What follows belongs to an exercise in optimizing a design on an open flow for small area; a production flow would make more cautious choices.
RTL that was checked went through simulation tests only; none was proved equivalent to the original.
Some runs may be left out. An edit can pass the tests and still lose a function that they never use.
For runs 5 to 8, only the layout was checked, not whether the RTL still works.

`run.sh`:
```
#!/bin/bash
# synth_recipe.tcl (not shown) runs the flow's synth.tcl, then flattens the netlist and writes it again
# the make line also repeats each setting of config.mk as NAME=value (left out here)
make -C /OpenROAD-flow-scripts/flow DESIGN_CONFIG=/design/flow/config.mk WORK_HOME=/design/flow/orfs CLKGATE_MAP_FILE= SYNTH_SCRIPT=/design/flow/synth_recipe.tcl finish
```
`constraint.sdc`:
```
create_clock -name core_clock -period 16.0 [get_ports {clk}]
set_input_delay 3.2000 -clock core_clock [delete_from_list [all_inputs] [get_ports {clk}]]
set_output_delay 3.2000 -clock core_clock [all_outputs]
set_load 0.01 [all_outputs]
```
`design.v`:
```
`timescale 1ns / 1ps
module butterfly_full(
    input clk,
    input rstn,
    input CE,
    input [31:0] x0_re_i,
    input [31:0] x0_im_i,
    input [31:0] x1_re_i,
    input [31:0] x1_im_i,
    input [9:0] w_re_i,
    input [9:0] w_im_i,
    output reg [31:0] X0_re_o,
    output reg [31:0] X0_im_o,
    output reg [31:0] X1_re_o,
    output reg [31:0] X1_im_o
    );
function automatic [33:0] rca32;    
    input [31:0] a;
    input [31:0] b;
    input        cin;
    integer i;
    reg c;
    reg [31:0] s;
    reg c31;
    begin
        c = cin;
        c31 = 1'b0;
        for (i = 0; i < 32; i = i + 1) begin
            s[i] = a[i] ^ b[i] ^ c;
            if (i == 31) c31 = c;
            c = (a[i] & b[i]) | (c & (a[i] ^ b[i]));
        end
        rca32 = {c31, c, s};
    end
endfunction
reg [1:0] ph;
always @(posedge clk or negedge rstn) begin
    if (!rstn) ph <= 2'd0;
    else       ph <= ph + 2'd1;
end
wire [31:0] mx = ph[0] ? x1_im_i : x1_re_i;
wire [9:0]  mw = (ph[0] ^ ph[1]) ? w_im_i : w_re_i;
wire        flip = (ph == 2'd1);           
wire        w_m512 = (mw == 10'h200);      
wire [10:0] wb = {mw, 1'b0};
reg  [4:0]  b_neg, b_one, b_two;
integer k;
always @* begin
    for (k = 0; k < 5; k = k + 1) begin
        b_one[k] = wb[2*k+1] ^ wb[2*k];
        b_two[k] = (wb[2*k+2] & ~wb[2*k+1] & ~wb[2*k]) | (~wb[2*k+2] & wb[2*k+1] & wb[2*k]);
        b_neg[k] = wb[2*k+2];
    end
    b_neg[4] = wb[10] & ~w_m512;
    b_neg = b_neg ^ {5{flip}};
end
reg [31:0] row [0:4];
reg [31:0] corr;
integer j;
always @* begin
    corr = 32'd0;
    for (k = 0; k < 5; k = k + 1) begin
        row[k] = 32'd0;
        for (j = 2*k; j < 32; j = j + 1)
            row[k][j] = ((b_one[k] & mx[j-2*k]) | (b_two[k] & ((j-2*k) > 0 ? mx[j-2*k-1] : 1'b0))) ^ b_neg[k];
        corr[2*k] = b_neg[k];
    end
end
wire [31:0] s1 = row[0] ^ row[1] ^ row[2];
wire [31:0] c1 = ((row[0] & row[1]) | (row[2] & (row[0] ^ row[1]))) << 1;
wire [31:0] s2 = row[3] ^ row[4] ^ corr;
wire [31:0] c2 = ((row[3] & row[4]) | (corr & (row[3] ^ row[4]))) << 1;
wire [31:0] s3 = s1 ^ c1 ^ s2;
wire [31:0] c3 = ((s1 & c1) | (s2 & (s1 ^ c1))) << 1;
wire [31:0] s4 = s3 ^ c3 ^ c2;
wire [31:0] c4 = ((s3 & c3) | (c2 & (s3 ^ c3))) << 1;
wire [33:0] mres = rca32(s4, c4, 1'b0);
wire [31:0] prod = mres[31:0];
reg [31:0] pa, pb;    
always @(posedge clk) begin
    pa <= prod;
    pb <= pa;
end
wire        zim  = ~ph[1];
wire [33:0] zres = rca32(pb, pa, 1'b0);
wire [31:0] zr   = zres[31:0];
wire        ii_nonneg = pa[31] & (|pa[30:0]);
wire        sat_neg = pb[31] & pa[31] & ~zr[31] & (zim | ii_nonneg);
wire        sat_pos = zim & ~pb[31] & ~pa[31] & zr[31];
wire        sat = sat_neg | sat_pos;
wire [23:0] zq = sat ? {~zr[31], {23{zr[31]}}} : zr[31:8];
wire        zrnd = zr[31] & (|zr[7:0]) & ~sat_pos;
reg [23:0] zs_re, zs_im;
reg        rn_re, rn_im;
always @(posedge clk) begin
    if (ph == 2'd2) begin
        zs_re <= zq;
        rn_re <= zrnd;
    end
    if (ph == 2'd0) begin
        zs_im <= zq;
        rn_im <= zrnd;
    end
end
wire [31:0] zre32 = {{8{zs_re[23]}}, zs_re};
wire [31:0] zim32 = {{8{zs_im[23]}}, zs_im};
wire [33:0] a0r = rca32(x0_re_i,  zre32,  rn_re);
wire [33:0] a0i = rca32(x0_im_i,  zim32,  rn_im);
wire [33:0] a1r = rca32(x0_re_i, ~zre32, ~rn_re);
wire [33:0] a1i = rca32(x0_im_i, ~zim32, ~rn_im);
wire v0r = a0r[33] ^ a0r[32];
wire v0i = a0i[33] ^ a0i[32];
wire v1r = (a1r[33] ^ a1r[32]) & x0_re_i[31];
wire v1i = (a1i[33] ^ a1i[32]) & x0_im_i[31];
wire [31:0] X0_re = v0r ? {x0_re_i[31], {31{~x0_re_i[31]}}} : a0r[31:0];
wire [31:0] X0_im = v0i ? {x0_im_i[31], {31{~x0_im_i[31]}}} : a0i[31:0];
wire [31:0] X1_re = v1r ? 32'h80000000 : a1r[31:0];
wire [31:0] X1_im = v1i ? 32'h80000000 : a1i[31:0];
always @(posedge clk or negedge rstn) begin
    if (!rstn) begin
        X0_re_o <= 32'd0;
        X0_im_o <= 32'd0;
        X1_re_o <= 32'd0;
        X1_im_o <= 32'd0;
    end
    else if (CE) begin
        X0_re_o <= X0_re;
        X0_im_o <= X0_im;
        X1_re_o <= X1_re;
        X1_im_o <= X1_im;
    end
end
endmodule
```
`config.mk`:
```
export PLATFORM = sky130hd
export DESIGN_NAME = butterfly_full
export DESIGN_NICKNAME = butterfly_full
export VERILOG_FILES = /design/flow/design.v
export SDC_FILE = /design/flow/constraint.sdc
export NUM_CORES = 4
export LEC_CHECK = 0
export CAP_MARGIN = 20
export CORE_MARGIN = 2
export CORE_UTILIZATION = 40
export PLACE_DENSITY = 0.6
export SLEW_MARGIN = 20
```
**Run 1: routed metal per tile**

(1.5 px per um) The die is cut into 22 by 22 equal tiles; dark purple is low, yellow is high, scaled to the fullest tile. Values are wire area over tile area, all layers added.
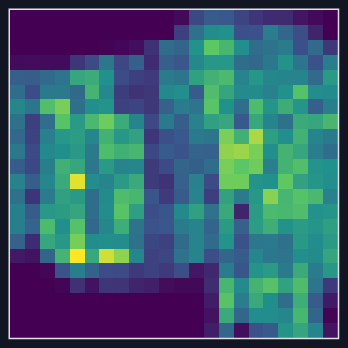
mean over tiles: 0.16
densest ninth of the die: east
nearly empty tiles: 16%
total wire length after detailed routing: 48100 um
vias after detailed routing: 12900
GRT Resource Usage Total: 20.4%
routed length per placed instance: 18.7 um

**Run 1: cell classes on the final placement**

(3 px per um) Fill, decap, tap and diode cells in grey.
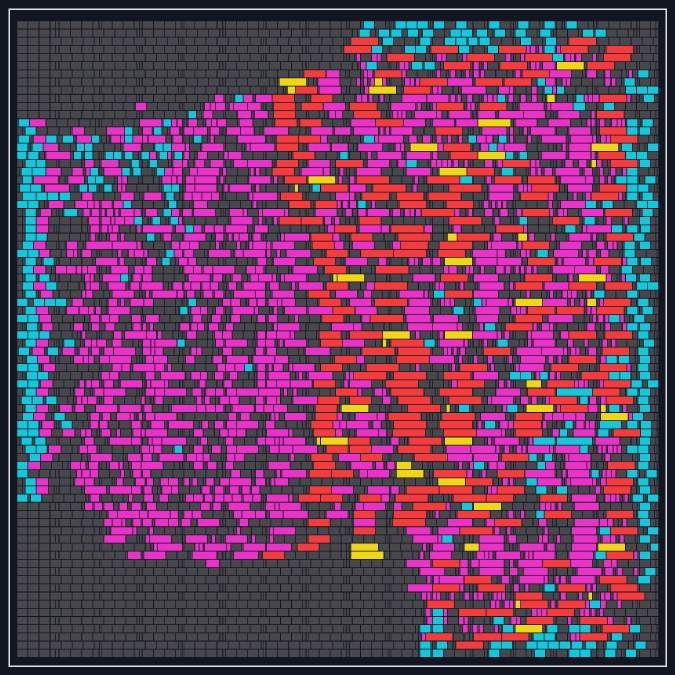
[magenta] combinational and other logic | cells: 1320 | share of their area: 55%
[red] flops | cells: 244 | share of their area: 26%
[cyan] other buffers and delay cells | cells: 360 | share of their area: 15%
[yellow] clock drivers and dummy loads | cells: 45 | share of their area: 3.6%
post-route standard cell area excluding fillers: 0.0236 sq mm
Core Region: 0.0454 sq mm
Final Util: 51.9%

==> run notes, run 1 <==
Placement:
- The routability congestion estimate from global placement is 0.832.
- Detailed placement finished with a half-perimeter wire length of 37200 um.
- Including well taps, the total number of placed cells is 2516.
- The number of I/O port buffers is 278.

Run status:
- The run finished with no timing, DRC or antenna violations.

CTS:
- TritonCTS created 25 clock buffers.
- The maximum count of clock buffers along a single path is 3.
- The tree is rooted in a sky130_fd_sc_hd__clkbuf_16.
- The clock transition at the registers of the reported paths is 0.06 ns.
- The CTS tree is done.
- In this run the number of H-tree levels came out at 1.

Hold path:
- The worst hold path belongs to the class reg -> reg.
- Along the worst hold path, the cell count comes to 0.

Synthesis:
- The most common cell in the synthesized netlist is sky130_fd_sc_hd__inv_1.
- The number of enable flip-flop cells after synthesis is 50.
- The post-synthesis async set-or-reset flop share is 53.3%.
- In the synthesized netlist, the cells that appear most often are sky130_fd_sc_hd__inv_1 (271), sky130_fd_sc_hd__fa_1 (263), sky130_fd_sc_hd__o21ai_0 (139), sky130_fd_sc_hd__dfrtp_1 (130), sky130_fd_sc_hd__xnor2_1 (103).
- The total of flip-flops plus latches after synthesis is 244.
- The cell area after synthesis is 0.0184 sq mm.
- The post-synth net total is 2111.
- The sequential element share of the synthesized area is 32.8%.
- After synthesis, the cell types taking the most area are sky130_fd_sc_hd__fa_1 (29%), sky130_fd_sc_hd__dfrtp_1 (18%), sky130_fd_sc_hd__edfxtp_1 (8.2%).
- The prevailing post-synth register cell is sky130_fd_sc_hd__dfrtp_1.
- In this run the biggest area consumer among cell types represents 28.6% of the synthesized area.
- The library cell occupying the most area in the post-synthesis netlist is sky130_fd_sc_hd__fa_1.
- Yosys mapped the design onto 45 distinct sky130hd cell types.
- The cell count after synthesis is 1655.
- The average cell area after synthesis is 11.1 sq um.
- The yosys synthesis warning count is 2.

Critical path:
- The endpoint type of the worst setup path is a register.
- In this design, the stage delay of the slowest critical-path cell is 0.53 ns.
- Counting cells, the worst reg-to-reg path comes to 48.
- Counting stages on the worst path, the most repeated cell is sky130_fd_sc_hd__fa_2.
- STA classifies the critical path startpoint as a primary input.
- On the critical path, the stage with the largest delay is an instance of sky130_fd_sc_hd__fa_1.
- The endpoint of the worst-slack reg-to-reg timing path is pa[31]$_DFF_P_.
- STA puts the critical path data required time at 16.39 ns.
- In this run the critical register-to-register path is launched from ph[1]$_DFF_PN0_.
- The critical path ends at pa[31]$_DFF_P_.
- Of all nets on the critical path, the largest fanout is 4.
- The startpoint-to-endpoint class of the critical path is in -> reg.
- Across all register-to-register paths, the minimum setup slack is 1.95 ns.
- The launching element of the worst setup path is w_re_i[0].
- The data arrival time of the worst path is 16.11 ns.

Floorplan:
- The number of top-level design ports is 279.
- Once the floorplan was initialized, standard cells occupied 40.5% of the core.
- Row generation in the floorplan step produced 78 rows.
- The die width is 218 um.
- The floorplan step defined a die boundary enclosing 0.0477 sq mm.
- The y dimension of the die is 218 um.

Cells and area:
- The area used by multi-input combinational logic is 0.0114 sq mm.
- The count of cells in the finished layout, fillers not included, comes to 2570.
- The final layout contains 2407 nets.
- The register cell area after layout is 0.00604 sq mm.
- The share of layout cells above drive strength 1 is 15.5%.
- Counting the fill cells in the layout gives 4031.
- Relative to the synthesized area, the layout overhead comes to 28.0%.

Timing:
- The shortest clock period the worst path allows after layout is 15.72 ns.
- Setup repair after global routing could not meet its margin everywhere.
- The worst slew margin relative to its limit is 33.6%.
- The number of hold-slack violations in the final timing report is 0.
- The max-slew violation count was 0.
- At the pin with the least slew margin, the transition time is 0.996 ns.
- Setup violations remaining at the end of the flow were counted as 0.
- After routing, the total negative slack on setup checks comes to 0 ns.
- The timing-limited maximum frequency is 0.0636 GHz.
- The period utilization is 98.3%.

Global routing:
- The largest net degree at the start of global routing is 112.
- The number of antenna violations at the first check in global routing is 3.
- The number of global-route vias before repair is 13800.
- The first global-routing pass estimated 76600 um of wire.
- The final global-route overflow total is 0.

Routing:
- The mean number of vias per cell is 5.02.
- The detail route stage leaves a number of antenna-violating nets equal to 0.
- For this run, design rule violations remaining after detail routing come to 0.
- In this run, the number of DRC markers left after iteration 0 of detailed routing was 799.
- The detailed-router iteration count before antenna repair is 5.

Flow run:
- The tool flagged a number of max-cap violations equal to 0.
**Run 1: the clock network**

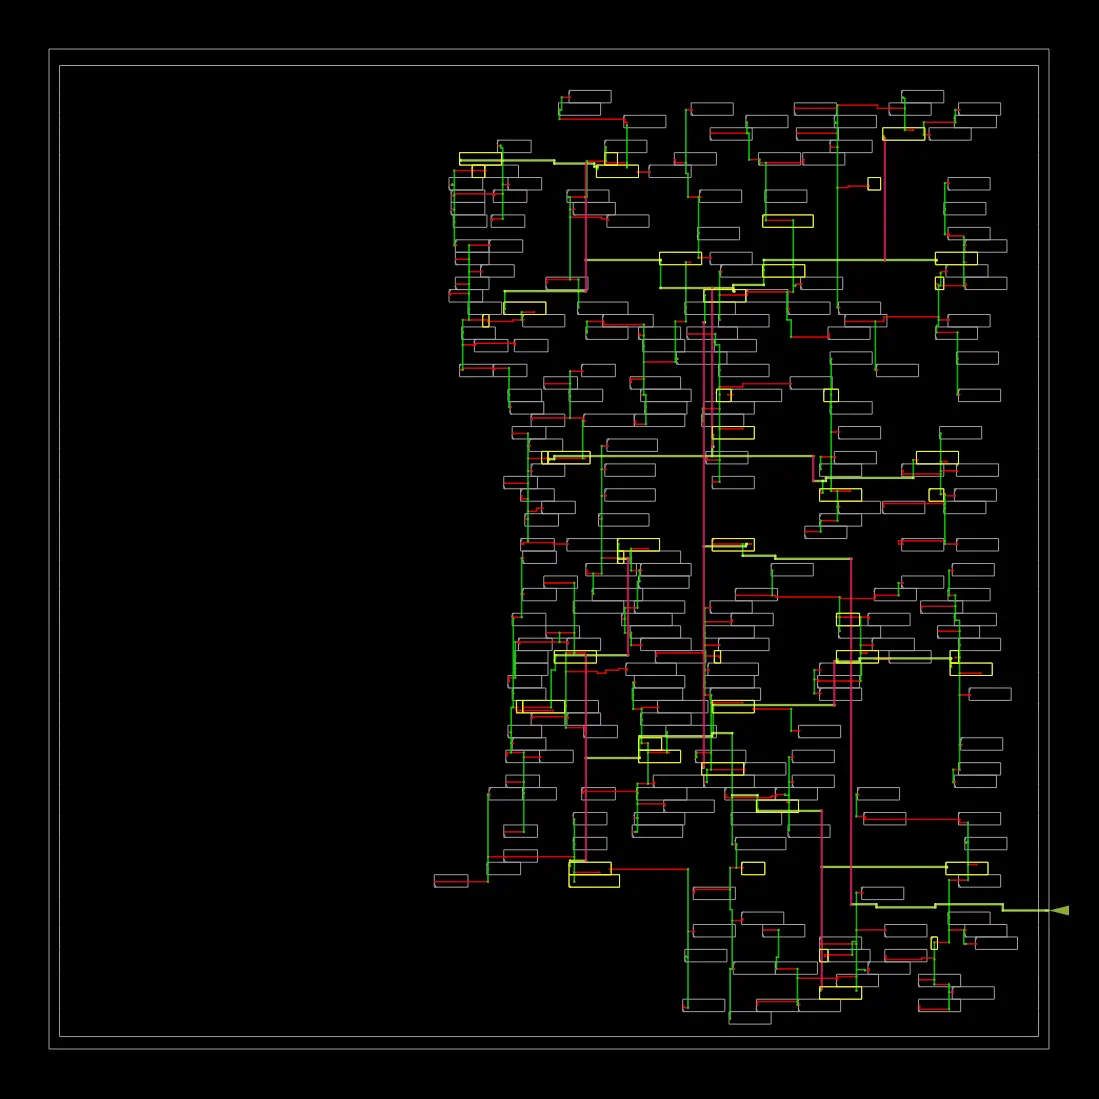
final worst clock skew: 0.0111 ns
# clock sinks: 244
source-to-sink clock delay at the later pin of the worst-skew pair: 0.53 ns

[run 1: layout make-up]
| cell class | instances | area share (%) |
|---|---|---|
| inverters | 272 | 4.34 |
| repair buffers | 360 | 14.8 |
| clock buffers | 33 | 2.91 |
| clock inverters | 12 | 0.542 |
| diodes | 1 | 0.0106 |
| well taps | 600 | 3.19 |
| multi-input cells | 1048 | 48.6 |
| flip-flops and latches | 244 | 25.6 |
[run 1: repair_timing]
action / 4_1_cts / 5_1_grt
resized for setup: 55 / 57
hold buffers: 0 / 0
pin swaps: 11 / 12
setup buffers: 4 / 0
gates cloned: 3 / 1
setup endpoints to repair: 128 / 127
[run 1: cell families after synthesis]
| kind of cell | count (synthesis) | synth area share [%] |
|---|---|---|
| AO/OA/AOI/OAI | 370 | 12.7 |
| buffers and inverters | 363 | 7.54 |
| adder cells (fa/ha/maj) | 305 | 31.5 |
| flip-flops | 244 | 32.8 |
| XOR/XNOR | 191 | 9.34 |
| AND/OR/NAND/NOR | 130 | 2.99 |
| multiplexers | 52 | 3.18 |
[run 1: sequential cells by signal, indices dropped and copies added, names as in the netlist]
register,count
X1_re_o,32
rn_re,1
X1_im_o,32
X0_re_o,32
zs_im,24
pb,32
pa,32
X0_im_o,32
rn_im,1
ph,2
zs_re,24
[run 1: metal layers]
metal / part of all wire [%] / global-route usage (%) / up-vias / wire length (um)
met1: 43 / 27.6 / 6423 / 20600
met5: 0.048 / 0 / - / 23
met3: 6.2 / 2.49 / 60 / 2970
met2: 49 / 34.9 / 458 / 23700
met4: 1.8 / 5.12 / 4 / 890
li1: - / - / 5968 / -
[run 1: worst min path at each step]
stage	start	endpoint
after floorplan	pa[29]$_DFF_P_	pb[29]$_DFF_P_
after global placement	pa[29]$_DFF_P_	pb[29]$_DFF_P_
after detailed placement	pa[29]$_DFF_P_	pb[29]$_DFF_P_
after CTS	pa[29]$_DFF_P_	pb[29]$_DFF_P_
after global routing	pa[29]$_DFF_P_	pb[29]$_DFF_P_
final	pa[29]$_DFF_P_	pb[29]$_DFF_P_
[run 1: through the flow]
stage / setup slack (ns) / instance area, sq um / util (%) / hold slack [ns]
final: 0.279 / 23600 / 51.9 / 0.374
after global routing: -0.105 / 23500 / 51.9 / 0.392
after CTS: 0.00567 / 23400 / 51.5 / 0.376
after detailed placement: -1.26 / 22300 / 49.2 / 0.368
after global placement: -1.04 / 22300 / 49.2 / 0.370
after floorplan: 0.00501 / 18600 / - / 0.351
[run 1: placed cells by master (no fill, tap or decap), drive strengths merged, types with 81 or more instances in the layout]
cell,count
xor2,85
o21ai,143
fa,263
a22oi,99
nand2,81
xnor2,104
buf,81
inv,274
clkdlybuf4s50,268
dfrtp,130
[run 1: critical path, delay by kind of cell]
kind	cells	cell delay (ns)
AOI/OAI and AO/OA	1	0.07
xor gates and xnor gates	6	1.08
adders and majority gates	30	10.52
buffers and inverters	6	0.72
muxes	1	0.32
and+or+nand+nor	1	0.19
==> inputs of run 2 (changes only) <==
--- a/config.mk
+++ b/config.mk
@@ -5,6 +5,7 @@
 export SDC_FILE = /design/flow/constraint.sdc
 export NUM_CORES = 4
 export LEC_CHECK = 0
+export ABC_AREA = 1
 export CAP_MARGIN = 20
 export CORE_MARGIN = 2
 export CORE_UTILIZATION = 40
**Run 2: cell classes on the final placement**

(3 px per um) Fill, decap, tap and diode cells in grey.
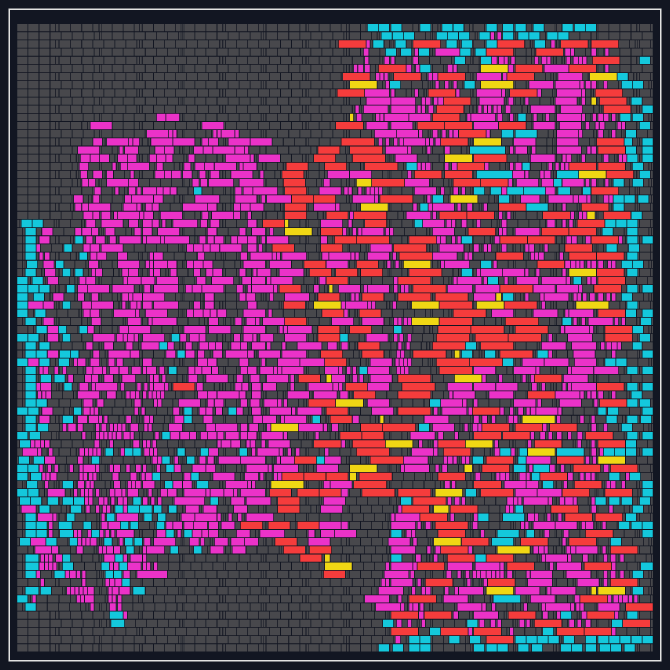
[red] flops | cells: 244 | share of their area: 26%
[yellow] clock drivers and dummy loads | cells: 48 | share of their area: 4.1%
[magenta] combinational and other logic | cells: 1450 | share of their area: 53%
[cyan] other buffers and delay cells | cells: 382 | share of their area: 17%
Core Region: 0.0444 sq mm
share of cell area taken by flip-flops and latches: 25.5%
placement row count: 77
Final Util: 53.2%
post-route standard cell area excluding fillers: 0.0236 sq mm

**Run 2: the clock network**

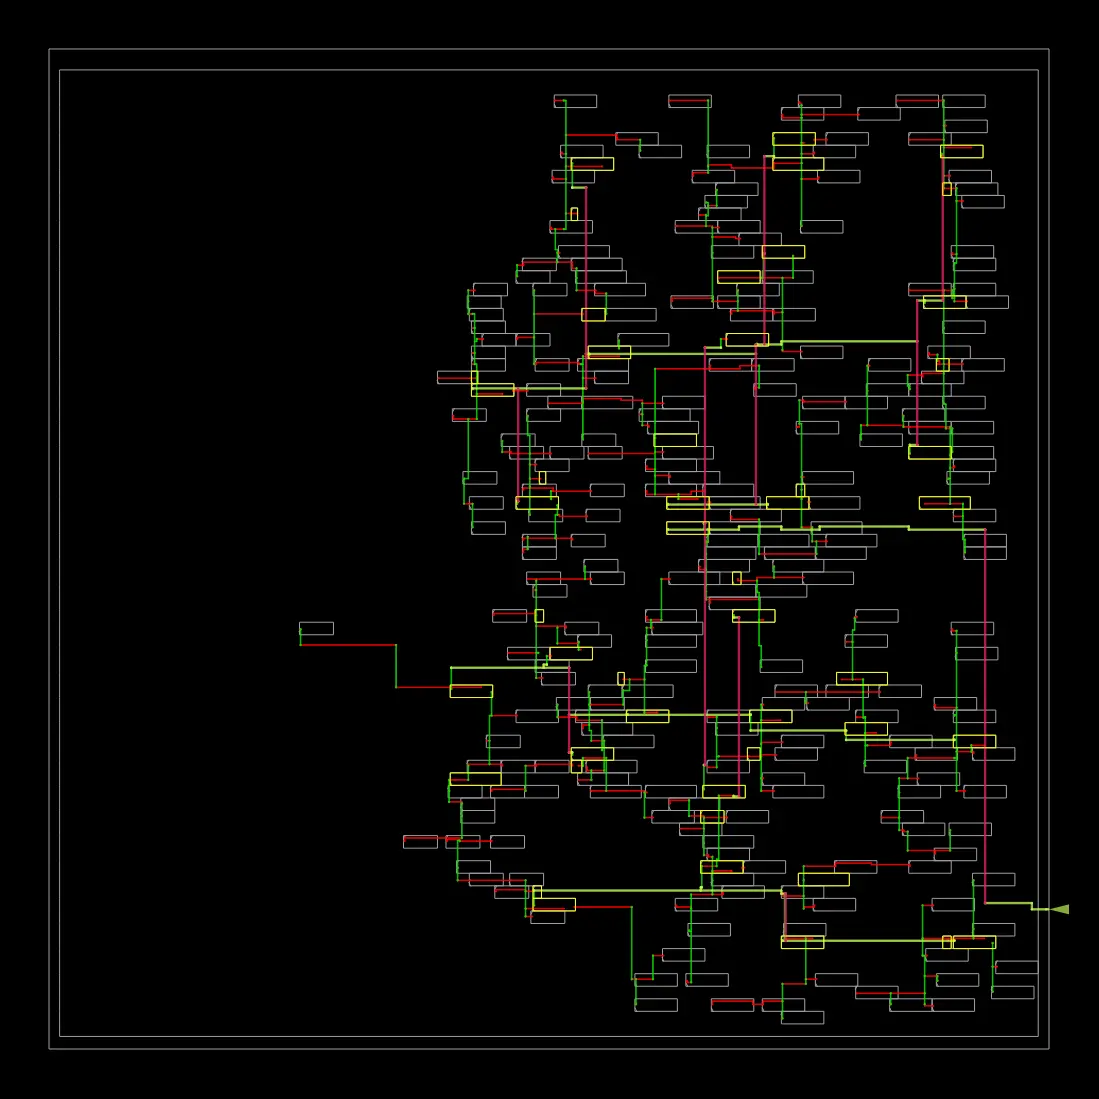
source-to-sink clock delay at the later pin of the worst-skew pair: 0.54 ns
Num CTS Buffers: 26
number of sequential storage elements: 244

==> run notes, run 2 <==
Routing:
- The DRC violation count after routing came to 0 (unchanged).
- The highest metal layer carrying signal wires in the routed design is met5.
- The wire length on met1 is 21000 um (+2.2%).
- The violation count after the first detailed-route iteration is 1023 (+28%).
- The mean number of vias per cell was 5.01 (-0.34%).
- The amount of wire on met2 after detailed routing is 23400 um (-1.0%).
- The average wire per standard cell was 17.8 um (-5.1%).
- The total met3 wirelength after detailed routing is 2820 um (-5.0%).

Run status:
- The flow ran to the end and the layout has no timing, DRC or antenna violations.

CTS:
- The number of buffers inserted by hold repair at cts is 0 (unchanged).
- The CTS tree is done.
- The number of H-tree branching levels came to 1 (unchanged).
- The maximum count of clock buffers along a single path is 3 (unchanged).

Critical path:
- The length in cells of the worst reg-to-reg path was 39 (-19%).
- In this run the worst setup path terminates at X0_im_o[20]$_DFFE_PN0P_.
- The minimum setup slack among reg-to-reg paths is 1.75 ns (-0.20 ns).
- STA classifies the critical path endpoint as a register.
- The worst setup path is launched from a primary input.
- The peak fanout along the critical path came to 7 (+3).
- The startpoint-to-endpoint class of the critical path is in -> reg.
- The required time of the worst setup path is 16.42 ns (+0.03 ns).
- The longest individual stage delay on the worst path is 0.39 ns (-0.14 ns).
- By instance count, the cell type seen most on the critical path is sky130_fd_sc_hd__fa_2.
- The launching element of the worst setup path is x0_im_i[0].

Global routing:
- The final global-route overflow total is 0 (unchanged).
- The wire length of the first global-routing pass is 77500 um (+1.2%).
- The number of global-route vias before repair is 14300 (+3.7%).

Placement:
- The post-DP HPWL is 37200 um (about the same).
- The number of cells in the design after placement is 2655 (+5.5%).
- The routability congestion estimate from global placement is 0.843 (+1.3%).

Synthesis:
- The total of flip-flops plus latches after synthesis was 244 (unchanged).
- The post-synthesis async set-or-reset flop share is 53.3% (unchanged).
- The commonest cells after synthesis are sky130_fd_sc_hd__nand2_1 (346), sky130_fd_sc_hd__fa_1 (263), sky130_fd_sc_hd__inv_1 (198), sky130_fd_sc_hd__xor2_1 (135), sky130_fd_sc_hd__dfrtp_1 (130).
- The most frequently used cell type in the post-synthesis netlist is sky130_fd_sc_hd__nand2_1.
- The sequential element share of the synthesized area was 33.4% (+0.56 points).
- The cell area after synthesis is 0.0181 sq mm (-1.7%).
- The count of distinct cell types in the synthesized netlist came to 44 (-2.2%).
- The number of enable flip-flop cells after synthesis was 50 (unchanged).
- The most used flip-flop cell after synthesis is sky130_fd_sc_hd__dfrtp_1.
- After synthesis, the cell types taking the most area are sky130_fd_sc_hd__fa_1 (29%), sky130_fd_sc_hd__dfrtp_1 (18%), sky130_fd_sc_hd__edfxtp_1 (8.3%).

Timing:
- The worst clock skew on the final layout is 0.0189 ns (+0.00774 ns).
- The post-route worst setup slack was 0.385 ns (+0.106 ns).
- The number of endpoints failing setup at the final stage is 0 (unchanged).
- The transition time of the tightest slew-check pin is 1.09 ns (+0.0981 ns).
- The period utilization is 97.6% (-0.66 points).
- The max-slew violation count was 0 (unchanged).
- The number of hold-slack violations in the final timing report came to 0 (unchanged).
- The timing-limited maximum frequency is 0.0640 GHz (+0.68%).
- The worst hold slack across all endpoints is 0.387 ns (+0.0135 ns).
- The shortest clock period the worst path allows after layout is 15.61 ns (-0.106 ns).

Flow run:
- The number of max-capacitance violations reported is 0 (unchanged).

Floorplan:
- The y dimension of the die is 217 um (-0.82%).

Cells and area:
- The share of layout cells above drive strength 1 is 15.4% (-0.098 points).
- Leaving out fill and tap cells, the most frequent cells in the layout are sky130_fd_sc_hd__nand2_1 (335), sky130_fd_sc_hd__clkdlybuf4s50_1 (267), sky130_fd_sc_hd__inv_1 (192), sky130_fd_sc_hd__fa_1 (161), sky130_fd_sc_hd__xor2_1 (133).
- Leaving out fill and tap cells, the most frequent cell in the layout is sky130_fd_sc_hd__nand2_1.
- From synthesis to final layout, the design area changed by 30.7%.
- The non-filler instance count after layout is 2717 (+5.7%).

Hold path:
- The critical hold path startpoint is pa[29]$_DFF_P_.
- The type of the tightest min-delay check is reg -> reg.
**Run 2: routed metal per tile**

(1.5 px per um) The die is cut into 22 by 22 equal tiles; dark purple is low, yellow is high, scaled to the fullest tile. Values are wire area over tile area, all layers added.
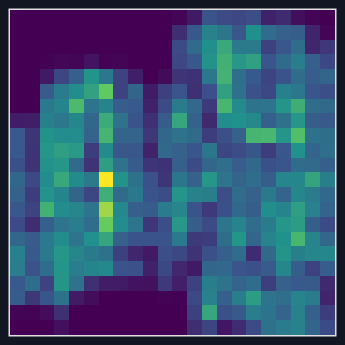
nearly empty tiles: 17%
fullest tile: 0.59
emptiest ninth of the die: north-west
vias after detailed routing: 13600
total wire length after detailed routing: 48300 um
GRT Resource Usage Total: 20.7%

**Run 2: nets reached from selected ports**

(2 px per um)
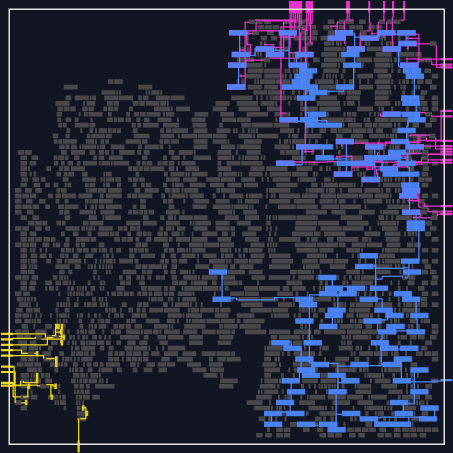
[yellow] w_re_i | bits: 10 | direction: input | edge: 9 west, 1 south | end cells: 16 | buffers: 10 | wire: 238 um
[magenta] X0_re_o | bits: 32 | direction: output | edge: 17 north, 15 east | end cells: 32 | buffers: 32 | wire: 1160 um
[blue] rstn | bits: 1 | direction: input | edge: east | end cells: 130 | buffers: 2 | wire: 1020 um
number of buffer cells added on primary ports: 278
number of ports placed on the die boundary: 279

[run 2: area by class of cell]
| class | count | area, sq um |
|---|---|---|
| Antenna cell | 1 | 2.50 |
| Clock buffer | 33 | 739 |
| Clock inverter | 15 | 205 |
| Fill cell | 3903 | 20800 |
| Inverter | 206 | 776 |
| Multi-Input combinational cell | 1244 | 11400 |
| Sequential cell | 244 | 6040 |
| Tap cell | 592 | 741 |
| Timing Repair Buffer | 382 | 3790 |
[run 2: routing by layer]
layer	vias to the layer above	global-route usage (%)
met5	-	0
met2	462	35.6
met3	59	2.54
met1	6748	28.1
li1	6334	-
met4	2	4.91
[run 2: critical path, delay by kind of cell]
| family | cells | cell delay (ns) |
|---|---|---|
| adder cells (fa/ha/maj) | 32 | 11.54 |
| buffers and inverters | 6 | 0.88 |
| AND/OR/NAND/NOR | 4 | 0.35 |
| AO/OA/AOI/OAI | 1 | 0.06 |
[run 2: cell families (layout without fill, tap and decap cells)]
| group | count (synthesis) | after routing | share of synthesized area, % |
|---|---|---|---|
| and+or+nand+nor | 522 | 522 | 11.7 |
| adders and majority gates | 305 | 305 | 32.0 |
| buffers and inverters | 290 | 636 | 6.63 |
| AOI/OAI and AO/OA | 254 | 254 | 8.08 |
| DFF | 244 | 244 | 33.4 |
| xor gates and xnor gates | 142 | 142 | 7.02 |
| muxes | 21 | 21 | 1.16 |
| other | 0 | 1 | 0 |
[run 2: timing repair]
| action | in CTS | in global routing |
|---|---|---|
| buffers inserted | 1 | 8 |
| pin swaps | 24 | 53 |
| gates resized for setup | 55 | 81 |
| endpoints found under the setup margin | 129 | 127 |
| gates cloned | 3 | 2 |
[run 2: worst min path at each step]
stage	slack, ns	cells past startpoint	to
after CTS	0.39	0	pb[29]$_DFF_P_
final	0.39	0	pb[29]$_DFF_P_
after detailed placement	0.38	0	pb[0]$_DFF_P_
after floorplan	0.35	0	pb[29]$_DFF_P_
after global routing	0.40	0	pb[29]$_DFF_P_
after global placement	0.36	0	pb[29]$_DFF_P_
[run 2: per-stage QoR]
stage | setup TNS, ns | instance area [sq um]
3_3_place_gp | -108.83 | 22100
2_1_floorplan | -1.69 | 18300
4_1_cts | 0 | 23300
3_5_place_dp | -131.99 | 22100
6_report | 0 | 23600
5_1_grt | -0.00237 | 23600
==> inputs of run 3 (changes only) <==
==> flow/run.sh (new file) <==
#!/bin/bash
# The standard layout, with the smallest buffer cell for the port buffers.
set -euo pipefail
bash standard.sh BUFFER_PORTS_ARGS="-buffer_cell sky130_fd_sc_hd__buf_1" finish > standard_flow.log 2>&1
==> standard.sh (new file) <==
#!/bin/bash
# synth_recipe.tcl (not shown) runs the flow's synth.tcl, then flattens the netlist and writes it again
# the make line also repeats each setting of config.mk as NAME=value (left out here)
make -C /OpenROAD-flow-scripts/flow DESIGN_CONFIG=/design/flow/config.mk WORK_HOME=/design/flow/orfs CLKGATE_MAP_FILE= SYNTH_SCRIPT=/design/flow/synth_recipe.tcl "${@:-finish}"
--- a/config.mk
+++ b/config.mk
@@ -5,7 +5,6 @@
 export SDC_FILE = /design/flow/constraint.sdc
 export NUM_CORES = 4
 export LEC_CHECK = 0
-export ABC_AREA = 1
 export CAP_MARGIN = 20
 export CORE_MARGIN = 2
 export CORE_UTILIZATION = 40
removed: run.sh
**Run 3: cell classes on the final placement**

(3 px per um) Fill, decap, tap and diode cells in grey.
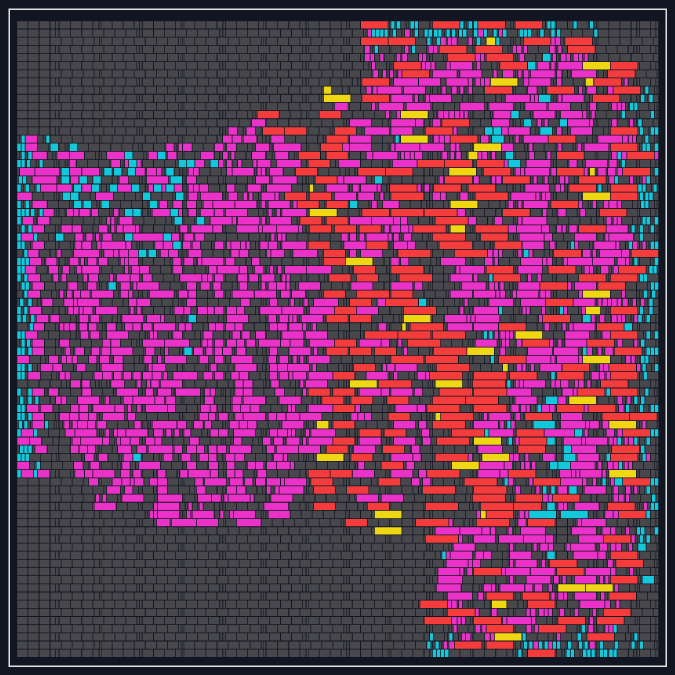
[yellow] clock drivers and dummy loads | cells: 44 | share of their area: 4.1%
[red] flops | cells: 244 | share of their area: 29%
[magenta] combinational and other logic | cells: 1320 | share of their area: 59%
[cyan] other buffers and delay cells | cells: 356 | share of their area: 8.2%
Core Region: 0.0454 sq mm
share of cell area taken by flip-flops and latches: 27.7%
placement row count: 78

**Run 3: the clock network**

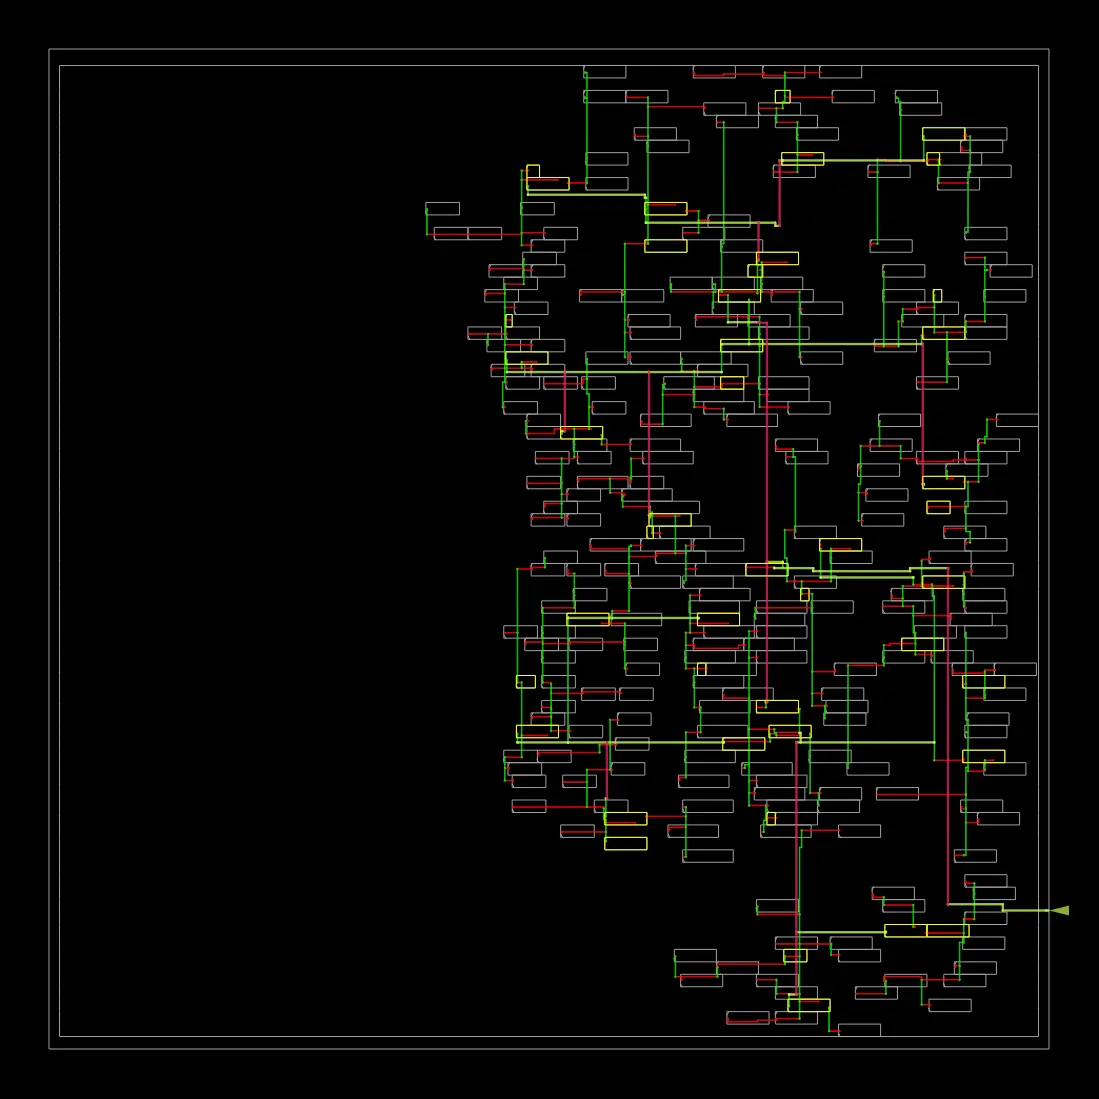
final worst clock skew: 0.00927 ns
total of clock buffers placed in the layout: 35

==> run notes, run 3 <==
Synthesis:
- Counting every net in the synthesized netlist gives 2111.
- During synthesis, Yosys emitted a total of 2 warnings.
- In the post-synthesis netlist, the biggest area contributors are sky130_fd_sc_hd__fa_1 (29%), sky130_fd_sc_hd__dfrtp_1 (18%), sky130_fd_sc_hd__edfxtp_1 (8.2%).
- The most frequently used cell type in the post-synthesis netlist is sky130_fd_sc_hd__inv_1.
- The count of distinct cell types in the synthesized netlist is 45 (+2.3%).
- The cell area after synthesis came to 0.0184 sq mm (+1.7%).
- In the synthesized netlist the dominant register cell turns out to be sky130_fd_sc_hd__dfrtp_1.
- The commonest cells after synthesis are sky130_fd_sc_hd__inv_1 (271), sky130_fd_sc_hd__fa_1 (263), sky130_fd_sc_hd__o21ai_0 (139), sky130_fd_sc_hd__dfrtp_1 (130), sky130_fd_sc_hd__xnor2_1 (103).
- The total of flip-flops plus latches after synthesis is 244 (unchanged).
- The cell count after synthesis came out at 1655.
- The number of enable flip-flop cells after synthesis is 50 (unchanged).
- The sequential element share of the synthesized area is 32.8% (-0.56 points).
- The library cell occupying the most area in the post-synthesis netlist is sky130_fd_sc_hd__fa_1.
- The post-synthesis async set-or-reset flop share is 53.3% (unchanged).

Routing:
- The detailed-router iteration count before antenna repair is 5.
- The violation count after the first detailed-route iteration is 869 (-15%).
- The DRC violation count after routing is 0 (unchanged).
- The mean number of vias per cell is 5.03 (+0.42%).

Critical path:
- The worst setup path is launched from a primary input.
- The critical path in this run is classified as in -> reg.
- The worst setup path is captured at a register.
- The endpoint of the most critical setup path is X1_re_o[31]$_DFFE_PN0P_.
- The most numerous cell type found on the critical path is sky130_fd_sc_hd__fa_1.
- The worst register-to-register path begins at ph[1]$_DFF_PN0_.
- The peak fanout along the critical path is 4 (-3).
- The length in cells of the worst reg-to-reg path is 47 (+21%).
- The longest individual stage delay on the worst path is 0.41 ns (+0.02 ns).
- The minimum setup slack among reg-to-reg paths is 1.98 ns (+0.23 ns).
- The required time of the worst setup path is 16.42 ns (about the same).
- The launching element of the worst setup path is x0_re_i[0].

CTS:
- The later-pin clock latency in the skew report is 0.53 ns (about the same).
- The clock root buffer is sky130_fd_sc_hd__clkbuf_16.
- The total clock buffers created by CTS is 24 (-7.7%).
- TritonCTS built the clock tree.
- The number of sinks driven by the clock tree is 244.
- The number of buffers inserted by hold repair at cts is 0 (unchanged).
- The clock transition at the registers of the reported paths is 0.07 ns.
- The number of H-tree branching levels is 1 (unchanged).
- The maximum count of clock buffers along a single path is 3 (unchanged).

Timing:
- The shortest clock period the worst path allows after layout came to 15.67 ns (+0.0586 ns).
- The max-slew violation count is 0 (unchanged).
- The period utilization is 98.0% (+0.37 points).
- The post-route worst setup slack was 0.326 ns (-0.0586 ns).
- Measured against its own limit, the worst slew margin works out to 37.9%.
- The number of hold-slack violations in the final timing report is 0 (unchanged).
- The timing-limited maximum frequency is 0.0638 GHz (-0.37%).
- The transition time of the tightest slew-check pin is 0.931 ns (-0.163 ns).
- The total negative setup slack is 0 ns (unchanged).
- The number of endpoints failing setup at the final stage is 0 (unchanged).

Floorplan:
- The y dimension of the die is 218 um (+0.83%).
- The starting utilization of the core area is 40.5%.
- The die width is 218 um.
- The die covers 0.0477 sq mm.
- The number of top-level design ports is 279 (unchanged).

Global routing:
- The final global-route overflow total is 0 (unchanged).
- The number of global-route vias before repair was 13400 (-6.1%).
- The wire length of the first global-routing pass is 74000 um (-4.6%).
- The largest net degree at the start of global routing is 104.

Flow run:
- The number of max-capacitance violations reported is 0 (unchanged).

Cells and area:
- In the layout the commonest cells are sky130_fd_sc_hd__buf_1 (276), sky130_fd_sc_hd__inv_1 (268), sky130_fd_sc_hd__fa_1 (167), sky130_fd_sc_hd__o21ai_0 (132), sky130_fd_sc_hd__dfrtp_1 (130).
- The net count of the finished layout is 2402.
- The area growth from synthesis to layout is 18.3%.
- The leading cell type in the layout, fill and taps excluded is sky130_fd_sc_hd__buf_1.
- The non-filler instance count after layout is 2564 (-5.6%).
- The diode insertion count for antenna repair was 0 (-1).
- The share of layout cells above drive strength 1 is 14.7% (-0.78 points).

Placement:
- The routability congestion estimate from global placement is 0.845 (+0.20%).
- The number of cells in the design after placement is 2514 (-5.3%).
- At the placement stage, the worst setup path has a slack of -0.880 ns.
- The post-DP HPWL was 36000 um (-3.1%).
- The number of I/O port buffers is 278 (unchanged).

Hold path:
- The type of the tightest min-delay check is reg -> reg.

Run status:
- The run finished with no timing, DRC or antenna violations.
**Run 3: met1 routing**

(2 px per um)
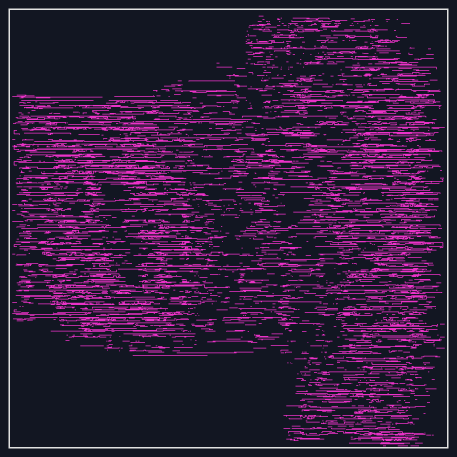
wire length on this layer: 20.2 mm
nets with wire on the layer: 2091
main direction: horizontal
longest straight run: 55.2 um
total wire length after detailed routing: 46100 um
vias after detailed routing: 12900
Global Route met1 Usage: 27.0%

**Run 3: routed metal per tile**

(1.5 px per um) The die is cut into 22 by 22 equal tiles; dark purple is low, yellow is high, scaled to the fullest tile. Values are wire area over tile area, all layers added.
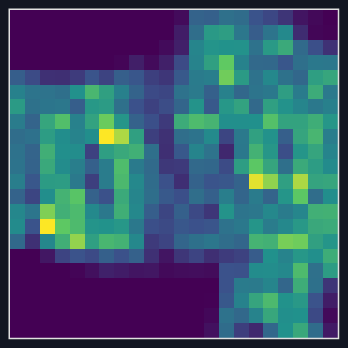
emptiest ninth of the die: south
nearly empty tiles: 22%
tiles over half the peak: 24%
mean over tiles: 0.15
GRT Resource Usage Total: 19.6%
routed length per placed instance: 18.0 um

-- run 3: metrics by stage --
| stage | cell area (sq um) | hold slack, ns | util [%] |
|---|---|---|---|
| floorplan | 18600 | 0.351 | - |
| global placement | 20600 | 0.373 | 45.3 |
| detailed placement | 20600 | 0.385 | 45.3 |
| CTS | 21500 | 0.388 | 47.5 |
| global route | 21800 | 0.396 | 48.0 |
| finish | 21800 | 0.383 | 48.0 |
-- run 3: cell families (layout without fill, tap and decap cells) --
family | after synthesis | in the layout | synth area share, %
fa+ha+maj | 305 | 305 | 31.5
buf+inv | 363 | 672 | 7.54
compound gates | 370 | 370 | 12.7
simple gates | 130 | 130 | 2.99
mux | 52 | 52 | 3.18
xor+xnor | 191 | 191 | 9.34
flops | 244 | 244 | 32.8
-- run 3: what timing repair did --
| item | CTS | global route |
|---|---|---|
| gates cloned | 2 | 2 |
| buffers inserted | 1 | 1 |
| pin swaps | 8 | 13 |
| endpoints found under the setup margin | 126 | 127 |
| gates resized for setup | 36 | 58 |
| hold endpoints to repair | 0 | 0 |
-- run 3: worst min-delay path by stage --
stage | start | endpoint | slack [ns] | cells past startpoint
2_1_floorplan | pa[29]$_DFF_P_ | pb[29]$_DFF_P_ | 0.35 | 0
3_3_place_gp | pa[0]$_DFF_P_ | pb[0]$_DFF_P_ | 0.37 | 0
3_5_place_dp | pa[17]$_DFF_P_ | pb[17]$_DFF_P_ | 0.38 | 0
4_1_cts | pa[29]$_DFF_P_ | pb[29]$_DFF_P_ | 0.39 | 0
5_1_grt | pa[29]$_DFF_P_ | pb[29]$_DFF_P_ | 0.40 | 0
6_report | pa[29]$_DFF_P_ | pb[29]$_DFF_P_ | 0.38 | 0
-- run 3: layer usage --
layer	vias to the layer above	track usage, %	part of all wire [%]
met3	46	2.14	6.1
li1	5953	-	-
met2	446	33.4	48
met5	-	0	0.052
met1	6444	27.0	44
met4	4	4.04	1.7
-- run 3: cell type report --
| cell class | count | area, sq um |
|---|---|---|
| Inverter | 272 | 1020 |
| Sequential cell | 244 | 6040 |
| Clock buffer | 35 | 800 |
| Timing Repair Buffer | 356 | 1720 |
| Tap cell | 600 | 751 |
| Fill cell | 4169 | 23600 |
| Multi-Input combinational cell | 1048 | 11400 |
| Clock inverter | 9 | 63.8 |
-- run 3: worst max-delay path, delay by kind of cell --
family                     cells  cell delay, ns
AOI/OAI and AO/OA              2            0.43
adders and majority gates     32           11.79
buffers and inverters          5            0.47
xor gates and xnor gates       1            0.16
==> inputs of run 4 (changes only) <==
--- a/config.mk
+++ b/config.mk
@@ -7,6 +7,7 @@
 export LEC_CHECK = 0
 export CAP_MARGIN = 20
 export CORE_MARGIN = 2
-export CORE_UTILIZATION = 40
-export PLACE_DENSITY = 0.6
+export CORE_UTILIZATION = 60
+export CTS_BUF_LIST = sky130_fd_sc_hd__clkbuf_8
+export PLACE_DENSITY = 0.75
 export SLEW_MARGIN = 20
**Run 4: cell classes on the final placement**

(4 px per um) Fill, decap, tap and diode cells in grey.
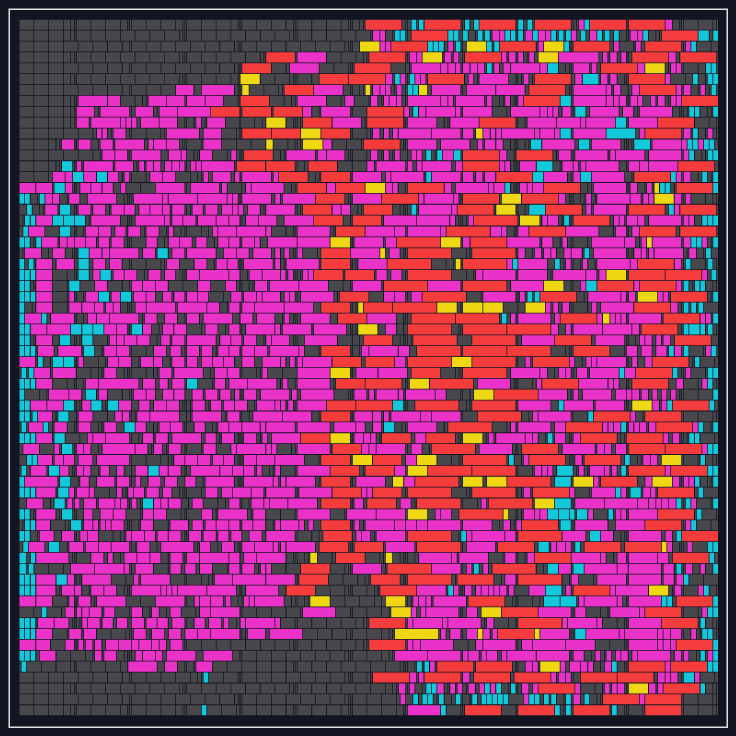
post-route standard cell area excluding fillers: 0.0214 sq mm
Core Region: 0.0304 sq mm
share of cell area taken by flip-flops and latches: 28.2%

**Run 4: met1 routing**

(3 px per um)
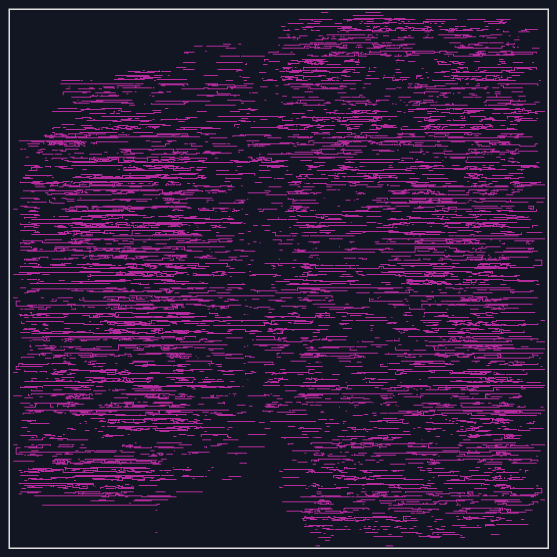
Global Route met1 Usage: 37.0%
total wire length after detailed routing: 44100 um
vias after detailed routing: 13300

==> run notes, run 4 <==
Global routing:
- The number of global-route vias before repair was 13700 (+1.6%).
- The wire length of the first global-routing pass came to 70500 um (-4.7%).
- The final global-route overflow total is 0 (unchanged).
- The highest-utilization routing layer at the global route stage is met2.
- The fraction of met2 tracks used by global routing is 47.7% (+14 points).
- The largest net degree at the start of global routing is 99 (-4.8%).
- The met3 routing resource usage after global routing is 4.01% (+1.9 points).
- The number of antenna violations at the first check in global routing came to 2.

Timing:
- The post-route worst setup slack is 0.250 ns (-0.0769 ns).
- The worst hold slack across all endpoints is 0.381 ns (-0.00142 ns).
- The shortest clock period the worst path allows after layout is 15.75 ns (+0.0769 ns).
- The period utilization was 98.4% (+0.48 points).
- The worst clock skew on the final layout came to 0.0511 ns (+0.0418 ns).
- The max-slew violation count is 0 (unchanged).
- The number of hold-slack violations in the final timing report is 0 (unchanged).
- The transition time of the tightest slew-check pin is 0.992 ns (+0.0614 ns).
- The number of endpoints failing setup at the final stage came to 0 (unchanged).
- The timing-limited maximum frequency came to 0.0635 GHz (-0.49%).

Critical path:
- The dominant cell type by count on the critical path is sky130_fd_sc_hd__fa_2.
- The required time of the worst setup path came to 16.34 ns (-0.08 ns).
- STA classifies the critical path startpoint as a primary input.
- On the critical path the largest part of the delay comes from adder cells.
- The worst setup path is of the in -> reg kind.
- The longest individual stage delay on the worst path was 0.51 ns (+0.10 ns).
- The peak fanout along the critical path is 3 (-1).
- The endpoint type of the worst setup path is a register.

Floorplan:
- The number of top-level design ports was 279 (unchanged).
- The starting utilization of the core area is 60.5% (+20 points).
- The floorplan die area came to 0.0321 sq mm (-33%).
- The die width came to 179 um (-18%).
- The y dimension of the die was 179 um (-18%).
- The number of placement rows is 64 (-18%).

Synthesis:
- The sequential element share of the synthesized area was 32.8% (unchanged).
- The post-synth net total is 2111 (unchanged).
- The total of flip-flops plus latches after synthesis is 244 (unchanged).
- Ranked by total cell area, the synthesized netlist is headed by sky130_fd_sc_hd__fa_1 (29%), sky130_fd_sc_hd__dfrtp_1 (18%), sky130_fd_sc_hd__edfxtp_1 (8.2%).
- The library cell occupying the most area in the post-synthesis netlist is sky130_fd_sc_hd__fa_1.
- Counting instances in the post-synthesis netlist gives the leading cell types as sky130_fd_sc_hd__inv_1 (271), sky130_fd_sc_hd__fa_1 (263), sky130_fd_sc_hd__o21ai_0 (139), sky130_fd_sc_hd__dfrtp_1 (130), sky130_fd_sc_hd__xnor2_1 (103).
- The number of enable flip-flop cells after synthesis is 50 (unchanged).
- The count of distinct cell types in the synthesized netlist was 45 (unchanged).
- The post-synthesis async set-or-reset flop share is 53.3% (unchanged).
- The prevailing post-synth register cell is sky130_fd_sc_hd__dfrtp_1.
- The cell area after synthesis is 0.0184 sq mm (unchanged).
- The yosys synthesis warning count came to 2 (unchanged).
- The most frequently used cell type in the post-synthesis netlist is sky130_fd_sc_hd__inv_1.

Cells and area:
- The net count of the finished layout is 2419 (+0.71%).
- In the layout the commonest cells are sky130_fd_sc_hd__inv_1 (279), sky130_fd_sc_hd__buf_1 (274), sky130_fd_sc_hd__fa_1 (168), sky130_fd_sc_hd__o21ai_0 (137), sky130_fd_sc_hd__dfrtp_1 (130).
- The non-filler instance count after layout is 2387 (-6.9%).
- The leading cell type in the layout, fill and taps excluded is sky130_fd_sc_hd__inv_1.
- The final cell utilization of the core is 70.4% (+22 points).
- The share of layout cells above drive strength 1 is 15.3% (+0.61 points).
- The layout overhead on the synthesized area is 16.3%.

Flow run:
- The number of max-capacitance violations reported is 0 (unchanged).

CTS:
- The number of H-tree branching levels is 2 (+1).
- The clock transition at the registers of the reported paths is 0.06 ns (about the same).
- TritonCTS built the clock tree.
- The clock root buffer is sky130_fd_sc_hd__clkbuf_8.
- The maximum count of clock buffers along a single path was 3 (unchanged).
- The number of buffers inserted by hold repair at cts was 0 (unchanged).
- The number of sinks driven by the clock tree came to 244 (unchanged).

Placement:
- The post-DP HPWL is 33900 um (-5.9%).
- The routability congestion estimate from global placement is 0.886 (+4.9%).
- The number of cells in the design after placement is 2312 (-8.0%).
- The number of I/O port buffers is 278 (unchanged).
- The post-place instance area is 0.0203 sq mm (-1.1%).

Routing:
- The violation count after the first detailed-route iteration is 1061 (+22%).
- The detailed-router iteration count before antenna repair is 5 (unchanged).
- The DRC violation count after routing is 0 (unchanged).

Run status:
- The run finished with no timing, DRC or antenna violations.

Hold path:
- The min-delay analysis places its worst path in the category reg -> reg.
**Run 4: routed metal per tile**

(2 px per um) The die is cut into 36 by 36 equal tiles; dark purple is low, yellow is high, scaled to the fullest tile. Values are wire area over tile area, all layers added.
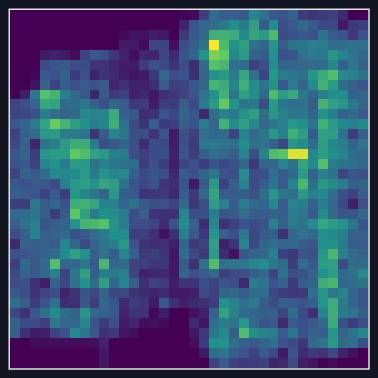
mean over tiles: 0.23
fullest tile: 0.78
nearly empty tiles: 10%
tiles over half the peak: 12%
GRT Resource Usage Total: 28.2%
routed length per placed instance: 18.5 um

**Run 4: the clock network**

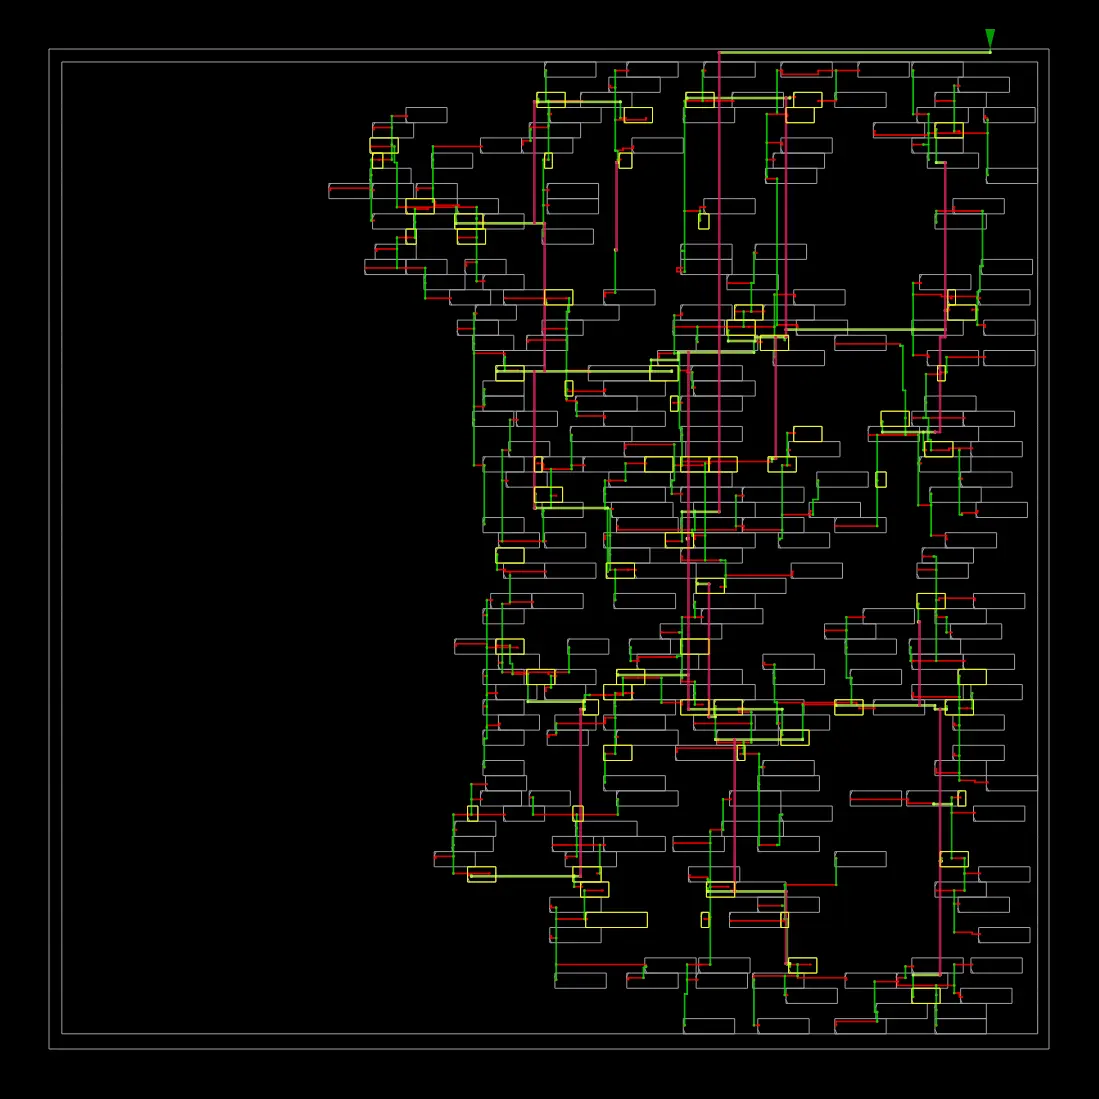
Num CTS Buffers: 39
source-to-sink clock delay at the later pin of the worst-skew pair: 0.53 ns
total of clock buffers placed in the layout: 49

run 4: worst paths after layout:
check	from	to	slack [ns]	depth (start not counted)
hold / removal	pa[0]$_DFF_P_	pb[0]$_DFF_P_	0.38	0
min in group asynchronous	rstn	X1_im_o[26]$_DFFE_PN0P_	2.85	1
setup reg to reg	ph[1]$_DFF_PN0_	pa[31]$_DFF_P_	1.80	48
max in group asynchronous	rstn	X1_re_o[13]$_DFFE_PN0P_	11.72	2
hold reg to reg	pa[0]$_DFF_P_	pb[0]$_DFF_P_	0.38	0
setup / recovery	w_im_i[2]	pa[31]$_DFF_P_	0.25	46
run 4: layout make-up:
cell class,instances,area [sq um]
antenna,1,2.50
clock buffer,49,674
clock inverter,19,111
fill,2164,9020
inverter,272,1020
multi-input combinational,1048,11400
sequential,244,6040
tap,396,495
timing repair buffer,358,1700
run 4: stage by stage:
stage | TNS (ns)
final | 0
after global routing | -0.110
after CTS | 0
after detailed placement | -91.29
after global placement | -62.68
after floorplan | 0
run 4: cells by family (layout without fill, tap and decap cells):
kind of cell,Yosys count,after routing,synth area share [%]
buffers and inverters,363,698,7.54
XOR/XNOR,191,191,9.34
flip-flops,244,244,32.8
AND/OR/NAND/NOR,130,130,2.99
multiplexers,52,52,3.18
other,0,1,0
AO/OA/AOI/OAI,370,370,12.7
adder cells (fa/ha/maj),305,305,31.5
run 4: timing repair:
item                       4_1_cts  5_1_grt
gates resized for setup         35       49
buffers inserted                 2        2
setup endpoints to repair      124      127
pin swaps                        4       17
cloned                           2        0
run 4: per-layer routing:
| metal | routed length, um | part of all wire, % |
|---|---|---|
| met1 | 17500 | 40 |
| met2 | 21800 | 49 |
| met3 | 3030 | 6.9 |
| met4 | 1690 | 3.8 |
| met5 | 16 | 0.036 |
run 4: worst register-to-register path: cells and delay by family, from the launching register on:
family	cells	cell delay, ns
xor+xnor	7	1.50
simple gates	1	0.10
fa+ha+maj	31	11.07
flops	1	0.39
mux	1	0.21
buf+inv	8	0.81
--- run 5 (changed files replaced; the others as in run 4) ---
removed: flow/run.sh
removed: standard.sh
==> design.v <==
`timescale 1ns / 1ps
module full_adder(
    input x,
    input y,
    input c_in,
    output s,
    output c_out
    );
    assign s = x ^ y ^ c_in;
    assign c_out = (x & y) + (c_in & (x ^ y));
endmodule 
`timescale 1ns / 1ps
module adder_subtracter32(
    input [31:0] x,       
    input [31:0] y,       
    input c_in,          
    output reg [31:0] r,      
    output v             
    );
    wire [31:0] s;      
    wire [31:0] c_out;
    wire positive_v, negative_v;
    full_adder add0(
        .x(x[0]),
        .y(y[0] ^ c_in),     
        .c_in(c_in),
        .s(s[0]),
        .c_out(c_out[0]));
    full_adder add1(
        .x(x[1]),
        .y(y[1] ^ c_in),
        .c_in(c_out[0]),
        .s(s[1]),
        .c_out(c_out[1]));
    full_adder add2(
        .x(x[2]),
        .y(y[2] ^ c_in),
        .c_in(c_out[1]),
        .s(s[2]),
        .c_out(c_out[2]));
    full_adder add3(
        .x(x[3]),
        .y(y[3] ^ c_in),
        .c_in(c_out[2]),
        .s(s[3]),
        .c_out(c_out[3]));
    full_adder add4(
        .x(x[4]),
        .y(y[4] ^ c_in),
        .c_in(c_out[3]),
        .s(s[4]),
        .c_out(c_out[4]));
    full_adder add5(
        .x(x[5]),
        .y(y[5] ^ c_in),
        .c_in(c_out[4]),
        .s(s[5]),
        .c_out(c_out[5]));
    full_adder add6(
        .x(x[6]),
        .y(y[6] ^ c_in),
        .c_in(c_out[5]),
        .s(s[6]),
        .c_out(c_out[6]));
    full_adder add7(
        .x(x[7]),
        .y(y[7] ^ c_in),
        .c_in(c_out[6]),
        .s(s[7]),
        .c_out(c_out[7]));
    full_adder add8(
        .x(x[8]),
        .y(y[8] ^ c_in),
        .c_in(c_out[7]),
        .s(s[8]),
        .c_out(c_out[8])); 
    full_adder add9(
        .x(x[9]),
        .y(y[9] ^ c_in),
        .c_in(c_out[8]),
        .s(s[9]),
        .c_out(c_out[9]));
    full_adder add10(
        .x(x[10]),
        .y(y[10] ^ c_in),
        .c_in(c_out[9]),
        .s(s[10]),
        .c_out(c_out[10]));
    full_adder add11(
        .x(x[11]),
        .y(y[11] ^ c_in),
        .c_in(c_out[10]),
        .s(s[11]),
        .c_out(c_out[11]));
    full_adder add12(
        .x(x[12]),
        .y(y[12] ^ c_in),
        .c_in(c_out[11]),
        .s(s[12]),
        .c_out(c_out[12]));
    full_adder add13(
        .x(x[13]),
        .y(y[13] ^ c_in),
        .c_in(c_out[12]),
        .s(s[13]),
        .c_out(c_out[13]));
    full_adder add14(
        .x(x[14]),
        .y(y[14] ^ c_in),
        .c_in(c_out[13]),
        .s(s[14]),
        .c_out(c_out[14]));
    full_adder add15(
        .x(x[15]),
        .y(y[15] ^ c_in),
        .c_in(c_out[14]),
        .s(s[15]),
        .c_out(c_out[15]));
    full_adder add16(
        .x(x[16]),
        .y(y[16] ^ c_in),     
        .c_in(c_out[15]),
        .s(s[16]),
        .c_out(c_out[16]));
    full_adder add17(
        .x(x[17]),
        .y(y[17] ^ c_in),
        .c_in(c_out[16]),
        .s(s[17]),
        .c_out(c_out[17]));
    full_adder add18(
        .x(x[18]),
        .y(y[18] ^ c_in),
        .c_in(c_out[17]),
        .s(s[18]),
        .c_out(c_out[18]));
    full_adder add19(
        .x(x[19]),
        .y(y[19] ^ c_in),
        .c_in(c_out[18]),
        .s(s[19]),
        .c_out(c_out[19]));
    full_adder add20(
        .x(x[20]),
        .y(y[20] ^ c_in),
        .c_in(c_out[19]),
        .s(s[20]),
        .c_out(c_out[20]));
    full_adder add21(
        .x(x[21]),
        .y(y[21] ^ c_in),
        .c_in(c_out[20]),
        .s(s[21]),
        .c_out(c_out[21]));
    full_adder add22(
        .x(x[22]),
        .y(y[22] ^ c_in),
        .c_in(c_out[21]),
        .s(s[22]),
        .c_out(c_out[22]));
    full_adder add23(
        .x(x[23]),
        .y(y[23] ^ c_in),
        .c_in(c_out[22]),
        .s(s[23]),
        .c_out(c_out[23]));
    full_adder add24(
        .x(x[24]),
        .y(y[24] ^ c_in),
        .c_in(c_out[23]),
        .s(s[24]),
        .c_out(c_out[24])); 
    full_adder add25(
        .x(x[25]),
        .y(y[25] ^ c_in),
        .c_in(c_out[24]),
        .s(s[25]),
        .c_out(c_out[25]));
    full_adder add26(
        .x(x[26]),
        .y(y[26] ^ c_in),
        .c_in(c_out[25]),
        .s(s[26]),
        .c_out(c_out[26]));
    full_adder add27(
        .x(x[27]),
        .y(y[27] ^ c_in),
        .c_in(c_out[26]),
        .s(s[27]),
        .c_out(c_out[27]));
    full_adder add28(
        .x(x[28]),
        .y(y[28] ^ c_in),
        .c_in(c_out[27]),
        .s(s[28]),
        .c_out(c_out[28]));
    full_adder add29(
        .x(x[29]),
        .y(y[29] ^ c_in),
        .c_in(c_out[28]),
        .s(s[29]),
        .c_out(c_out[29]));
    full_adder add30(
        .x(x[30]),
        .y(y[30] ^ c_in),
        .c_in(c_out[29]),
        .s(s[30]),
        .c_out(c_out[30]));
    full_adder add31(
        .x(x[31]),
        .y(y[31] ^ c_in),
        .c_in(c_out[30]),
        .s(s[31]),
        .c_out(c_out[31]));
    assign v = c_out[31] ^ c_out[30];  
    assign positive_v = ~x[31] && ((!y[31] && !c_in) || (!y[31] && !c_in)) && v;  
    assign negative_v = x[31] && (y[31] ^ c_in) && v;   
    always @* begin
        if (negative_v) begin  
            r <= 32'h80000000;  
        end 
        else if (positive_v)  begin
            r <= 32'h7FFFFFFF;  
        end
        else begin  
            r <= s;
        end
    end  
endmodule
module mux2 (
	d0,
	d1,
	s,
	y
);
	parameter WIDTH = 32;
	input wire [WIDTH - 1:0] d0;
	input wire [WIDTH - 1:0] d1;
	input wire s;
	output wire [WIDTH - 1:0] y;
	assign y = (s ? d1 : d0);
endmodule
`timescale 1ns / 1ps
module shift_right #(
    parameter SHIFT_NUM = 7,  
    parameter WIDTH = 32
)(
    input signed [WIDTH-1:0] data_in,
    output signed [WIDTH-1:0] data_out
);
wire signed [WIDTH-1:0] bias;
wire [WIDTH-1:0] shift_mask = (1 << SHIFT_NUM) - 1;
assign bias = (data_in < 0) ? shift_mask : 0;
assign data_out = (data_in + bias) >>> SHIFT_NUM;
endmodule
`timescale 1ns / 1ps
module mux2_0 (
    input  wire [31:0] d0,
    input  wire [31:0] d1,
    input  wire        s,
    output wire [31:0] y
);
mux2 #(.WIDTH(32)) inst (
    .d0(d0),
    .d1(d1),
    .s(s),
    .y(y)
);
endmodule
module adder_subtracter32_ip (
    input  wire [31:0] x,
    input  wire [31:0] y,
    input  wire        c_in,
    output wire [31:0] r,
    output wire        v
);
adder_subtracter32 inst (
    .x(x),
    .y(y),
    .c_in(c_in),
    .r(r),
    .v(v)
);
endmodule
module shift_right_fractional_len (
    input  wire [31:0] data_in,
    output wire [31:0] data_out
);
shift_right #(.SHIFT_NUM(8), .WIDTH(32)) inst (
    .data_in(data_in),
    .data_out(data_out)
);
endmodule
module multiplier (
    input  wire        CLK,
    input  wire [31:0] A,
    input  wire [9:0]  B,
    output wire [31:0] P
);
reg [31:0] a_r;
reg [9:0]  b_r;
reg [31:0] p1;
reg [31:0] p2;
reg [31:0] p3;
always @(posedge CLK) begin
    a_r <= A;
    b_r <= B;
    p1  <= $signed(a_r) * $signed(b_r);
    p2  <= p1;
    p3  <= p2;
end
assign P = p3;
endmodule
`timescale 1ns / 1ps
module butterfly_full(
    input clk,
    input rstn,
    input CE,
    input [31:0] x0_re_i,
    input [31:0] x0_im_i,
    input [31:0] x1_re_i,
    input [31:0] x1_im_i,
    input [9:0] w_re_i,
    input [9:0] w_im_i,
    output reg [31:0] X0_re_o,
    output reg [31:0] X0_im_o,
    output reg [31:0] X1_re_o,
    output reg [31:0] X1_im_o
    );
    reg [31:0] x1_re_x_w_re_r;
    reg [31:0] x1_im_x_w_im_r;
    reg [31:0] x1_re_x_w_im_r;
    reg [31:0] x1_im_x_w_re_r;
    wire [31:0] z_re;
    wire [31:0] z_im;
    reg [31:0] z_re_add_r;
    reg [31:0] z_im_add_r;
    wire [31:0] z_re_shifted;
    wire [31:0] z_im_shifted;
    reg [31:0] x0_re_r;
    reg [31:0] x0_im_r;
    reg [31:0] x1_re_r;
    reg [31:0] x1_im_r;
    wire [31:0] x1_re;
    wire [31:0] x1_im;
    wire [31:0] w_re;
    wire [31:0] w_im;
    wire [31:0] X0_re;
    wire [31:0] X0_im;
    wire [31:0] X1_re;
    wire [31:0] X1_im;
    wire [31:0] x1_re_x_w_re_m;
    wire [31:0] x1_im_x_w_im_m;
    wire [31:0] x1_im_x_w_re_m;
    wire [31:0] x1_re_x_w_im_m;
    wire [31:0] x1_re_x_w_re;
    wire [31:0] x1_im_x_w_im;
    wire [31:0] x1_re_x_w_im;
    wire [31:0] x1_im_x_w_re;
wire X0_re_add_v;
wire X0_im_add_v;
wire X1_re_sub_v;
wire X1_im_sub_v;
wire z_re_sub_v;
wire z_im_add_v;
always @(posedge clk or negedge rstn) begin
  if(!rstn) begin
    x0_re_r <= 32'd0;
    x0_im_r <= 32'd0;
    x1_re_r <= 32'd0;
    x1_im_r <= 32'd0;
    x1_re_x_w_re_r <= 32'd0;
    x1_re_x_w_im_r <= 32'd0;
    x1_im_x_w_im_r <= 32'd0;   
    x1_im_x_w_re_r <= 32'd0;
    z_re_add_r <= 32'd0;
    z_im_add_r <= 32'd0;
  end
  else begin
    x0_re_r <= x0_re_i;
    x0_im_r <= x0_im_i;
    x1_re_r <= x1_re_i;
    x1_im_r <= x1_im_i;
    x1_re_x_w_re_r <= x1_re_x_w_re;
    x1_re_x_w_im_r <= x1_re_x_w_im;
    x1_im_x_w_im_r <= x1_im_x_w_im;   
    x1_im_x_w_re_r <= x1_im_x_w_re;
    z_re_add_r <= z_re;
    z_im_add_r <= z_im;
  end
end    
always @(posedge clk or negedge rstn) begin
  if(!rstn) begin
    X0_re_o <= 32'd0;
    X0_im_o <= 32'd0;
    X1_re_o <= 32'd0;
    X1_im_o <= 32'd0;  
  end
  else if(CE) begin
    X0_re_o <= X0_re;
    X0_im_o <= X0_im;
    X1_re_o <= X1_re;
    X1_im_o <= X1_im;
  end
end
adder_subtracter32_ip X0_re_add(
  .x(x0_re_r),      
  .y(z_re_shifted),            
  .c_in(1'b0),                 
  .v(X0_re_add_v), 
  .r(X0_re)         
);
adder_subtracter32_ip X0_im_add(
  .x(x0_im_r),      
  .y(z_im_shifted),         
  .c_in(1'b0),   
  .v(X0_im_add_v), 
  .r(X0_im)        
);
adder_subtracter32_ip X1_re_sub(
  .x(x0_re_r),    
  .y(z_re_shifted),        
  .c_in(1'b1),        
  .v(X1_re_sub_v), 
  .r(X1_re)       
);
adder_subtracter32_ip X1_im_sub(
  .x(x0_im_r),    
  .y(z_im_shifted),             
  .c_in(1'b1),            
  .v(X1_im_sub_v),
  .r(X1_im)       
);
shift_right_fractional_len shift_z_re (
    .data_in(z_re_add_r),
    .data_out(z_re_shifted)
);
shift_right_fractional_len shift_z_im (
    .data_in(z_im_add_r),
    .data_out(z_im_shifted)
);
adder_subtracter32_ip z_re_sub(
  .x(x1_re_x_w_re_r),     
  .y(x1_im_x_w_im_r),
  .c_in(1'b1),   
  .v(z_re_sub_v), 
  .r(z_re)         
);
adder_subtracter32_ip z_im_add(
  .x(x1_re_x_w_im_r),   
  .y(x1_im_x_w_re_r),          
  .c_in(1'b0),    
  .v(z_im_add_v), 
  .r(z_im)       
);
mux2_0 x1_re_mux (  
  .d0(x1_re_r),  
  .d1(~x1_re_r + 1'b1),
  .s(x1_re_r[31]),
  .y(x1_re)
);
mux2_0 x1_im_mux (  
  .d0(x1_im_r),  
  .d1(~x1_im_r + 1'b1),
  .s(x1_im_r[31]),
  .y(x1_im)
);
mux2_0 w_re_mux (  
  .d0(w_re_i),  
  .d1(~w_re_i + 1'b1),
  .s(w_re_i[9]),
  .y(w_re)
);
mux2_0 w_im_mux (  
  .d0(w_im_i),  
  .d1(~w_im_i + 1'b1),
  .s(w_im_i[9]),
  .y(w_im)
);
multiplier x1_re_w_re_mul(
  .CLK(clk),  
  .A(x1_re),     
  .B(w_re),     
  .P(x1_re_x_w_re_m)    
); 
multiplier x1_im_w_im_mul(
  .CLK(clk), 
  .A(x1_im),   
  .B(w_im),       
  .P(x1_im_x_w_im_m)      
);
multiplier x1_re_w_im_mul(
  .CLK(clk), 
  .A(x1_re),    
  .B(w_im),      
  .P(x1_re_x_w_im_m)    
); 
multiplier x1_im_w_re_mul(
  .CLK(clk),  
  .A(x1_im),     
  .B(w_re),     
  .P(x1_im_x_w_re_m)   
);
mux2_0 x1_re_w_re_mux ( 
  .d0(x1_re_x_w_re_m),  
  .d1(~x1_re_x_w_re_m + 1'b1),
  .s(x1_re_r[31] ^ w_re_i[9]),
  .y(x1_re_x_w_re)
);
mux2_0 x1_im_w_im_mux ( 
  .d0(x1_im_x_w_im_m),  
  .d1(~x1_im_x_w_im_m + 1'b1),
  .s(x1_im_r[31] ^ w_im_i[9]),
  .y(x1_im_x_w_im)
);
mux2_0 x1_re_w_im_mux ( 
  .d0(x1_re_x_w_im_m),  
  .d1(~x1_re_x_w_im_m + 1'b1),
  .s(x1_re_r[31] ^ w_im_i[9]),
  .y(x1_re_x_w_im)
);
mux2_0 x1_im_w_re ( 
  .d0(x1_im_x_w_re_m),  
  .d1(~x1_im_x_w_re_m + 1'b1),
  .s(x1_im_r[31] ^ w_re_i[9]),
  .y(x1_im_x_w_re)
);
endmodule
==> run.sh <==
#!/bin/bash
# synth_recipe.tcl (not shown) runs the flow's synth.tcl, then flattens the netlist and writes it again
# the make line also repeats each setting of config.mk as NAME=value (left out here)
make -C /OpenROAD-flow-scripts/flow DESIGN_CONFIG=/design/flow/config.mk WORK_HOME=/design/flow/orfs CLKGATE_MAP_FILE= SYNTH_SCRIPT=/design/flow/synth_recipe.tcl finish
==> config.mk <==
export PLATFORM = sky130hd
export DESIGN_NAME = butterfly_full
export DESIGN_NICKNAME = butterfly_full
export VERILOG_FILES = /design/flow/design.v
export SDC_FILE = /design/flow/constraint.sdc
export NUM_CORES = 4
export LEC_CHECK = 0
export CAP_MARGIN = 20
export CORE_MARGIN = 2
export CORE_UTILIZATION = 40
export PLACE_DENSITY = 0.6
export SLEW_MARGIN = 20
**Run 5: met1 routing**

(1 px per um)
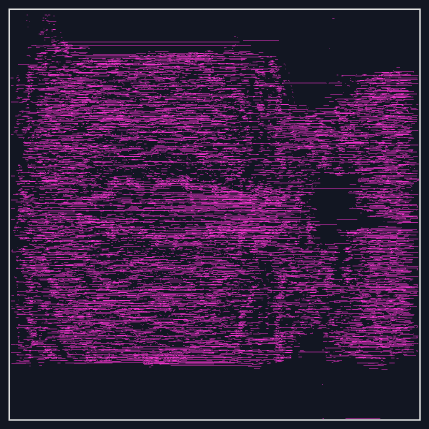
wire length on this layer: 70.0 mm
share of all routed wire: 45%
vias after detailed routing: 42900
Global Route met1 Usage: 26.1%
total wire length after detailed routing: 155000 um

**Run 5: the clock network**

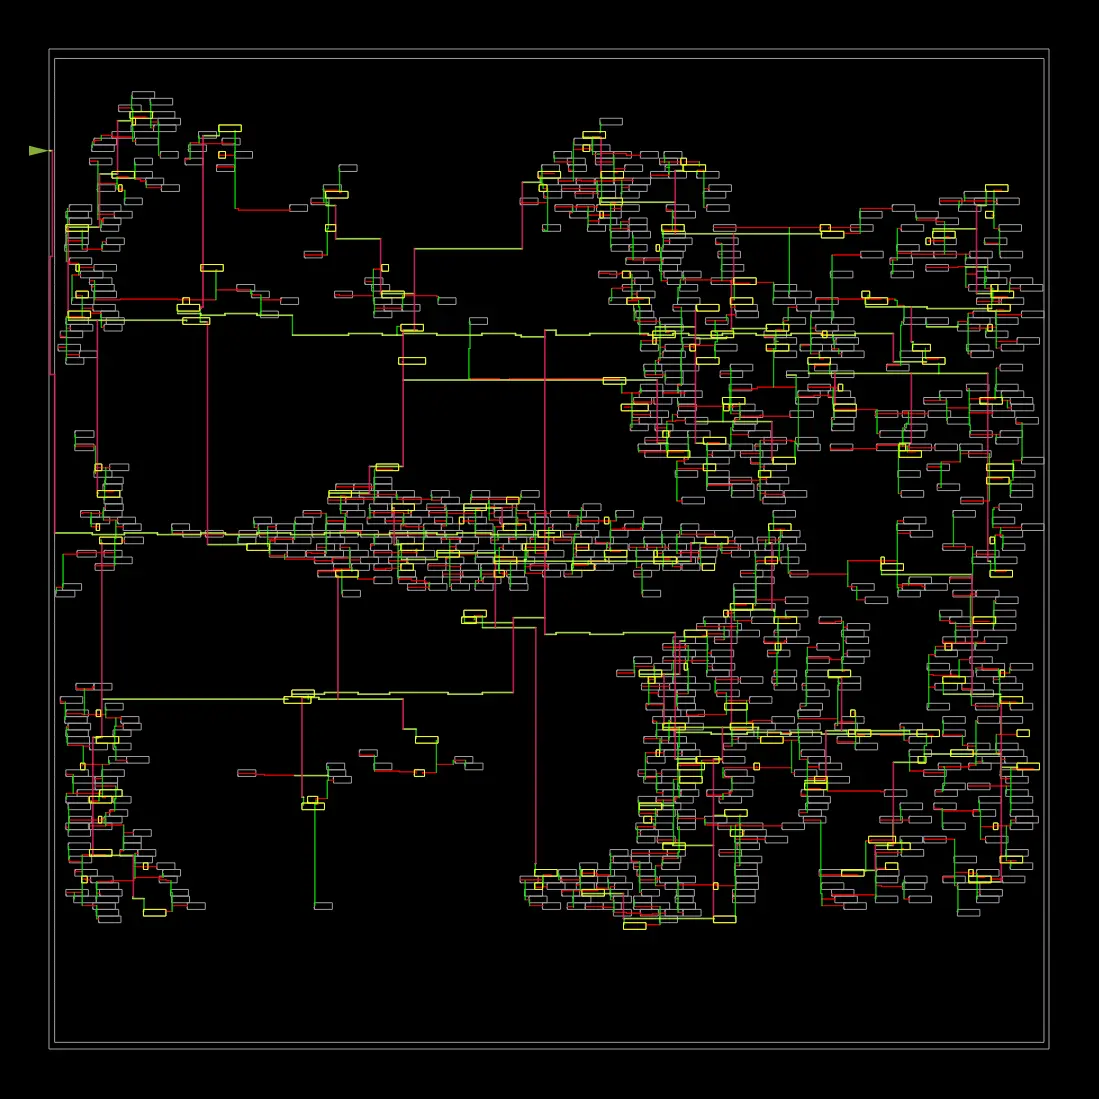
Num CTS Buffers: 98
number of sequential storage elements: 916
source-to-sink clock delay at the later pin of the worst-skew pair: 0.74 ns
final worst clock skew: 0.0271 ns

==> run notes, run 5 <==
Cells and area:
- The net count of the finished layout came to 7887 (+230%).
- The number of fill cells came to 15300 (+610%).
- In the layout the commonest cells are sky130_fd_sc_hd__inv_1 (990), sky130_fd_sc_hd__fa_1 (985), sky130_fd_sc_hd__nand2_1 (671), sky130_fd_sc_hd__and2_1 (479), sky130_fd_sc_hd__dfxtp_1 (456).
- The leading cell type in the layout, fill and taps excluded is sky130_fd_sc_hd__inv_1.
- The share of layout cells above drive strength 1 is 4.38% (-11 points).
- From synthesis to final layout, the design area changed by 12.6%.

Timing:
- The number of hold-slack violations in the final timing report came to 0 (unchanged).
- The transition time of the tightest slew-check pin is 1.26 ns (+0.268 ns).
- In this run the tightest slew margin relative to its limit is 14.9%.
- The timing-limited maximum frequency is 0.0649 GHz (+2.1%).
- The period utilization was 96.4% (-2.1 points).
- Setup repair after global routing left no endpoint under its margin.
- The shortest clock period the worst path allows after layout is 15.42 ns (-0.331 ns).
- The max-slew violation count was 0 (unchanged).
- The number of endpoints failing setup at the final stage is 0 (unchanged).
- The total negative setup slack is 0 ns (unchanged).
- The worst hold slack across all endpoints is 0.317 ns (-0.0643 ns).

Critical path:
- The type of origin of the critical path is a register.
- The startpoint-to-endpoint class of the critical path is reg -> reg.
- The cell family contributing the most delay on the critical path is adder cells.
- STA puts the critical path data arrival time at 15.99 ns.
- On the critical path, the stage with the largest delay is an instance of sky130_fd_sc_hd__dfrtp_2.
- STA classifies the critical path endpoint as a register.
- The peak fanout along the critical path is 30 (+27).
- The longest individual stage delay on the worst path is 0.50 ns (about the same).
- Counting both buffers and inverters, the worst setup path holds a total of 5.
- The required time of the worst setup path came to 16.57 ns (+0.23 ns).
- The cell that appears most often on the critical path is sky130_fd_sc_hd__fa_1.

Synthesis:
- The post-synth net total was 7739 (+270%).
- The post-synthesis async set-or-reset flop share is 48.9% (-4.4 points).
- The most frequently used cell type in the post-synthesis netlist is sky130_fd_sc_hd__inv_1.
- The cell count after synthesis is 6274.
- The number of enable flip-flop cells after synthesis is 0 (-100%).
- Sorting the synthesized cells by how often they occur yields sky130_fd_sc_hd__inv_1 (990), sky130_fd_sc_hd__fa_1 (985), sky130_fd_sc_hd__nand2_1 (672), sky130_fd_sc_hd__and2_1 (479), sky130_fd_sc_hd__dfxtp_1 (468).
- The count of distinct cell types in the synthesized netlist was 74 (+64%).
- The cell area after synthesis was 0.0657 sq mm (+260%).
- The sequential element share of the synthesized area is 31.3% (-1.5 points).
- The yosys synthesis warning count is 11 (+9).
- Among all flip-flop cells after synthesis, the most frequent one is sky130_fd_sc_hd__dfxtp_1.
- The synthesized design devotes to its leading area cell type 30.0% of total area.
- The total of flip-flops plus latches after synthesis is 916 (+280%).
- The largest total area in the synthesized netlist belongs to sky130_fd_sc_hd__fa_1.
- After synthesis, the mean cell area works out to 10.5 sq um.
- Sorting the synthesized cells by area gives the leading types as sky130_fd_sc_hd__fa_1 (30%), sky130_fd_sc_hd__dfrtp_1 (17%), sky130_fd_sc_hd__dfxtp_1 (14%).

Routing:
- The violation count after the first detailed-route iteration is 2449 (+130%).
- The detailed-router iteration count before antenna repair is 7 (+2).
- Using the TritonRoute via totals, the vias-per-cell ratio works out to 4.94.
- The DRC violation count after routing came to 0 (unchanged).
- The final antenna-violating net count is 0.

Floorplan:
- The y dimension of the die is 409 um (+130%).
- The placeable core region is 0.163 sq mm (+440%).
- The number of placement rows is 148 (+130%).
- The number of top-level design ports came to 279 (unchanged).
- The starting utilization of the core area is 40.3% (-20 points).
- The die width is 409 um (+130%).
- The floorplan die area is 0.167 sq mm (+420%).

Global routing:
- The number of global-route vias before repair is 46100 (+240%).
- The wire length of the first global-routing pass is 252000 um (+260%).
- The number of antenna violations at the first check in global routing is 11 (+9).
- The largest net degree at the start of global routing is 161 (+63%).
- The final global-route overflow total was 0 (unchanged).

CTS:
- The number of buffers inserted by hold repair at cts was 0 (unchanged).
- The buffers inserted during post-CTS setup optimization is 0 (-2).
- The maximum count of clock buffers along a single path was 3 (unchanged).
- The clock root buffer is sky130_fd_sc_hd__clkbuf_16.
- The number of gates resized after CTS is 0 (-100%).
- The CTS tree is done.
- The clock transition at the registers of the reported paths came to 0.06 ns (about the same).
- The number of H-tree branching levels came to 3 (+1).
- The number of sinks driven by the clock tree is 916 (+280%).

Placement:
- The routability congestion estimate from global placement was 0.880 (-0.64%).
- The post-DP HPWL is 118000 um (+250%).
- The number of I/O port buffers is 278 (unchanged).

Hold path:
- The type of the tightest min-delay check is reg -> reg.

Run status:
- The flow ran to the end and the layout has no timing, DRC or antenna violations.

Flow run:
- The number of max-capacitance violations reported is 0 (unchanged).
**Run 5: routed metal per tile**

(1 px per um) The die is cut into 20 by 20 equal tiles; dark purple is low, yellow is high, scaled to the fullest tile. Values are wire area over tile area, all layers added.
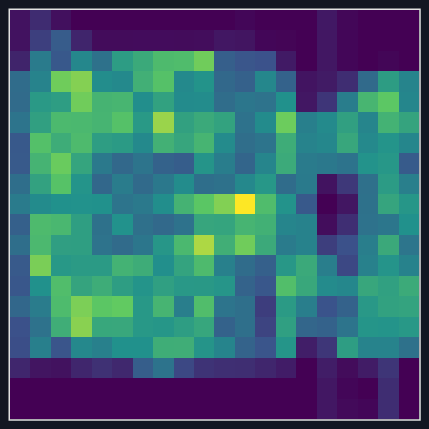
GRT Resource Usage Total: 19.0%
routed length per placed instance: 17.9 um

**Run 5: nets reached from selected ports**

(1 px per um)
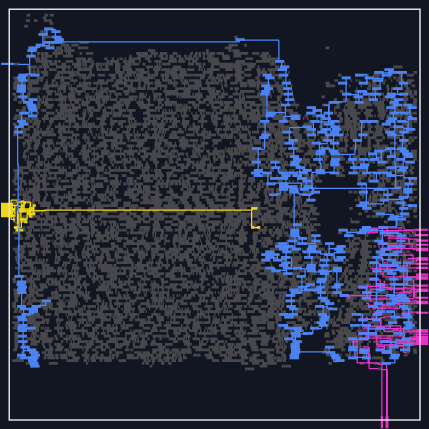
[yellow] w_re_i | bits: 10 | direction: input | edge: west | end cells: 28 | buffers: 10 | wire: 566 um
[blue] rstn | bits: 1 | direction: input | edge: west | end cells: 448 | buffers: 5 | wire: 3600 um
[magenta] X0_re_o | bits: 32 | direction: output | edge: 29 east, 3 south | end cells: 32 | buffers: 32 | wire: 1820 um

==> run 5: through the flow <==
stage	util (%)	std cells	area, sq um	setup WS (ns)
final	45.4	8680	74000	0.580
after global routing	45.4	8678	73900	0.0110
after CTS	45.4	8678	73900	0.308
after detailed placement	43.3	8497	70600	0.331
after global placement	43.3	8497	70600	0.523
after floorplan	-	6274	65700	1.28
==> run 5: logic make-up (layout without fill, tap and decap cells) <==
| family | count (synthesis) | after routing | synth area share, % |
|---|---|---|---|
| AO/OA/AOI/OAI | 666 | 666 | 6.41 |
| XOR/XNOR | 443 | 443 | 5.91 |
| adder cells (fa/ha/maj) | 1314 | 1314 | 36.3 |
| buffers and inverters | 1283 | 1512 | 7.33 |
| flip-flops | 916 | 916 | 31.3 |
| multiplexers | 3 | 3 | 0.0495 |
| other | 0 | 2 | 0 |
| AND/OR/NAND/NOR | 1649 | 1649 | 12.7 |
==> run 5: path summary, 6_finish.rpt <==
| path | start | end | slack [ns] | cells past startpoint |
|---|---|---|---|---|
| worst min register to register | x1_re_w_re_mul.p1[26]$_DFF_P_ | x1_re_w_re_mul.p2[26]$_DFF_P_ | 0.32 | 0 |
| min in group asynchronous | rstn | x1_re_r[8]$_DFF_PN0_ | 2.50 | 1 |
| worst min-delay path | x1_re_w_re_mul.p1[26]$_DFF_P_ | x1_re_w_re_mul.p2[26]$_DFF_P_ | 0.32 | 0 |
| max in group asynchronous | rstn | z_re_add_r[31]$_DFF_PN0_ | 10.41 | 4 |
| worst max-delay path | z_re_add_r[31]$_DFF_PN0_ | X0_re_o[12]$_DFFE_PN0P_ | 0.58 | 47 |
| worst max register to register | z_re_add_r[31]$_DFF_PN0_ | X0_re_o[12]$_DFFE_PN0P_ | 0.58 | 47 |
==> run 5: per-layer routing <==
layer,vias up,share of wire (%),GRT usage (%)
met5,-,0.0084,0
met4,2,2.1,4.53
met3,218,6.4,3.79
met2,1098,46,30.7
met1,22000,45,26.1
li1,19600,-,-
==> run 5: cell type report <==
| cell class | count | area (sq um) | share of cell area (%) |
|---|---|---|---|
| multi-input cells | 4075 | 40300 | 54.5 |
| flip-flops and latches | 916 | 20600 | 27.9 |
| inverters | 990 | 3720 | 5.02 |
| repair buffers | 341 | 3280 | 4.43 |
| clock buffers | 128 | 2780 | 3.76 |
| well taps | 2175 | 2720 | 3.68 |
| clock inverters | 53 | 556 | 0.751 |
| diodes | 2 | 5.00 | 0.00677 |
==> run 5: worst reg2reg max path, delay by kind of cell (launching register included) <==
family | cells | cell delay [ns]
fa+ha+maj | 32 | 12.52
compound gates | 6 | 1.06
buf+inv | 5 | 0.68
flops | 1 | 0.50
xor+xnor | 2 | 0.37
simple gates | 2 | 0.15
## Run 6: large edit since run 5, in outline
design.v: 528 -> 389 lines; modules unchanged: 0
  butterfly_full: edited, 214 -> 388 lines
  removed: full_adder, adder_subtracter32, mux2, shift_right, mux2_0, adder_subtracter32_ip, shift_right_fractional_len, multiplier
==> flow/run.sh (new file) <==
#!/bin/bash
# The standard layout, with the smallest buffer cell for the port buffers.
set -euo pipefail
bash standard.sh BUFFER_PORTS_ARGS="-buffer_cell sky130_fd_sc_hd__buf_1" finish > standard_flow.log 2>&1
==> standard.sh (new file) <==
#!/bin/bash
# synth_recipe.tcl (not shown) runs the flow's synth.tcl, then flattens the netlist and writes it again
# the make line also repeats each setting of config.mk as NAME=value (left out here)
make -C /OpenROAD-flow-scripts/flow DESIGN_CONFIG=/design/flow/config.mk WORK_HOME=/design/flow/orfs CLKGATE_MAP_FILE= SYNTH_SCRIPT=/design/flow/synth_recipe.tcl "${@:-finish}"
--- a/config.mk
+++ b/config.mk
@@ -8,5 +8,8 @@
 export CAP_MARGIN = 20
 export CORE_MARGIN = 2
-export CORE_UTILIZATION = 40
-export PLACE_DENSITY = 0.6
+export CORE_UTILIZATION = 60
+export CTS_BUF_LIST = sky130_fd_sc_hd__clkbuf_16
+export CTS_CLUSTER_DIAMETER = 80
+export CTS_CLUSTER_SIZE = 25
+export PLACE_DENSITY = 0.75
 export SLEW_MARGIN = 20
removed: run.sh
**Run 6: met1 routing**

(3 px per um)
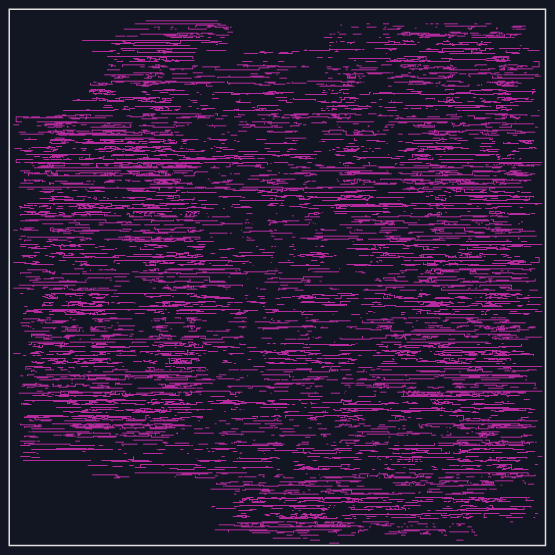
main direction: horizontal
wire length on this layer: 17500 um
Global Route met1 Usage: 37.3%
vias after detailed routing: 13200
total wire length after detailed routing: 44600 um

**Run 6: nets reached from selected ports**

(3 px per um)
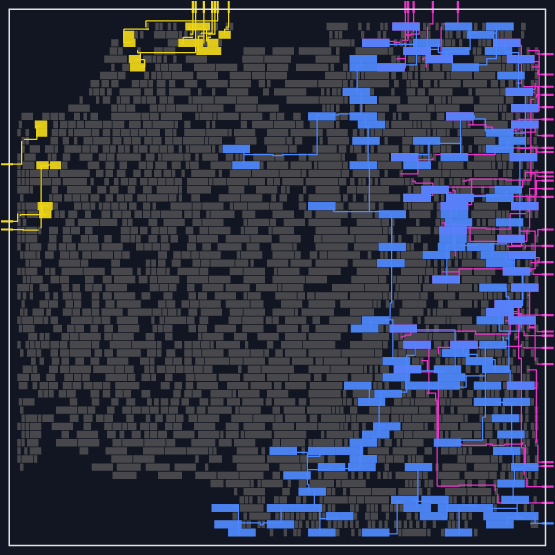
[yellow] w_re_i | bits: 10 | direction: input | edge: 7 north, 3 west | end cells: 15 | buffers: 10 | wire: 236 um
[blue] rstn | bits: 1 | direction: input | edge: east | end cells: 130 | buffers: 2 | wire: 974 um
[magenta] X0_re_o | bits: 32 | direction: output | edge: 27 east, 5 north | end cells: 32 | buffers: 32 | wire: 1080 um

==> run notes, run 6 <==
Synthesis:
- The area fraction of the dominant cell type after synthesis was 29.0% (-1.0 points).
- Yosys instantiated no cell more often than sky130_fd_sc_hd__fa_1.
- Among all flip-flop cells after synthesis, the most frequent one is sky130_fd_sc_hd__dfrtp_1.
- By area, the combinational part of the netlist is dominated by adder cells.
- The share of synthesized area spent on multiplexers is 3.15% (+3.1 points).
- The cell area after synthesis is 0.0182 sq mm (-72%).
- The library cell occupying the most area in the post-synthesis netlist is sky130_fd_sc_hd__fa_1.
- The sequential element share of the synthesized area is 33.1% (+1.8 points).
- The area fraction in and, or, nand and nor cells after synthesis was 3.18% (-9.5 points).
- The synthesized-area fraction occupied by xor and xnor cells is 9.18% (+3.3 points).
- The post-synthesis async set-or-reset flop share is 53.3% (+4.4 points).
- The compound-gate portion of the synthesized area was 13.2% (+6.8 points).
- The post-synth net total was 2068 (-73%).
- The total of flip-flops plus latches after synthesis came to 244 (-73%).
- The count of distinct cell types in the synthesized netlist is 46 (-38%).

Floorplan:
- The number of top-level design ports was 279 (unchanged).
- The die width is 178 um (-56%).
- The floorplan die area is 0.0318 sq mm (-81%).
- The number of placement rows is 63 (-57%).
- The y dimension of the die is 178 um (-56%).
- The starting utilization of the core area was 61.1% (+21 points).

Cells and area:
- The share of layout cells above drive strength 1 is 14.4% (+10 points).
- The non-filler instance count after layout came to 2319 (-73%).
- The library cell used most frequently in the layout, excluding fill and tap cells, is sky130_fd_sc_hd__buf_1.
- The final cell utilization of the core is 70.6% (+25 points).
- In the layout the commonest cells are sky130_fd_sc_hd__buf_1 (276), sky130_fd_sc_hd__inv_1 (246), sky130_fd_sc_hd__fa_1 (168), sky130_fd_sc_hd__o21ai_0 (154), sky130_fd_sc_hd__dfrtp_1 (130).
- The cell area after layout is 0.0210 sq mm (-72%).
- The net count of the finished layout came to 2369 (-70%).
- The layout overhead on the synthesized area is 15.5%.

Timing:
- The timing-limited maximum frequency is 0.0636 GHz (-1.9%).
- The worst slew margin relative to its limit is 32.2% (+17 points).
- The post-route worst setup slack came to 0.279 ns (-0.302 ns).
- The number of endpoints failing setup at the final stage is 0 (unchanged).
- The transition time of the tightest slew-check pin is 1.02 ns (-0.243 ns).

Placement:
- The worst setup slack before clock tree synthesis is -0.989 ns (-1.32 ns).
- The number of I/O port buffers came to 278 (unchanged).

Critical path:
- The length in cells of the worst reg-to-reg path is 40 (-15%).
- The peak fanout along the critical path is 14 (-53%).
- The longest individual stage delay on the worst path was 0.44 ns (-0.06 ns).
- The required time of the worst setup path is 16.34 ns (-0.23 ns).
- The data arrival time of the worst path is 16.06 ns (+0.07 ns).
- The minimum setup slack among reg-to-reg paths is 1.79 ns (+1.21 ns).

CTS:
- The tree is rooted in a sky130_fd_sc_hd__clkbuf_16.
- The later-pin clock latency in the skew report is 0.48 ns (-0.26 ns).
- The number of buffers inserted by hold repair at cts is 0 (unchanged).
- The CTS tree is done.
- The number of sinks driven by the clock tree is 244 (-73%).

Routing:
- The mean number of vias per cell was 5.67 (+15%).
- The DRC violation count after routing is 0 (unchanged).
- The final antenna-violating net count is 0 (unchanged).

Hold path:
- The count of cells along the worst hold path is 0 (unchanged).
- The type of the tightest min-delay check is reg -> reg.

Flow run:
- The number of max-capacitance violations reported is 0 (unchanged).

Run status:
- The run finished with no timing, DRC or antenna violations.

Global routing:
- The number of antenna violations at the first check in global routing is 1 (-10).
- The number of global-route vias before repair came to 13600 (-70%).
- The largest net degree at the start of global routing is 117 (-27%).
**Run 6: the clock network**

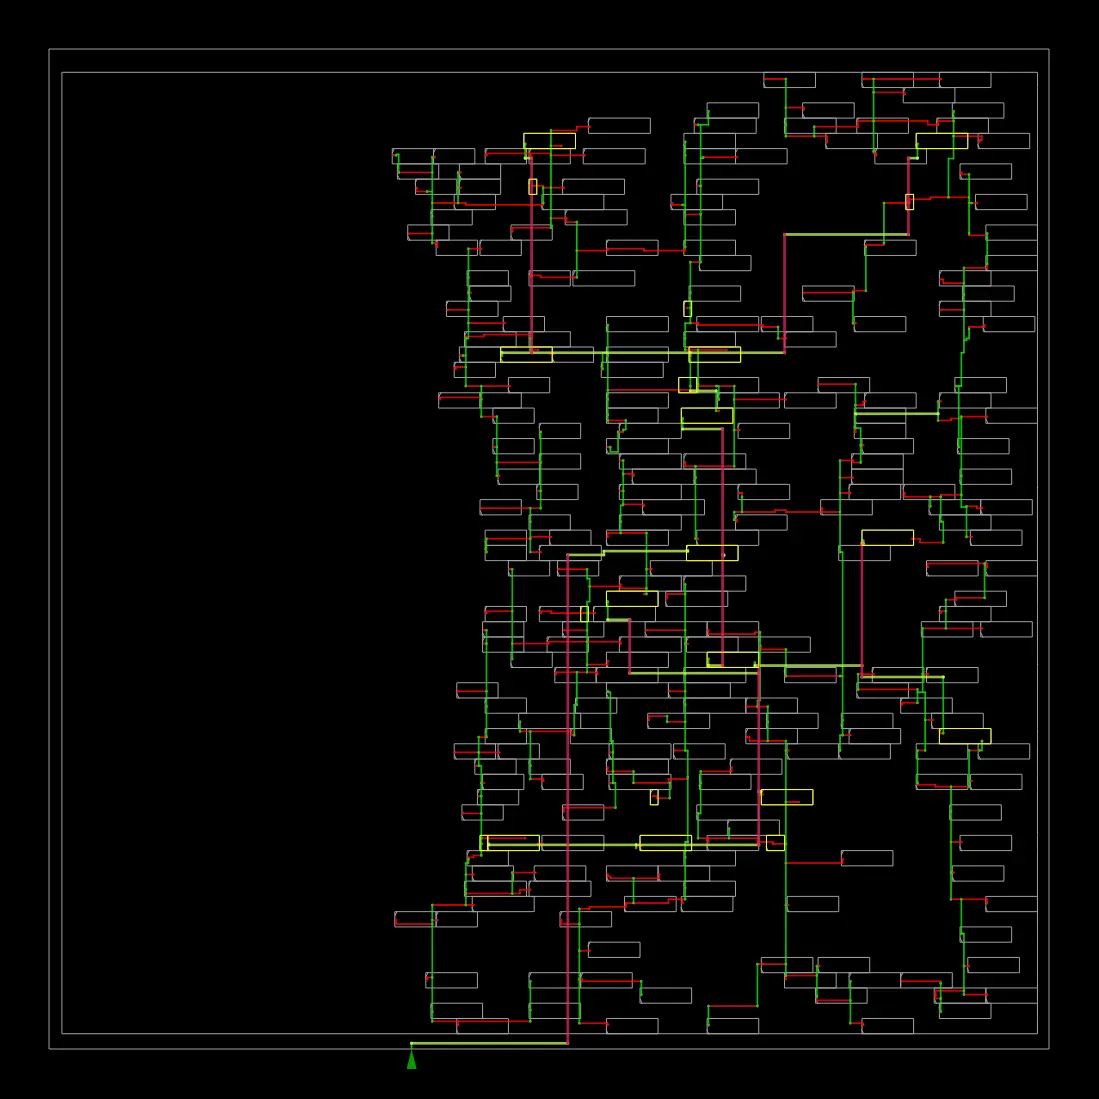
final worst clock skew: 0.0201 ns
total of clock buffers placed in the layout: 13

**Run 6: routed metal per tile**

(2 px per um) The die is cut into 36 by 36 equal tiles; dark purple is low, yellow is high, scaled to the fullest tile. Values are wire area over tile area, all layers added.
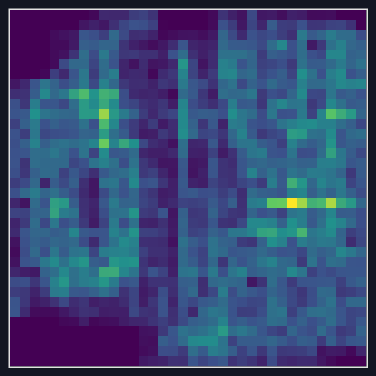
routed length per placed instance: 19.2 um
GRT Resource Usage Total: 28.6%

## run 6: kinds of logic after synthesis
kind of cell	count (synthesis)
buffers and inverters	334
muxes	50
xor gates and xnor gates	186
AOI/OAI and AO/OA	381
DFF	244
and+or+nand+nor	132
adders and majority gates	295
## run 6: through the flow
step	hold slack [ns]	setup TNS, ns
floorplan	0.351	-0.00910
CTS	0.385	0
global route	0.394	-0.0635
finish	0.381	0
global placement	0.375	-76.41
detailed placement	0.372	-97.76
## run 6: per-layer routing
| layer | GRT usage (%) | part of all wire, % |
|---|---|---|
| met5 | 0 | 0.020 |
| met4 | 7.79 | 2.8 |
| met3 | 2.66 | 6.1 |
| met2 | 51.2 | 52 |
| met1 | 37.3 | 39 |
## run 6: how the worst max path moves through the flow
stage | slack (ns) | from | endpoint
2_1_floorplan | -0.009 | w_re_i[3] | pa[31]$_DFF_P_
3_3_place_gp | -0.77 | x0_im_i[0] | X0_im_o[0]$_DFFE_PN0P_
6_report | 0.28 | x0_re_i[0] | X0_re_o[4]$_DFFE_PN0P_
4_1_cts | 0.009 | x0_im_i[0] | X1_im_o[3]$_DFFE_PN0P_
3_5_place_dp | -0.99 | x0_im_i[0] | X1_im_o[3]$_DFFE_PN0P_
5_1_grt | -0.03 | x0_re_i[0] | X1_re_o[25]$_DFFE_PN0P_
## run 6: worst max-delay path, delay by kind of cell
kind,cells,cell delay (ns)
AOI/OAI and AO/OA,2,0.34
xor gates and xnor gates,1,0.17
adders and majority gates,32,11.80
buffers and inverters,4,0.39
and+or+nand+nor,1,0.15
## run 6: repair_timing
item | CTS | global route
resized for setup | 29 | 54
pin swaps | 5 | 15
setup endpoints to repair | 121 | 127
gates cloned | 1 | 0
buffers inserted | 6 | 2
## run 6: area by class of cell
cell class                      count  area, sq um
Sequential cell                   244         6040
Timing Repair Buffer              379         1910
Multi-Input combinational cell   1045        11300
Tap cell                          390          488
Inverter                          240          901
Clock inverter                      8         40.0
Clock buffer                       13          325
Fill cell                        2204         8750
==> inputs of run 7 (changes only) <==
--- a/config.mk
+++ b/config.mk
@@ -8,8 +8,8 @@
 export CAP_MARGIN = 20
 export CORE_MARGIN = 2
 export CORE_UTILIZATION = 60
-export CTS_BUF_LIST = sky130_fd_sc_hd__clkbuf_16
-export CTS_CLUSTER_DIAMETER = 80
-export CTS_CLUSTER_SIZE = 25
+export CTS_BUF_LIST = sky130_fd_sc_hd__clkbuf_8
+export CTS_CLUSTER_DIAMETER = 60
+export CTS_CLUSTER_SIZE = 16
 export PLACE_DENSITY = 0.75
 export SLEW_MARGIN = 20
**Run 7: met1 routing**

(3 px per um)
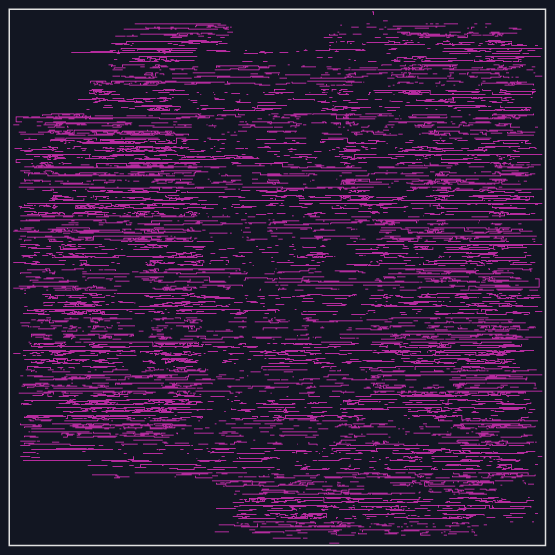
total wire length after detailed routing: 44000 um
vias after detailed routing: 13200

**Run 7: nets reached from selected ports**

(3 px per um)
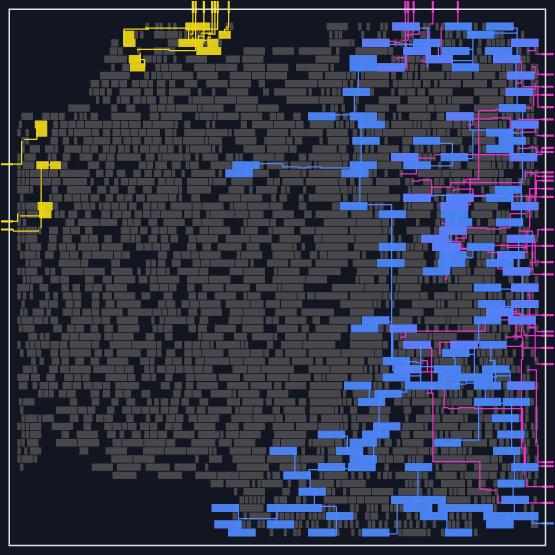

==> run notes, run 7 <==
Cells and area:
- 0 antenna diodes ended up in the layout.
- The layout overhead on the synthesized area is 15.4%.
- The register cell area after layout is 0.00604 sq mm (unchanged).
- The number of fill cells is 2210 (+0.27%).
- The area used by multi-input combinational logic was 0.0114 sq mm (about the same).
- The share of layout cells above drive strength 1 is 14.5% (+0.044 points).
- The leading cell type in the layout, fill and taps excluded is sky130_fd_sc_hd__buf_1.
- The non-filler instance count after layout came to 2327 (+0.34%).
- The net count of the finished layout came to 2372 (+0.13%).
- Leaving out fill and tap cells, the most frequent cells in the layout are sky130_fd_sc_hd__buf_1 (276), sky130_fd_sc_hd__inv_1 (250), sky130_fd_sc_hd__fa_1 (171), sky130_fd_sc_hd__o21ai_0 (157), sky130_fd_sc_hd__dfrtp_1 (130).

Critical path:
- The type of origin of the critical path is a primary input.
- The data arrival time of the worst path came to 16.08 ns (+0.02 ns).
- The slowest stage of the critical path is the sky130_fd_sc_hd__fa_2 cell.
- The minimum setup slack among reg-to-reg paths is 1.79 ns (about the same).
- The required time of the worst setup path was 16.38 ns (+0.04 ns).
- The launch point of the worst reg-to-reg path is ph[1]$_DFF_PN0_.
- The longest individual stage delay on the worst path was 0.45 ns (about the same).
- The worst register-to-register path ends at pa[31]$_DFF_P_.
- The worst setup path is captured at a register.
- The setup path with the least slack is of type in -> reg.
- The length in cells of the worst reg-to-reg path is 40 (unchanged).
- The peak fanout along the critical path is 20 (+6).
- The cell that appears most often on the critical path is sky130_fd_sc_hd__fa_2.

CTS:
- The later-pin clock latency in the skew report is 0.54 ns (+0.06 ns).
- TritonCTS created 19 clock buffers.
- The number of buffers inserted by hold repair at cts was 0 (unchanged).
- No sink is reached through more buffers than the 3 on the longest clock path.
- The number of H-tree branching levels is 1.
- TritonCTS built the clock tree.
- Clock tree synthesis selected as its root buffer the cell sky130_fd_sc_hd__clkbuf_8.
- The clock transition at the registers of the reported paths is 0.11 ns.
- The number of sinks driven by the clock tree is 244 (unchanged).

Placement:
- The routability congestion estimate from global placement is 0.914.
- The number of I/O port buffers is 278 (unchanged).
- The number of cells in the design after placement is 2290.
- The post-DP HPWL is 34700 um.
- The worst setup slack before clock tree synthesis was -0.989 ns (unchanged).

Routing:
- The violation count after the first detailed-route iteration is 965.
- The detailed-router iteration count before antenna repair is 5.
- The DRC violation count after routing is 0 (unchanged).
- The final antenna-violating net count is 0 (unchanged).
- The mean number of vias per cell is 5.66 (-0.18%).

Timing:
- After layout, the minimum clock period comes to 15.70 ns.
- The worst clock skew on the final layout is 0.0244 ns (+0.00428 ns).
- The post-route worst setup slack was 0.299 ns (+0.0199 ns).
- The worst slew margin relative to its limit is 32.5% (+0.28 points).
- Setup repair after global routing left no endpoint under its margin.
- The transition time of the tightest slew-check pin was 1.01 ns (-0.00419 ns).
- The worst path uses 98.1% of the clock period.
- The number of endpoints failing setup at the final stage is 0 (unchanged).
- The max-slew violation count is 0.
- The timing-limited maximum frequency was 0.0637 GHz (+0.13%).
- The total negative setup slack is 0 ns (unchanged).
- The number of hold-slack violations in the final timing report is 0.

Global routing:
- The first global-routing pass estimated 70800 um of wire.
- The number of antenna violations at the first check in global routing is 1 (unchanged).
- The final global-route overflow total is 0.
- The largest net degree at the start of global routing came to 117 (unchanged).
- The number of global-route vias before repair is 13600 (-0.17%).

Synthesis:
- The share of synthesized area spent on multiplexers was 3.15% (unchanged).
- The sequential element share of the synthesized area is 33.1% (unchanged).
- The post-synthesis adder-cell area fraction is 31.1%.
- The cell area after synthesis is 0.0182 sq mm (unchanged).
- The area fraction in and, or, nand and nor cells after synthesis is 3.18% (unchanged).
- The compound-gate portion of the synthesized area is 13.2% (unchanged).
- The area fraction of the dominant cell type after synthesis is 29.0% (unchanged).
- The post-synth net total is 2068 (unchanged).
- The synthesized-area fraction occupied by xor and xnor cells is 9.18% (unchanged).
- In the post-synthesis netlist, the biggest area contributors are sky130_fd_sc_hd__fa_1 (29%), sky130_fd_sc_hd__dfrtp_1 (18%), sky130_fd_sc_hd__edfxtp_1 (8.2%).
- The yosys synthesis warning count is 1.
- The number of enable flip-flop cells after synthesis is 50.
- The cell count after synthesis is 1622.
- The total of flip-flops plus latches after synthesis came to 244 (unchanged).
- The combinational family with the most area after synthesis is adder cells.
- Of all cell types, the one taking the most synthesized area is sky130_fd_sc_hd__fa_1.
- Sorting the synthesized cells by how often they occur yields sky130_fd_sc_hd__fa_1 (264), sky130_fd_sc_hd__inv_1 (240), sky130_fd_sc_hd__o21ai_0 (161), sky130_fd_sc_hd__dfrtp_1 (130), sky130_fd_sc_hd__xor2_1 (110).
- The most frequently used cell type in the post-synthesis netlist is sky130_fd_sc_hd__fa_1.
- The post-synthesis async set-or-reset flop share came to 53.3% (unchanged).
- Dividing the synthesized area by the synthesized cell count gives 11.2 sq um.
- For this run, the leading register cell type out of synthesis is sky130_fd_sc_hd__dfrtp_1.
- The count of distinct cell types in the synthesized netlist is 46 (unchanged).

Floorplan:
- The number of placement rows was 63 (unchanged).
- The die width came to 178 um (unchanged).
- The floorplan die area is 0.0318 sq mm (unchanged).
- The starting utilization of the core area is 61.1% (unchanged).
- The number of top-level design ports came to 279 (unchanged).
- The y dimension of the die is 178 um (unchanged).

Hold path:
- The count of cells along the worst hold path is 0 (unchanged).
- The startpoint identified for the worst hold timing path is pa[18]$_DFF_P_.
- In this run the worst hold path is classified as reg -> reg.
- The worst hold path terminates at pb[18]$_DFF_P_.

Flow run:
- The number of max-capacitance violations reported is 0 (unchanged).

Run status:
- The run finished with no timing, DRC or antenna violations.
**Run 7: routed metal per tile**

(2 px per um) The die is cut into 36 by 36 equal tiles; dark purple is low, yellow is high, scaled to the fullest tile. Values are wire area over tile area, all layers added.
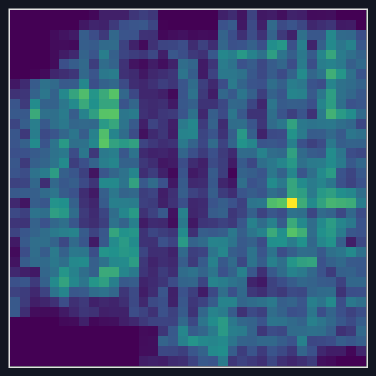
emptiest ninth of the die: south-west
mean over tiles: 0.22
fullest tile: 0.85
routed length per placed instance: 18.9 um
GRT Resource Usage Total: 28.4%

**Run 7: cell classes on the final placement**

(4 px per um) Fill, decap, tap and diode cells in grey.
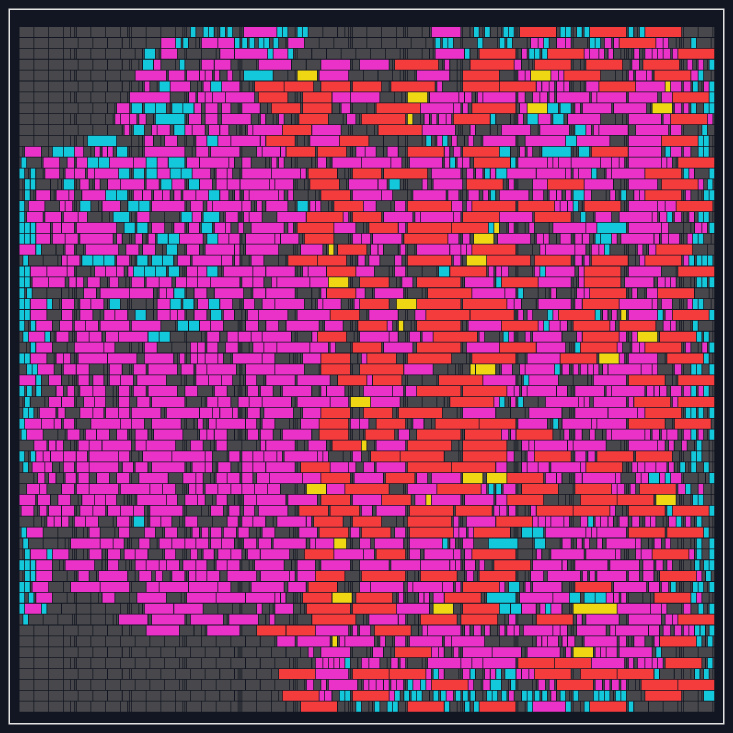
[cyan] other buffers and delay cells | cells: 376 | share of their area: 9.2%
[red] flops | cells: 244 | share of their area: 29%
[magenta] combinational and other logic | cells: 1285 | share of their area: 60%
[yellow] clock drivers and dummy loads | cells: 32 | share of their area: 1.7%
Final Util: 70.5%
post-route standard cell area excluding fillers: 0.0210 sq mm
share of cell area taken by flip-flops and latches: 28.7%
Core Region: 0.0298 sq mm

## run 7: cell counts after synthesis
Identical to the previous run, type by type.
## run 7: layer usage
layer	up-vias	wire length, um	global-route usage [%]
met5	-	11	0
met4	2	1090	7.28
met3	72	2770	3.50
met2	518	22600	50.7
met1	6669	17500	36.9
li1	5914	-	-
## run 7: kinds of logic after synthesis
kind of cell / after synthesis
AO/OA/AOI/OAI: 381
buffers and inverters: 334
adder cells (fa/ha/maj): 295
flip-flops: 244
XOR/XNOR: 186
AND/OR/NAND/NOR: 132
multiplexers: 50
## run 7: timing repair
action | 4_1_cts | 5_1_grt
gates cloned | 1 | 0
resized for setup | 23 | 55
pin swaps | 4 | 11
setup buffers | 3 | 1
endpoints found under the setup margin | 120 | 127
## run 7: per-stage QoR
| stage | instance area, sq um | hold WS [ns] |
|---|---|---|
| 3_3_place_gp | 20400 | 0.375 |
| 3_5_place_dp | 20400 | 0.372 |
| 6_report | 21000 | 0.375 |
| 5_1_grt | 21000 | 0.387 |
| 2_1_floorplan | 18500 | 0.351 |
| 4_1_cts | 20800 | 0.381 |
## run 7: worst max path at each step
stage	start	to	slack, ns	cells past startpoint
5_1_grt	x0_im_i[0]	X0_im_o[22]$_DFFE_PN0P_	0.02	40
2_1_floorplan	w_re_i[3]	pa[31]$_DFF_P_	-0.009	39
3_5_place_dp	x0_im_i[0]	X1_im_o[3]$_DFFE_PN0P_	-0.99	43
6_report	x0_re_i[0]	X0_re_o[9]$_DFFE_PN0P_	0.30	40
3_3_place_gp	x0_im_i[0]	X0_im_o[0]$_DFFE_PN0P_	-0.77	40
4_1_cts	x0_re_i[0]	X0_re_o[21]$_DFFE_PN0P_	0.01	40
## run 7: final cells by class
type,count,share of cell area [%]
Clock buffer,20,1.31
Clock inverter,12,0.363
Inverter,240,4.29
Multi-Input combinational cell,1045,54.0
Sequential cell,244,28.7
Tap cell,390,2.32
Timing Repair Buffer,376,8.97
## run 7: critical path, delay by kind of cell
| kind | cells | cell delay (ns) |
|---|---|---|
| adders and majority gates | 32 | 11.83 |
| AOI/OAI and AO/OA | 2 | 0.30 |
| buffers and inverters | 5 | 0.56 |
| xor gates and xnor gates | 1 | 0.17 |
==> inputs of run 8 (changes only) <==
--- a/design.v
+++ b/design.v
@@ -330,20 +330,27 @@
 wire mt_s133 = mt_c127 ^ mt_s132 ^ mt_c128;
 wire mt_s134 = mt_c129 ^ mt_s133;
 wire [31:0] prod = {mt_s134, mt_s129, mt_s124, mt_s119, mt_s114, mt_s109, mt_s104, mt_s99, mt_s94, mt_s89, mt_s84, mt_s79, mt_s74, mt_s69, mt_s64, mt_s59, mt_s54, mt_s49, mt_s44, mt_s39, mt_s34, mt_s29, mt_s24, mt_s19, mt_s15, mt_s11, mt_s8, mt_s5, mt_s3, mt_s1, mt_s0, lsb0};
-reg [31:0] pa, pb;    
+reg [31:0] pa;
+reg [23:0] pb_hi;
+reg        zlo_c, zlo_nz;
+wire [33:0] zlo_r = rca32({24'd0, pa[7:0]}, {24'd0, prod[7:0]}, 1'b0);
+wire [8:0] zlo = zlo_r[8:0];
 always @(posedge clk) begin
-    pa <= prod;
-    pb <= pa;
+    pa     <= prod;
+    pb_hi  <= pa[31:8];
+    zlo_c  <= zlo[8];
+    zlo_nz <= |zlo[7:0];
 end
 wire        zim  = ~ph[1];
-wire [33:0] zres = rca32(pb, pa, 1'b0);
-wire [31:0] zr   = zres[31:0];
+wire [23:0] zr;                       
+wire [33:0] zr_r = rca32({8'd0, pb_hi}, {8'd0, pa[31:8]}, zlo_c);
+assign zr = zr_r[23:0];
 wire        ii_nonneg = pa[31] & (|pa[30:0]);
-wire        sat_neg = pb[31] & pa[31] & ~zr[31] & (zim | ii_nonneg);
-wire        sat_pos = zim & ~pb[31] & ~pa[31] & zr[31];
+wire        sat_neg = pb_hi[23] & pa[31] & ~zr[23] & (zim | ii_nonneg);
+wire        sat_pos = zim & ~pb_hi[23] & ~pa[31] & zr[23];
 wire        sat = sat_neg | sat_pos;
-wire [23:0] zq = sat ? {~zr[31], {23{zr[31]}}} : zr[31:8];
-wire        zrnd = zr[31] & (|zr[7:0]) & ~sat_pos;
+wire [23:0] zq = sat ? {~zr[23], {23{zr[23]}}} : zr;
+wire        zrnd = zr[23] & zlo_nz & ~sat_pos;
 reg [23:0] zs_re, zs_im;
 reg        rn_re, rn_im;
 always @(posedge clk) begin
**Run 8: met1 routing**

(3 px per um)
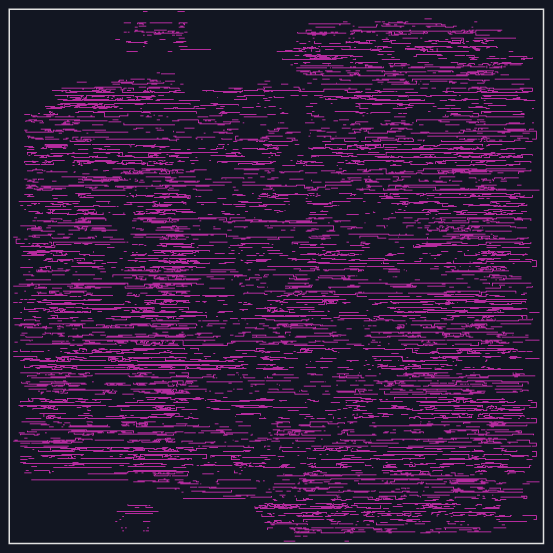
vias after detailed routing: 13100
Global Route met1 Usage: 35.7%

**Run 8: nets reached from selected ports**

(3 px per um)
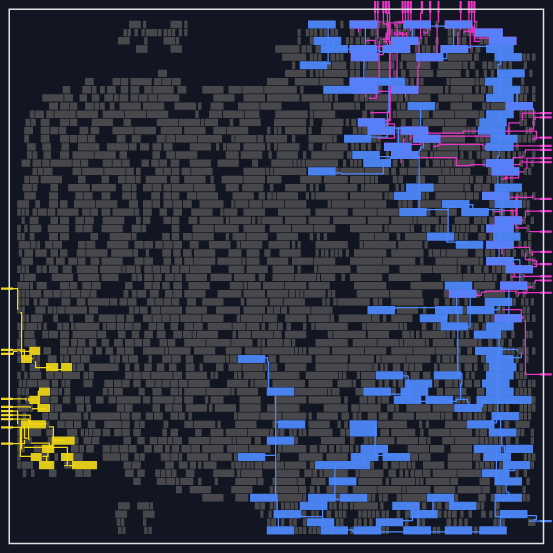
[blue] rstn | bits: 1 | direction: input | edge: east | end cells: 130 | buffers: 2 | wire: 912 um
[magenta] X0_re_o | bits: 32 | direction: output | edge: 16 east, 16 north | end cells: 32 | buffers: 32 | wire: 822 um
[yellow] w_re_i | bits: 10 | direction: input | edge: west | end cells: 15 | buffers: 12 | wire: 195 um

==> run notes, run 8 <==
Cells and area:
- The cell area after layout is 0.0207 sq mm (-1.3%).
- The number of fill cells was 2162 (-2.2%).
- The net count of the finished layout was 2399 (+1.1%).

Run status:
- The flow ran to the end and the layout has no timing, DRC or antenna violations.

Synthesis:
- The average cell area after synthesis was 11.0 sq um (-1.8%).
- The most frequently used cell type in the post-synthesis netlist is sky130_fd_sc_hd__fa_1.
- The combinational family with the most area after synthesis is adder cells.

CTS:
- The number of buffers inserted by hold repair at cts is 0 (unchanged).
- The clock root buffer is sky130_fd_sc_hd__clkbuf_8.
- The number of sinks driven by the clock tree is 238 (-2.5%).

Global routing:
- The fraction of met2 tracks used by global routing is 48.9% (-1.7 points).
- The number of antenna violations at the first check in global routing came to 0 (-1).
- The largest net degree at the start of global routing is 121 (+3.4%).

Routing:
- The violation count after the first detailed-route iteration is 1001 (+3.7%).

Critical path:
- STA classifies the critical path startpoint as a primary input.
- The peak fanout along the critical path is 6 (-70%).
- The worst setup path is captured at a register.

Floorplan:
- The y dimension of the die came to 178 um (-0.39%).
- The number of top-level design ports is 279 (unchanged).
- The die width was 178 um (-0.39%).
**Run 8: the clock network**

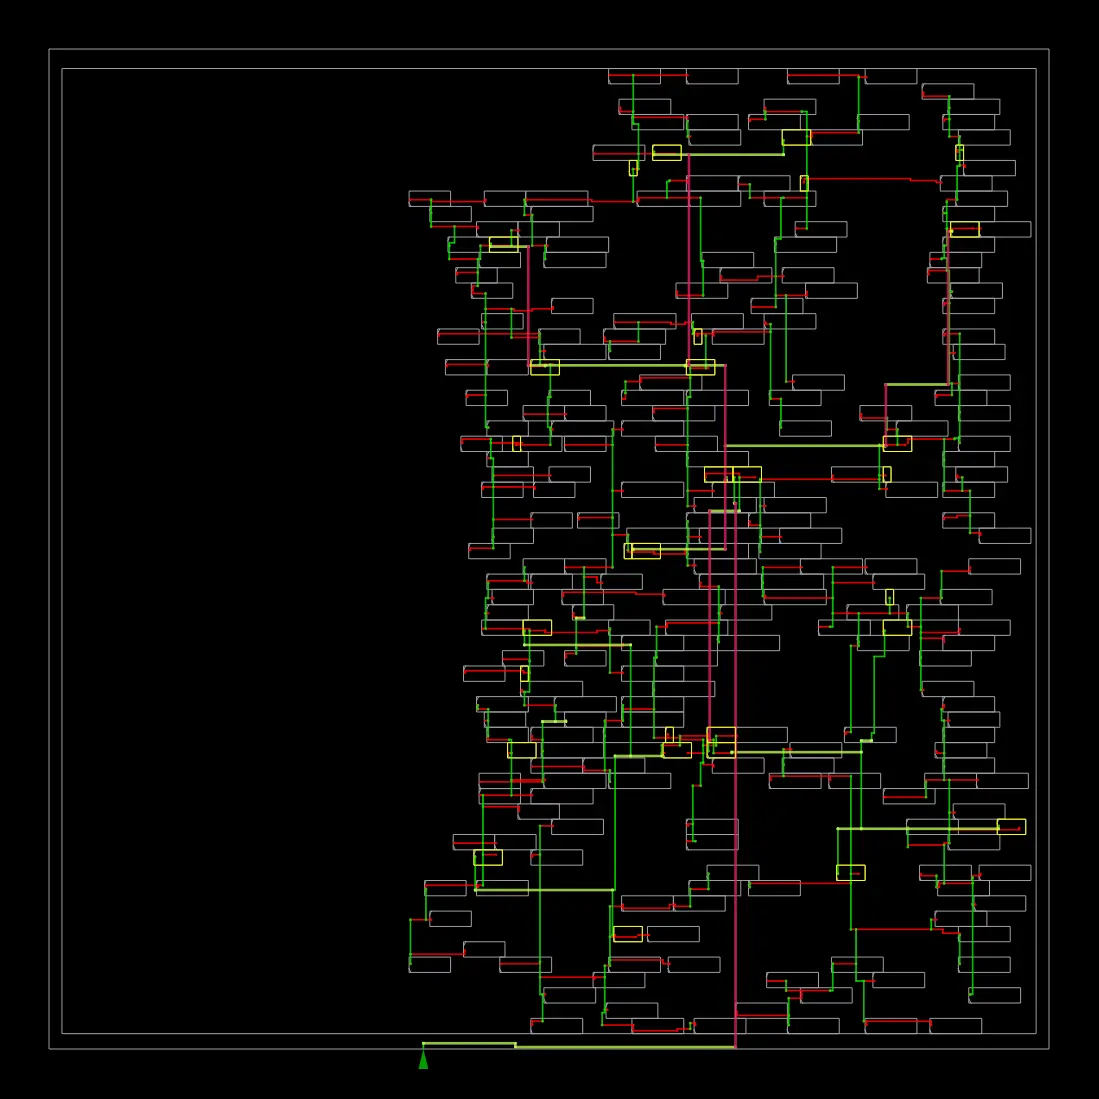
Num CTS Buffers: 18
source-to-sink clock delay at the later pin of the worst-skew pair: 0.54 ns
number of sequential storage elements: 238

**Run 8: routed metal per tile**

(2 px per um) The die is cut into 36 by 36 equal tiles; dark purple is low, yellow is high, scaled to the fullest tile. Values are wire area over tile area, all layers added.
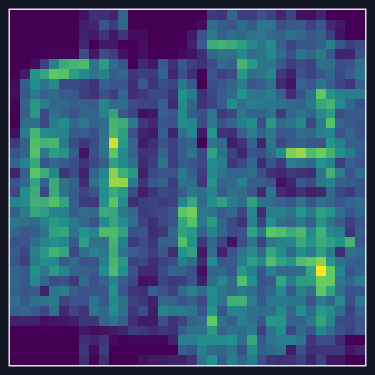
densest ninth of the die: west
nearly empty tiles: 9.7%
fullest tile: 0.73
tiles over half the peak: 13%
mean over tiles: 0.22
total wire length after detailed routing: 42600 um
GRT Resource Usage Total: 27.6%
routed length per placed instance: 18.1 um

==> run 8: path summary, 6_finish.rpt <==
kind                       cells after the start                       to  slack, ns            start
setup / recovery                              42   X0_im_o[7]$_DFFE_PN0P_       0.37       x0_im_i[0]
max in group asynchronous                      2  X0_re_o[26]$_DFFE_PN0P_      11.78             rstn
hold / removal                                 0         pb_hi[4]$_DFF_P_       0.38   pa[12]$_DFF_P_
hold reg to reg                                0         pb_hi[4]$_DFF_P_       0.38   pa[12]$_DFF_P_
min in group asynchronous                      1  X1_im_o[24]$_DFFE_PN0P_       2.80             rstn
setup reg to reg                              40           pa[31]$_DFF_P_       1.94  ph[0]$_DFF_PN0_
==> run 8: area by class of cell <==
type / instances / area share [%]
multi-input cells: 1091 / 54.5
flip-flops and latches: 238 / 28.5
repair buffers: 383 / 9.08
inverters: 221 / 4.00
well taps: 390 / 2.35
clock buffers: 20 / 1.33
clock inverters: 10 / 0.181
diodes: 1 / 0.0121
==> run 8: repair_timing <==
| item | 4_1_cts | 5_1_grt |
|---|---|---|
| setup endpoints to repair | 105 | 127 |
| gates cloned | 2 | 0 |
| buffers inserted | 3 | 1 |
| pin swaps | 4 | 8 |
| hold endpoints to repair | 0 | 0 |
| gates resized for setup | 15 | 43 |
==> run 8: cells by family (layout without fill, tap and decap cells) <==
logic type / after synthesis / after routing
adders and majority gates: 295 / 295
DFF: 238 / 238
other: 0 / 1
muxes: 50 / 50
xor gates and xnor gates: 187 / 187
AOI/OAI and AO/OA: 357 / 357
buffers and inverters: 312 / 634
and+or+nand+nor: 200 / 202
==> run 8: routing by layer <==
metal | part of all wire (%) | vias to the layer above
met5 | 0 | -
met4 | 3.0 | 0
met3 | 6.0 | 88
met2 | 51 | 537
met1 | 40 | 6507
li1 | - | 5967

-- what the ideal ports hide --
Ports are ideal in the flow. The routed layouts listed here were re-timed in OpenROAD. Step 1 assumes that a clkbuf_16 drives the clock port and a buf_2 every other input. Step 2 adds t to the input delays and takes it off the output delays; t is the mean of the earliest and latest rising clock arrival at the registers after step 1. Input paths then give back, and output paths get back, about the clock's delay inside the block. a / b / c = ideal ports / drivers / drivers and shift; a / b = the first two.
run | shift t [ns] | setup slack, ns | worst setup path after step 2 | slew at the worst register clock pin (ns)
run 1 | 0.575 | 0.279 / 0.293 / -0.281 | input to register | 0.07 / 0.07
run 2 | 0.582 | 0.385 / 0.411 / -0.171 | input to register | 0.06 / 0.06
run 3 | 0.573 | 0.326 / 0.353 / -0.220 | input to register | 0.07 / 0.07
run 4 | 0.549 | 0.250 / 0.272 / -0.277 | input to register | 0.07 / 0.07
run 5 | 0.803 | 0.580 / 0.580 / 0.580 | register to register | 0.07 / 0.07
run 6 | 0.520 | 0.279 / 0.301 / -0.218 | input to register | 0.11 / 0.11
run 7 | 0.565 | 0.299 / 0.317 / -0.248 | input to register | 0.11 / 0.11
run 8 | 0.565 | 0.367 / 0.379 / -0.186 | input to register | 0.11 / 0.11
Met with ideal ports but missed after step 2: setup timing in 7 of these runs. For run 1, which loses most, drivers alone change the setup slack by +0.014 ns; drivers and shift together by -0.560 ns.
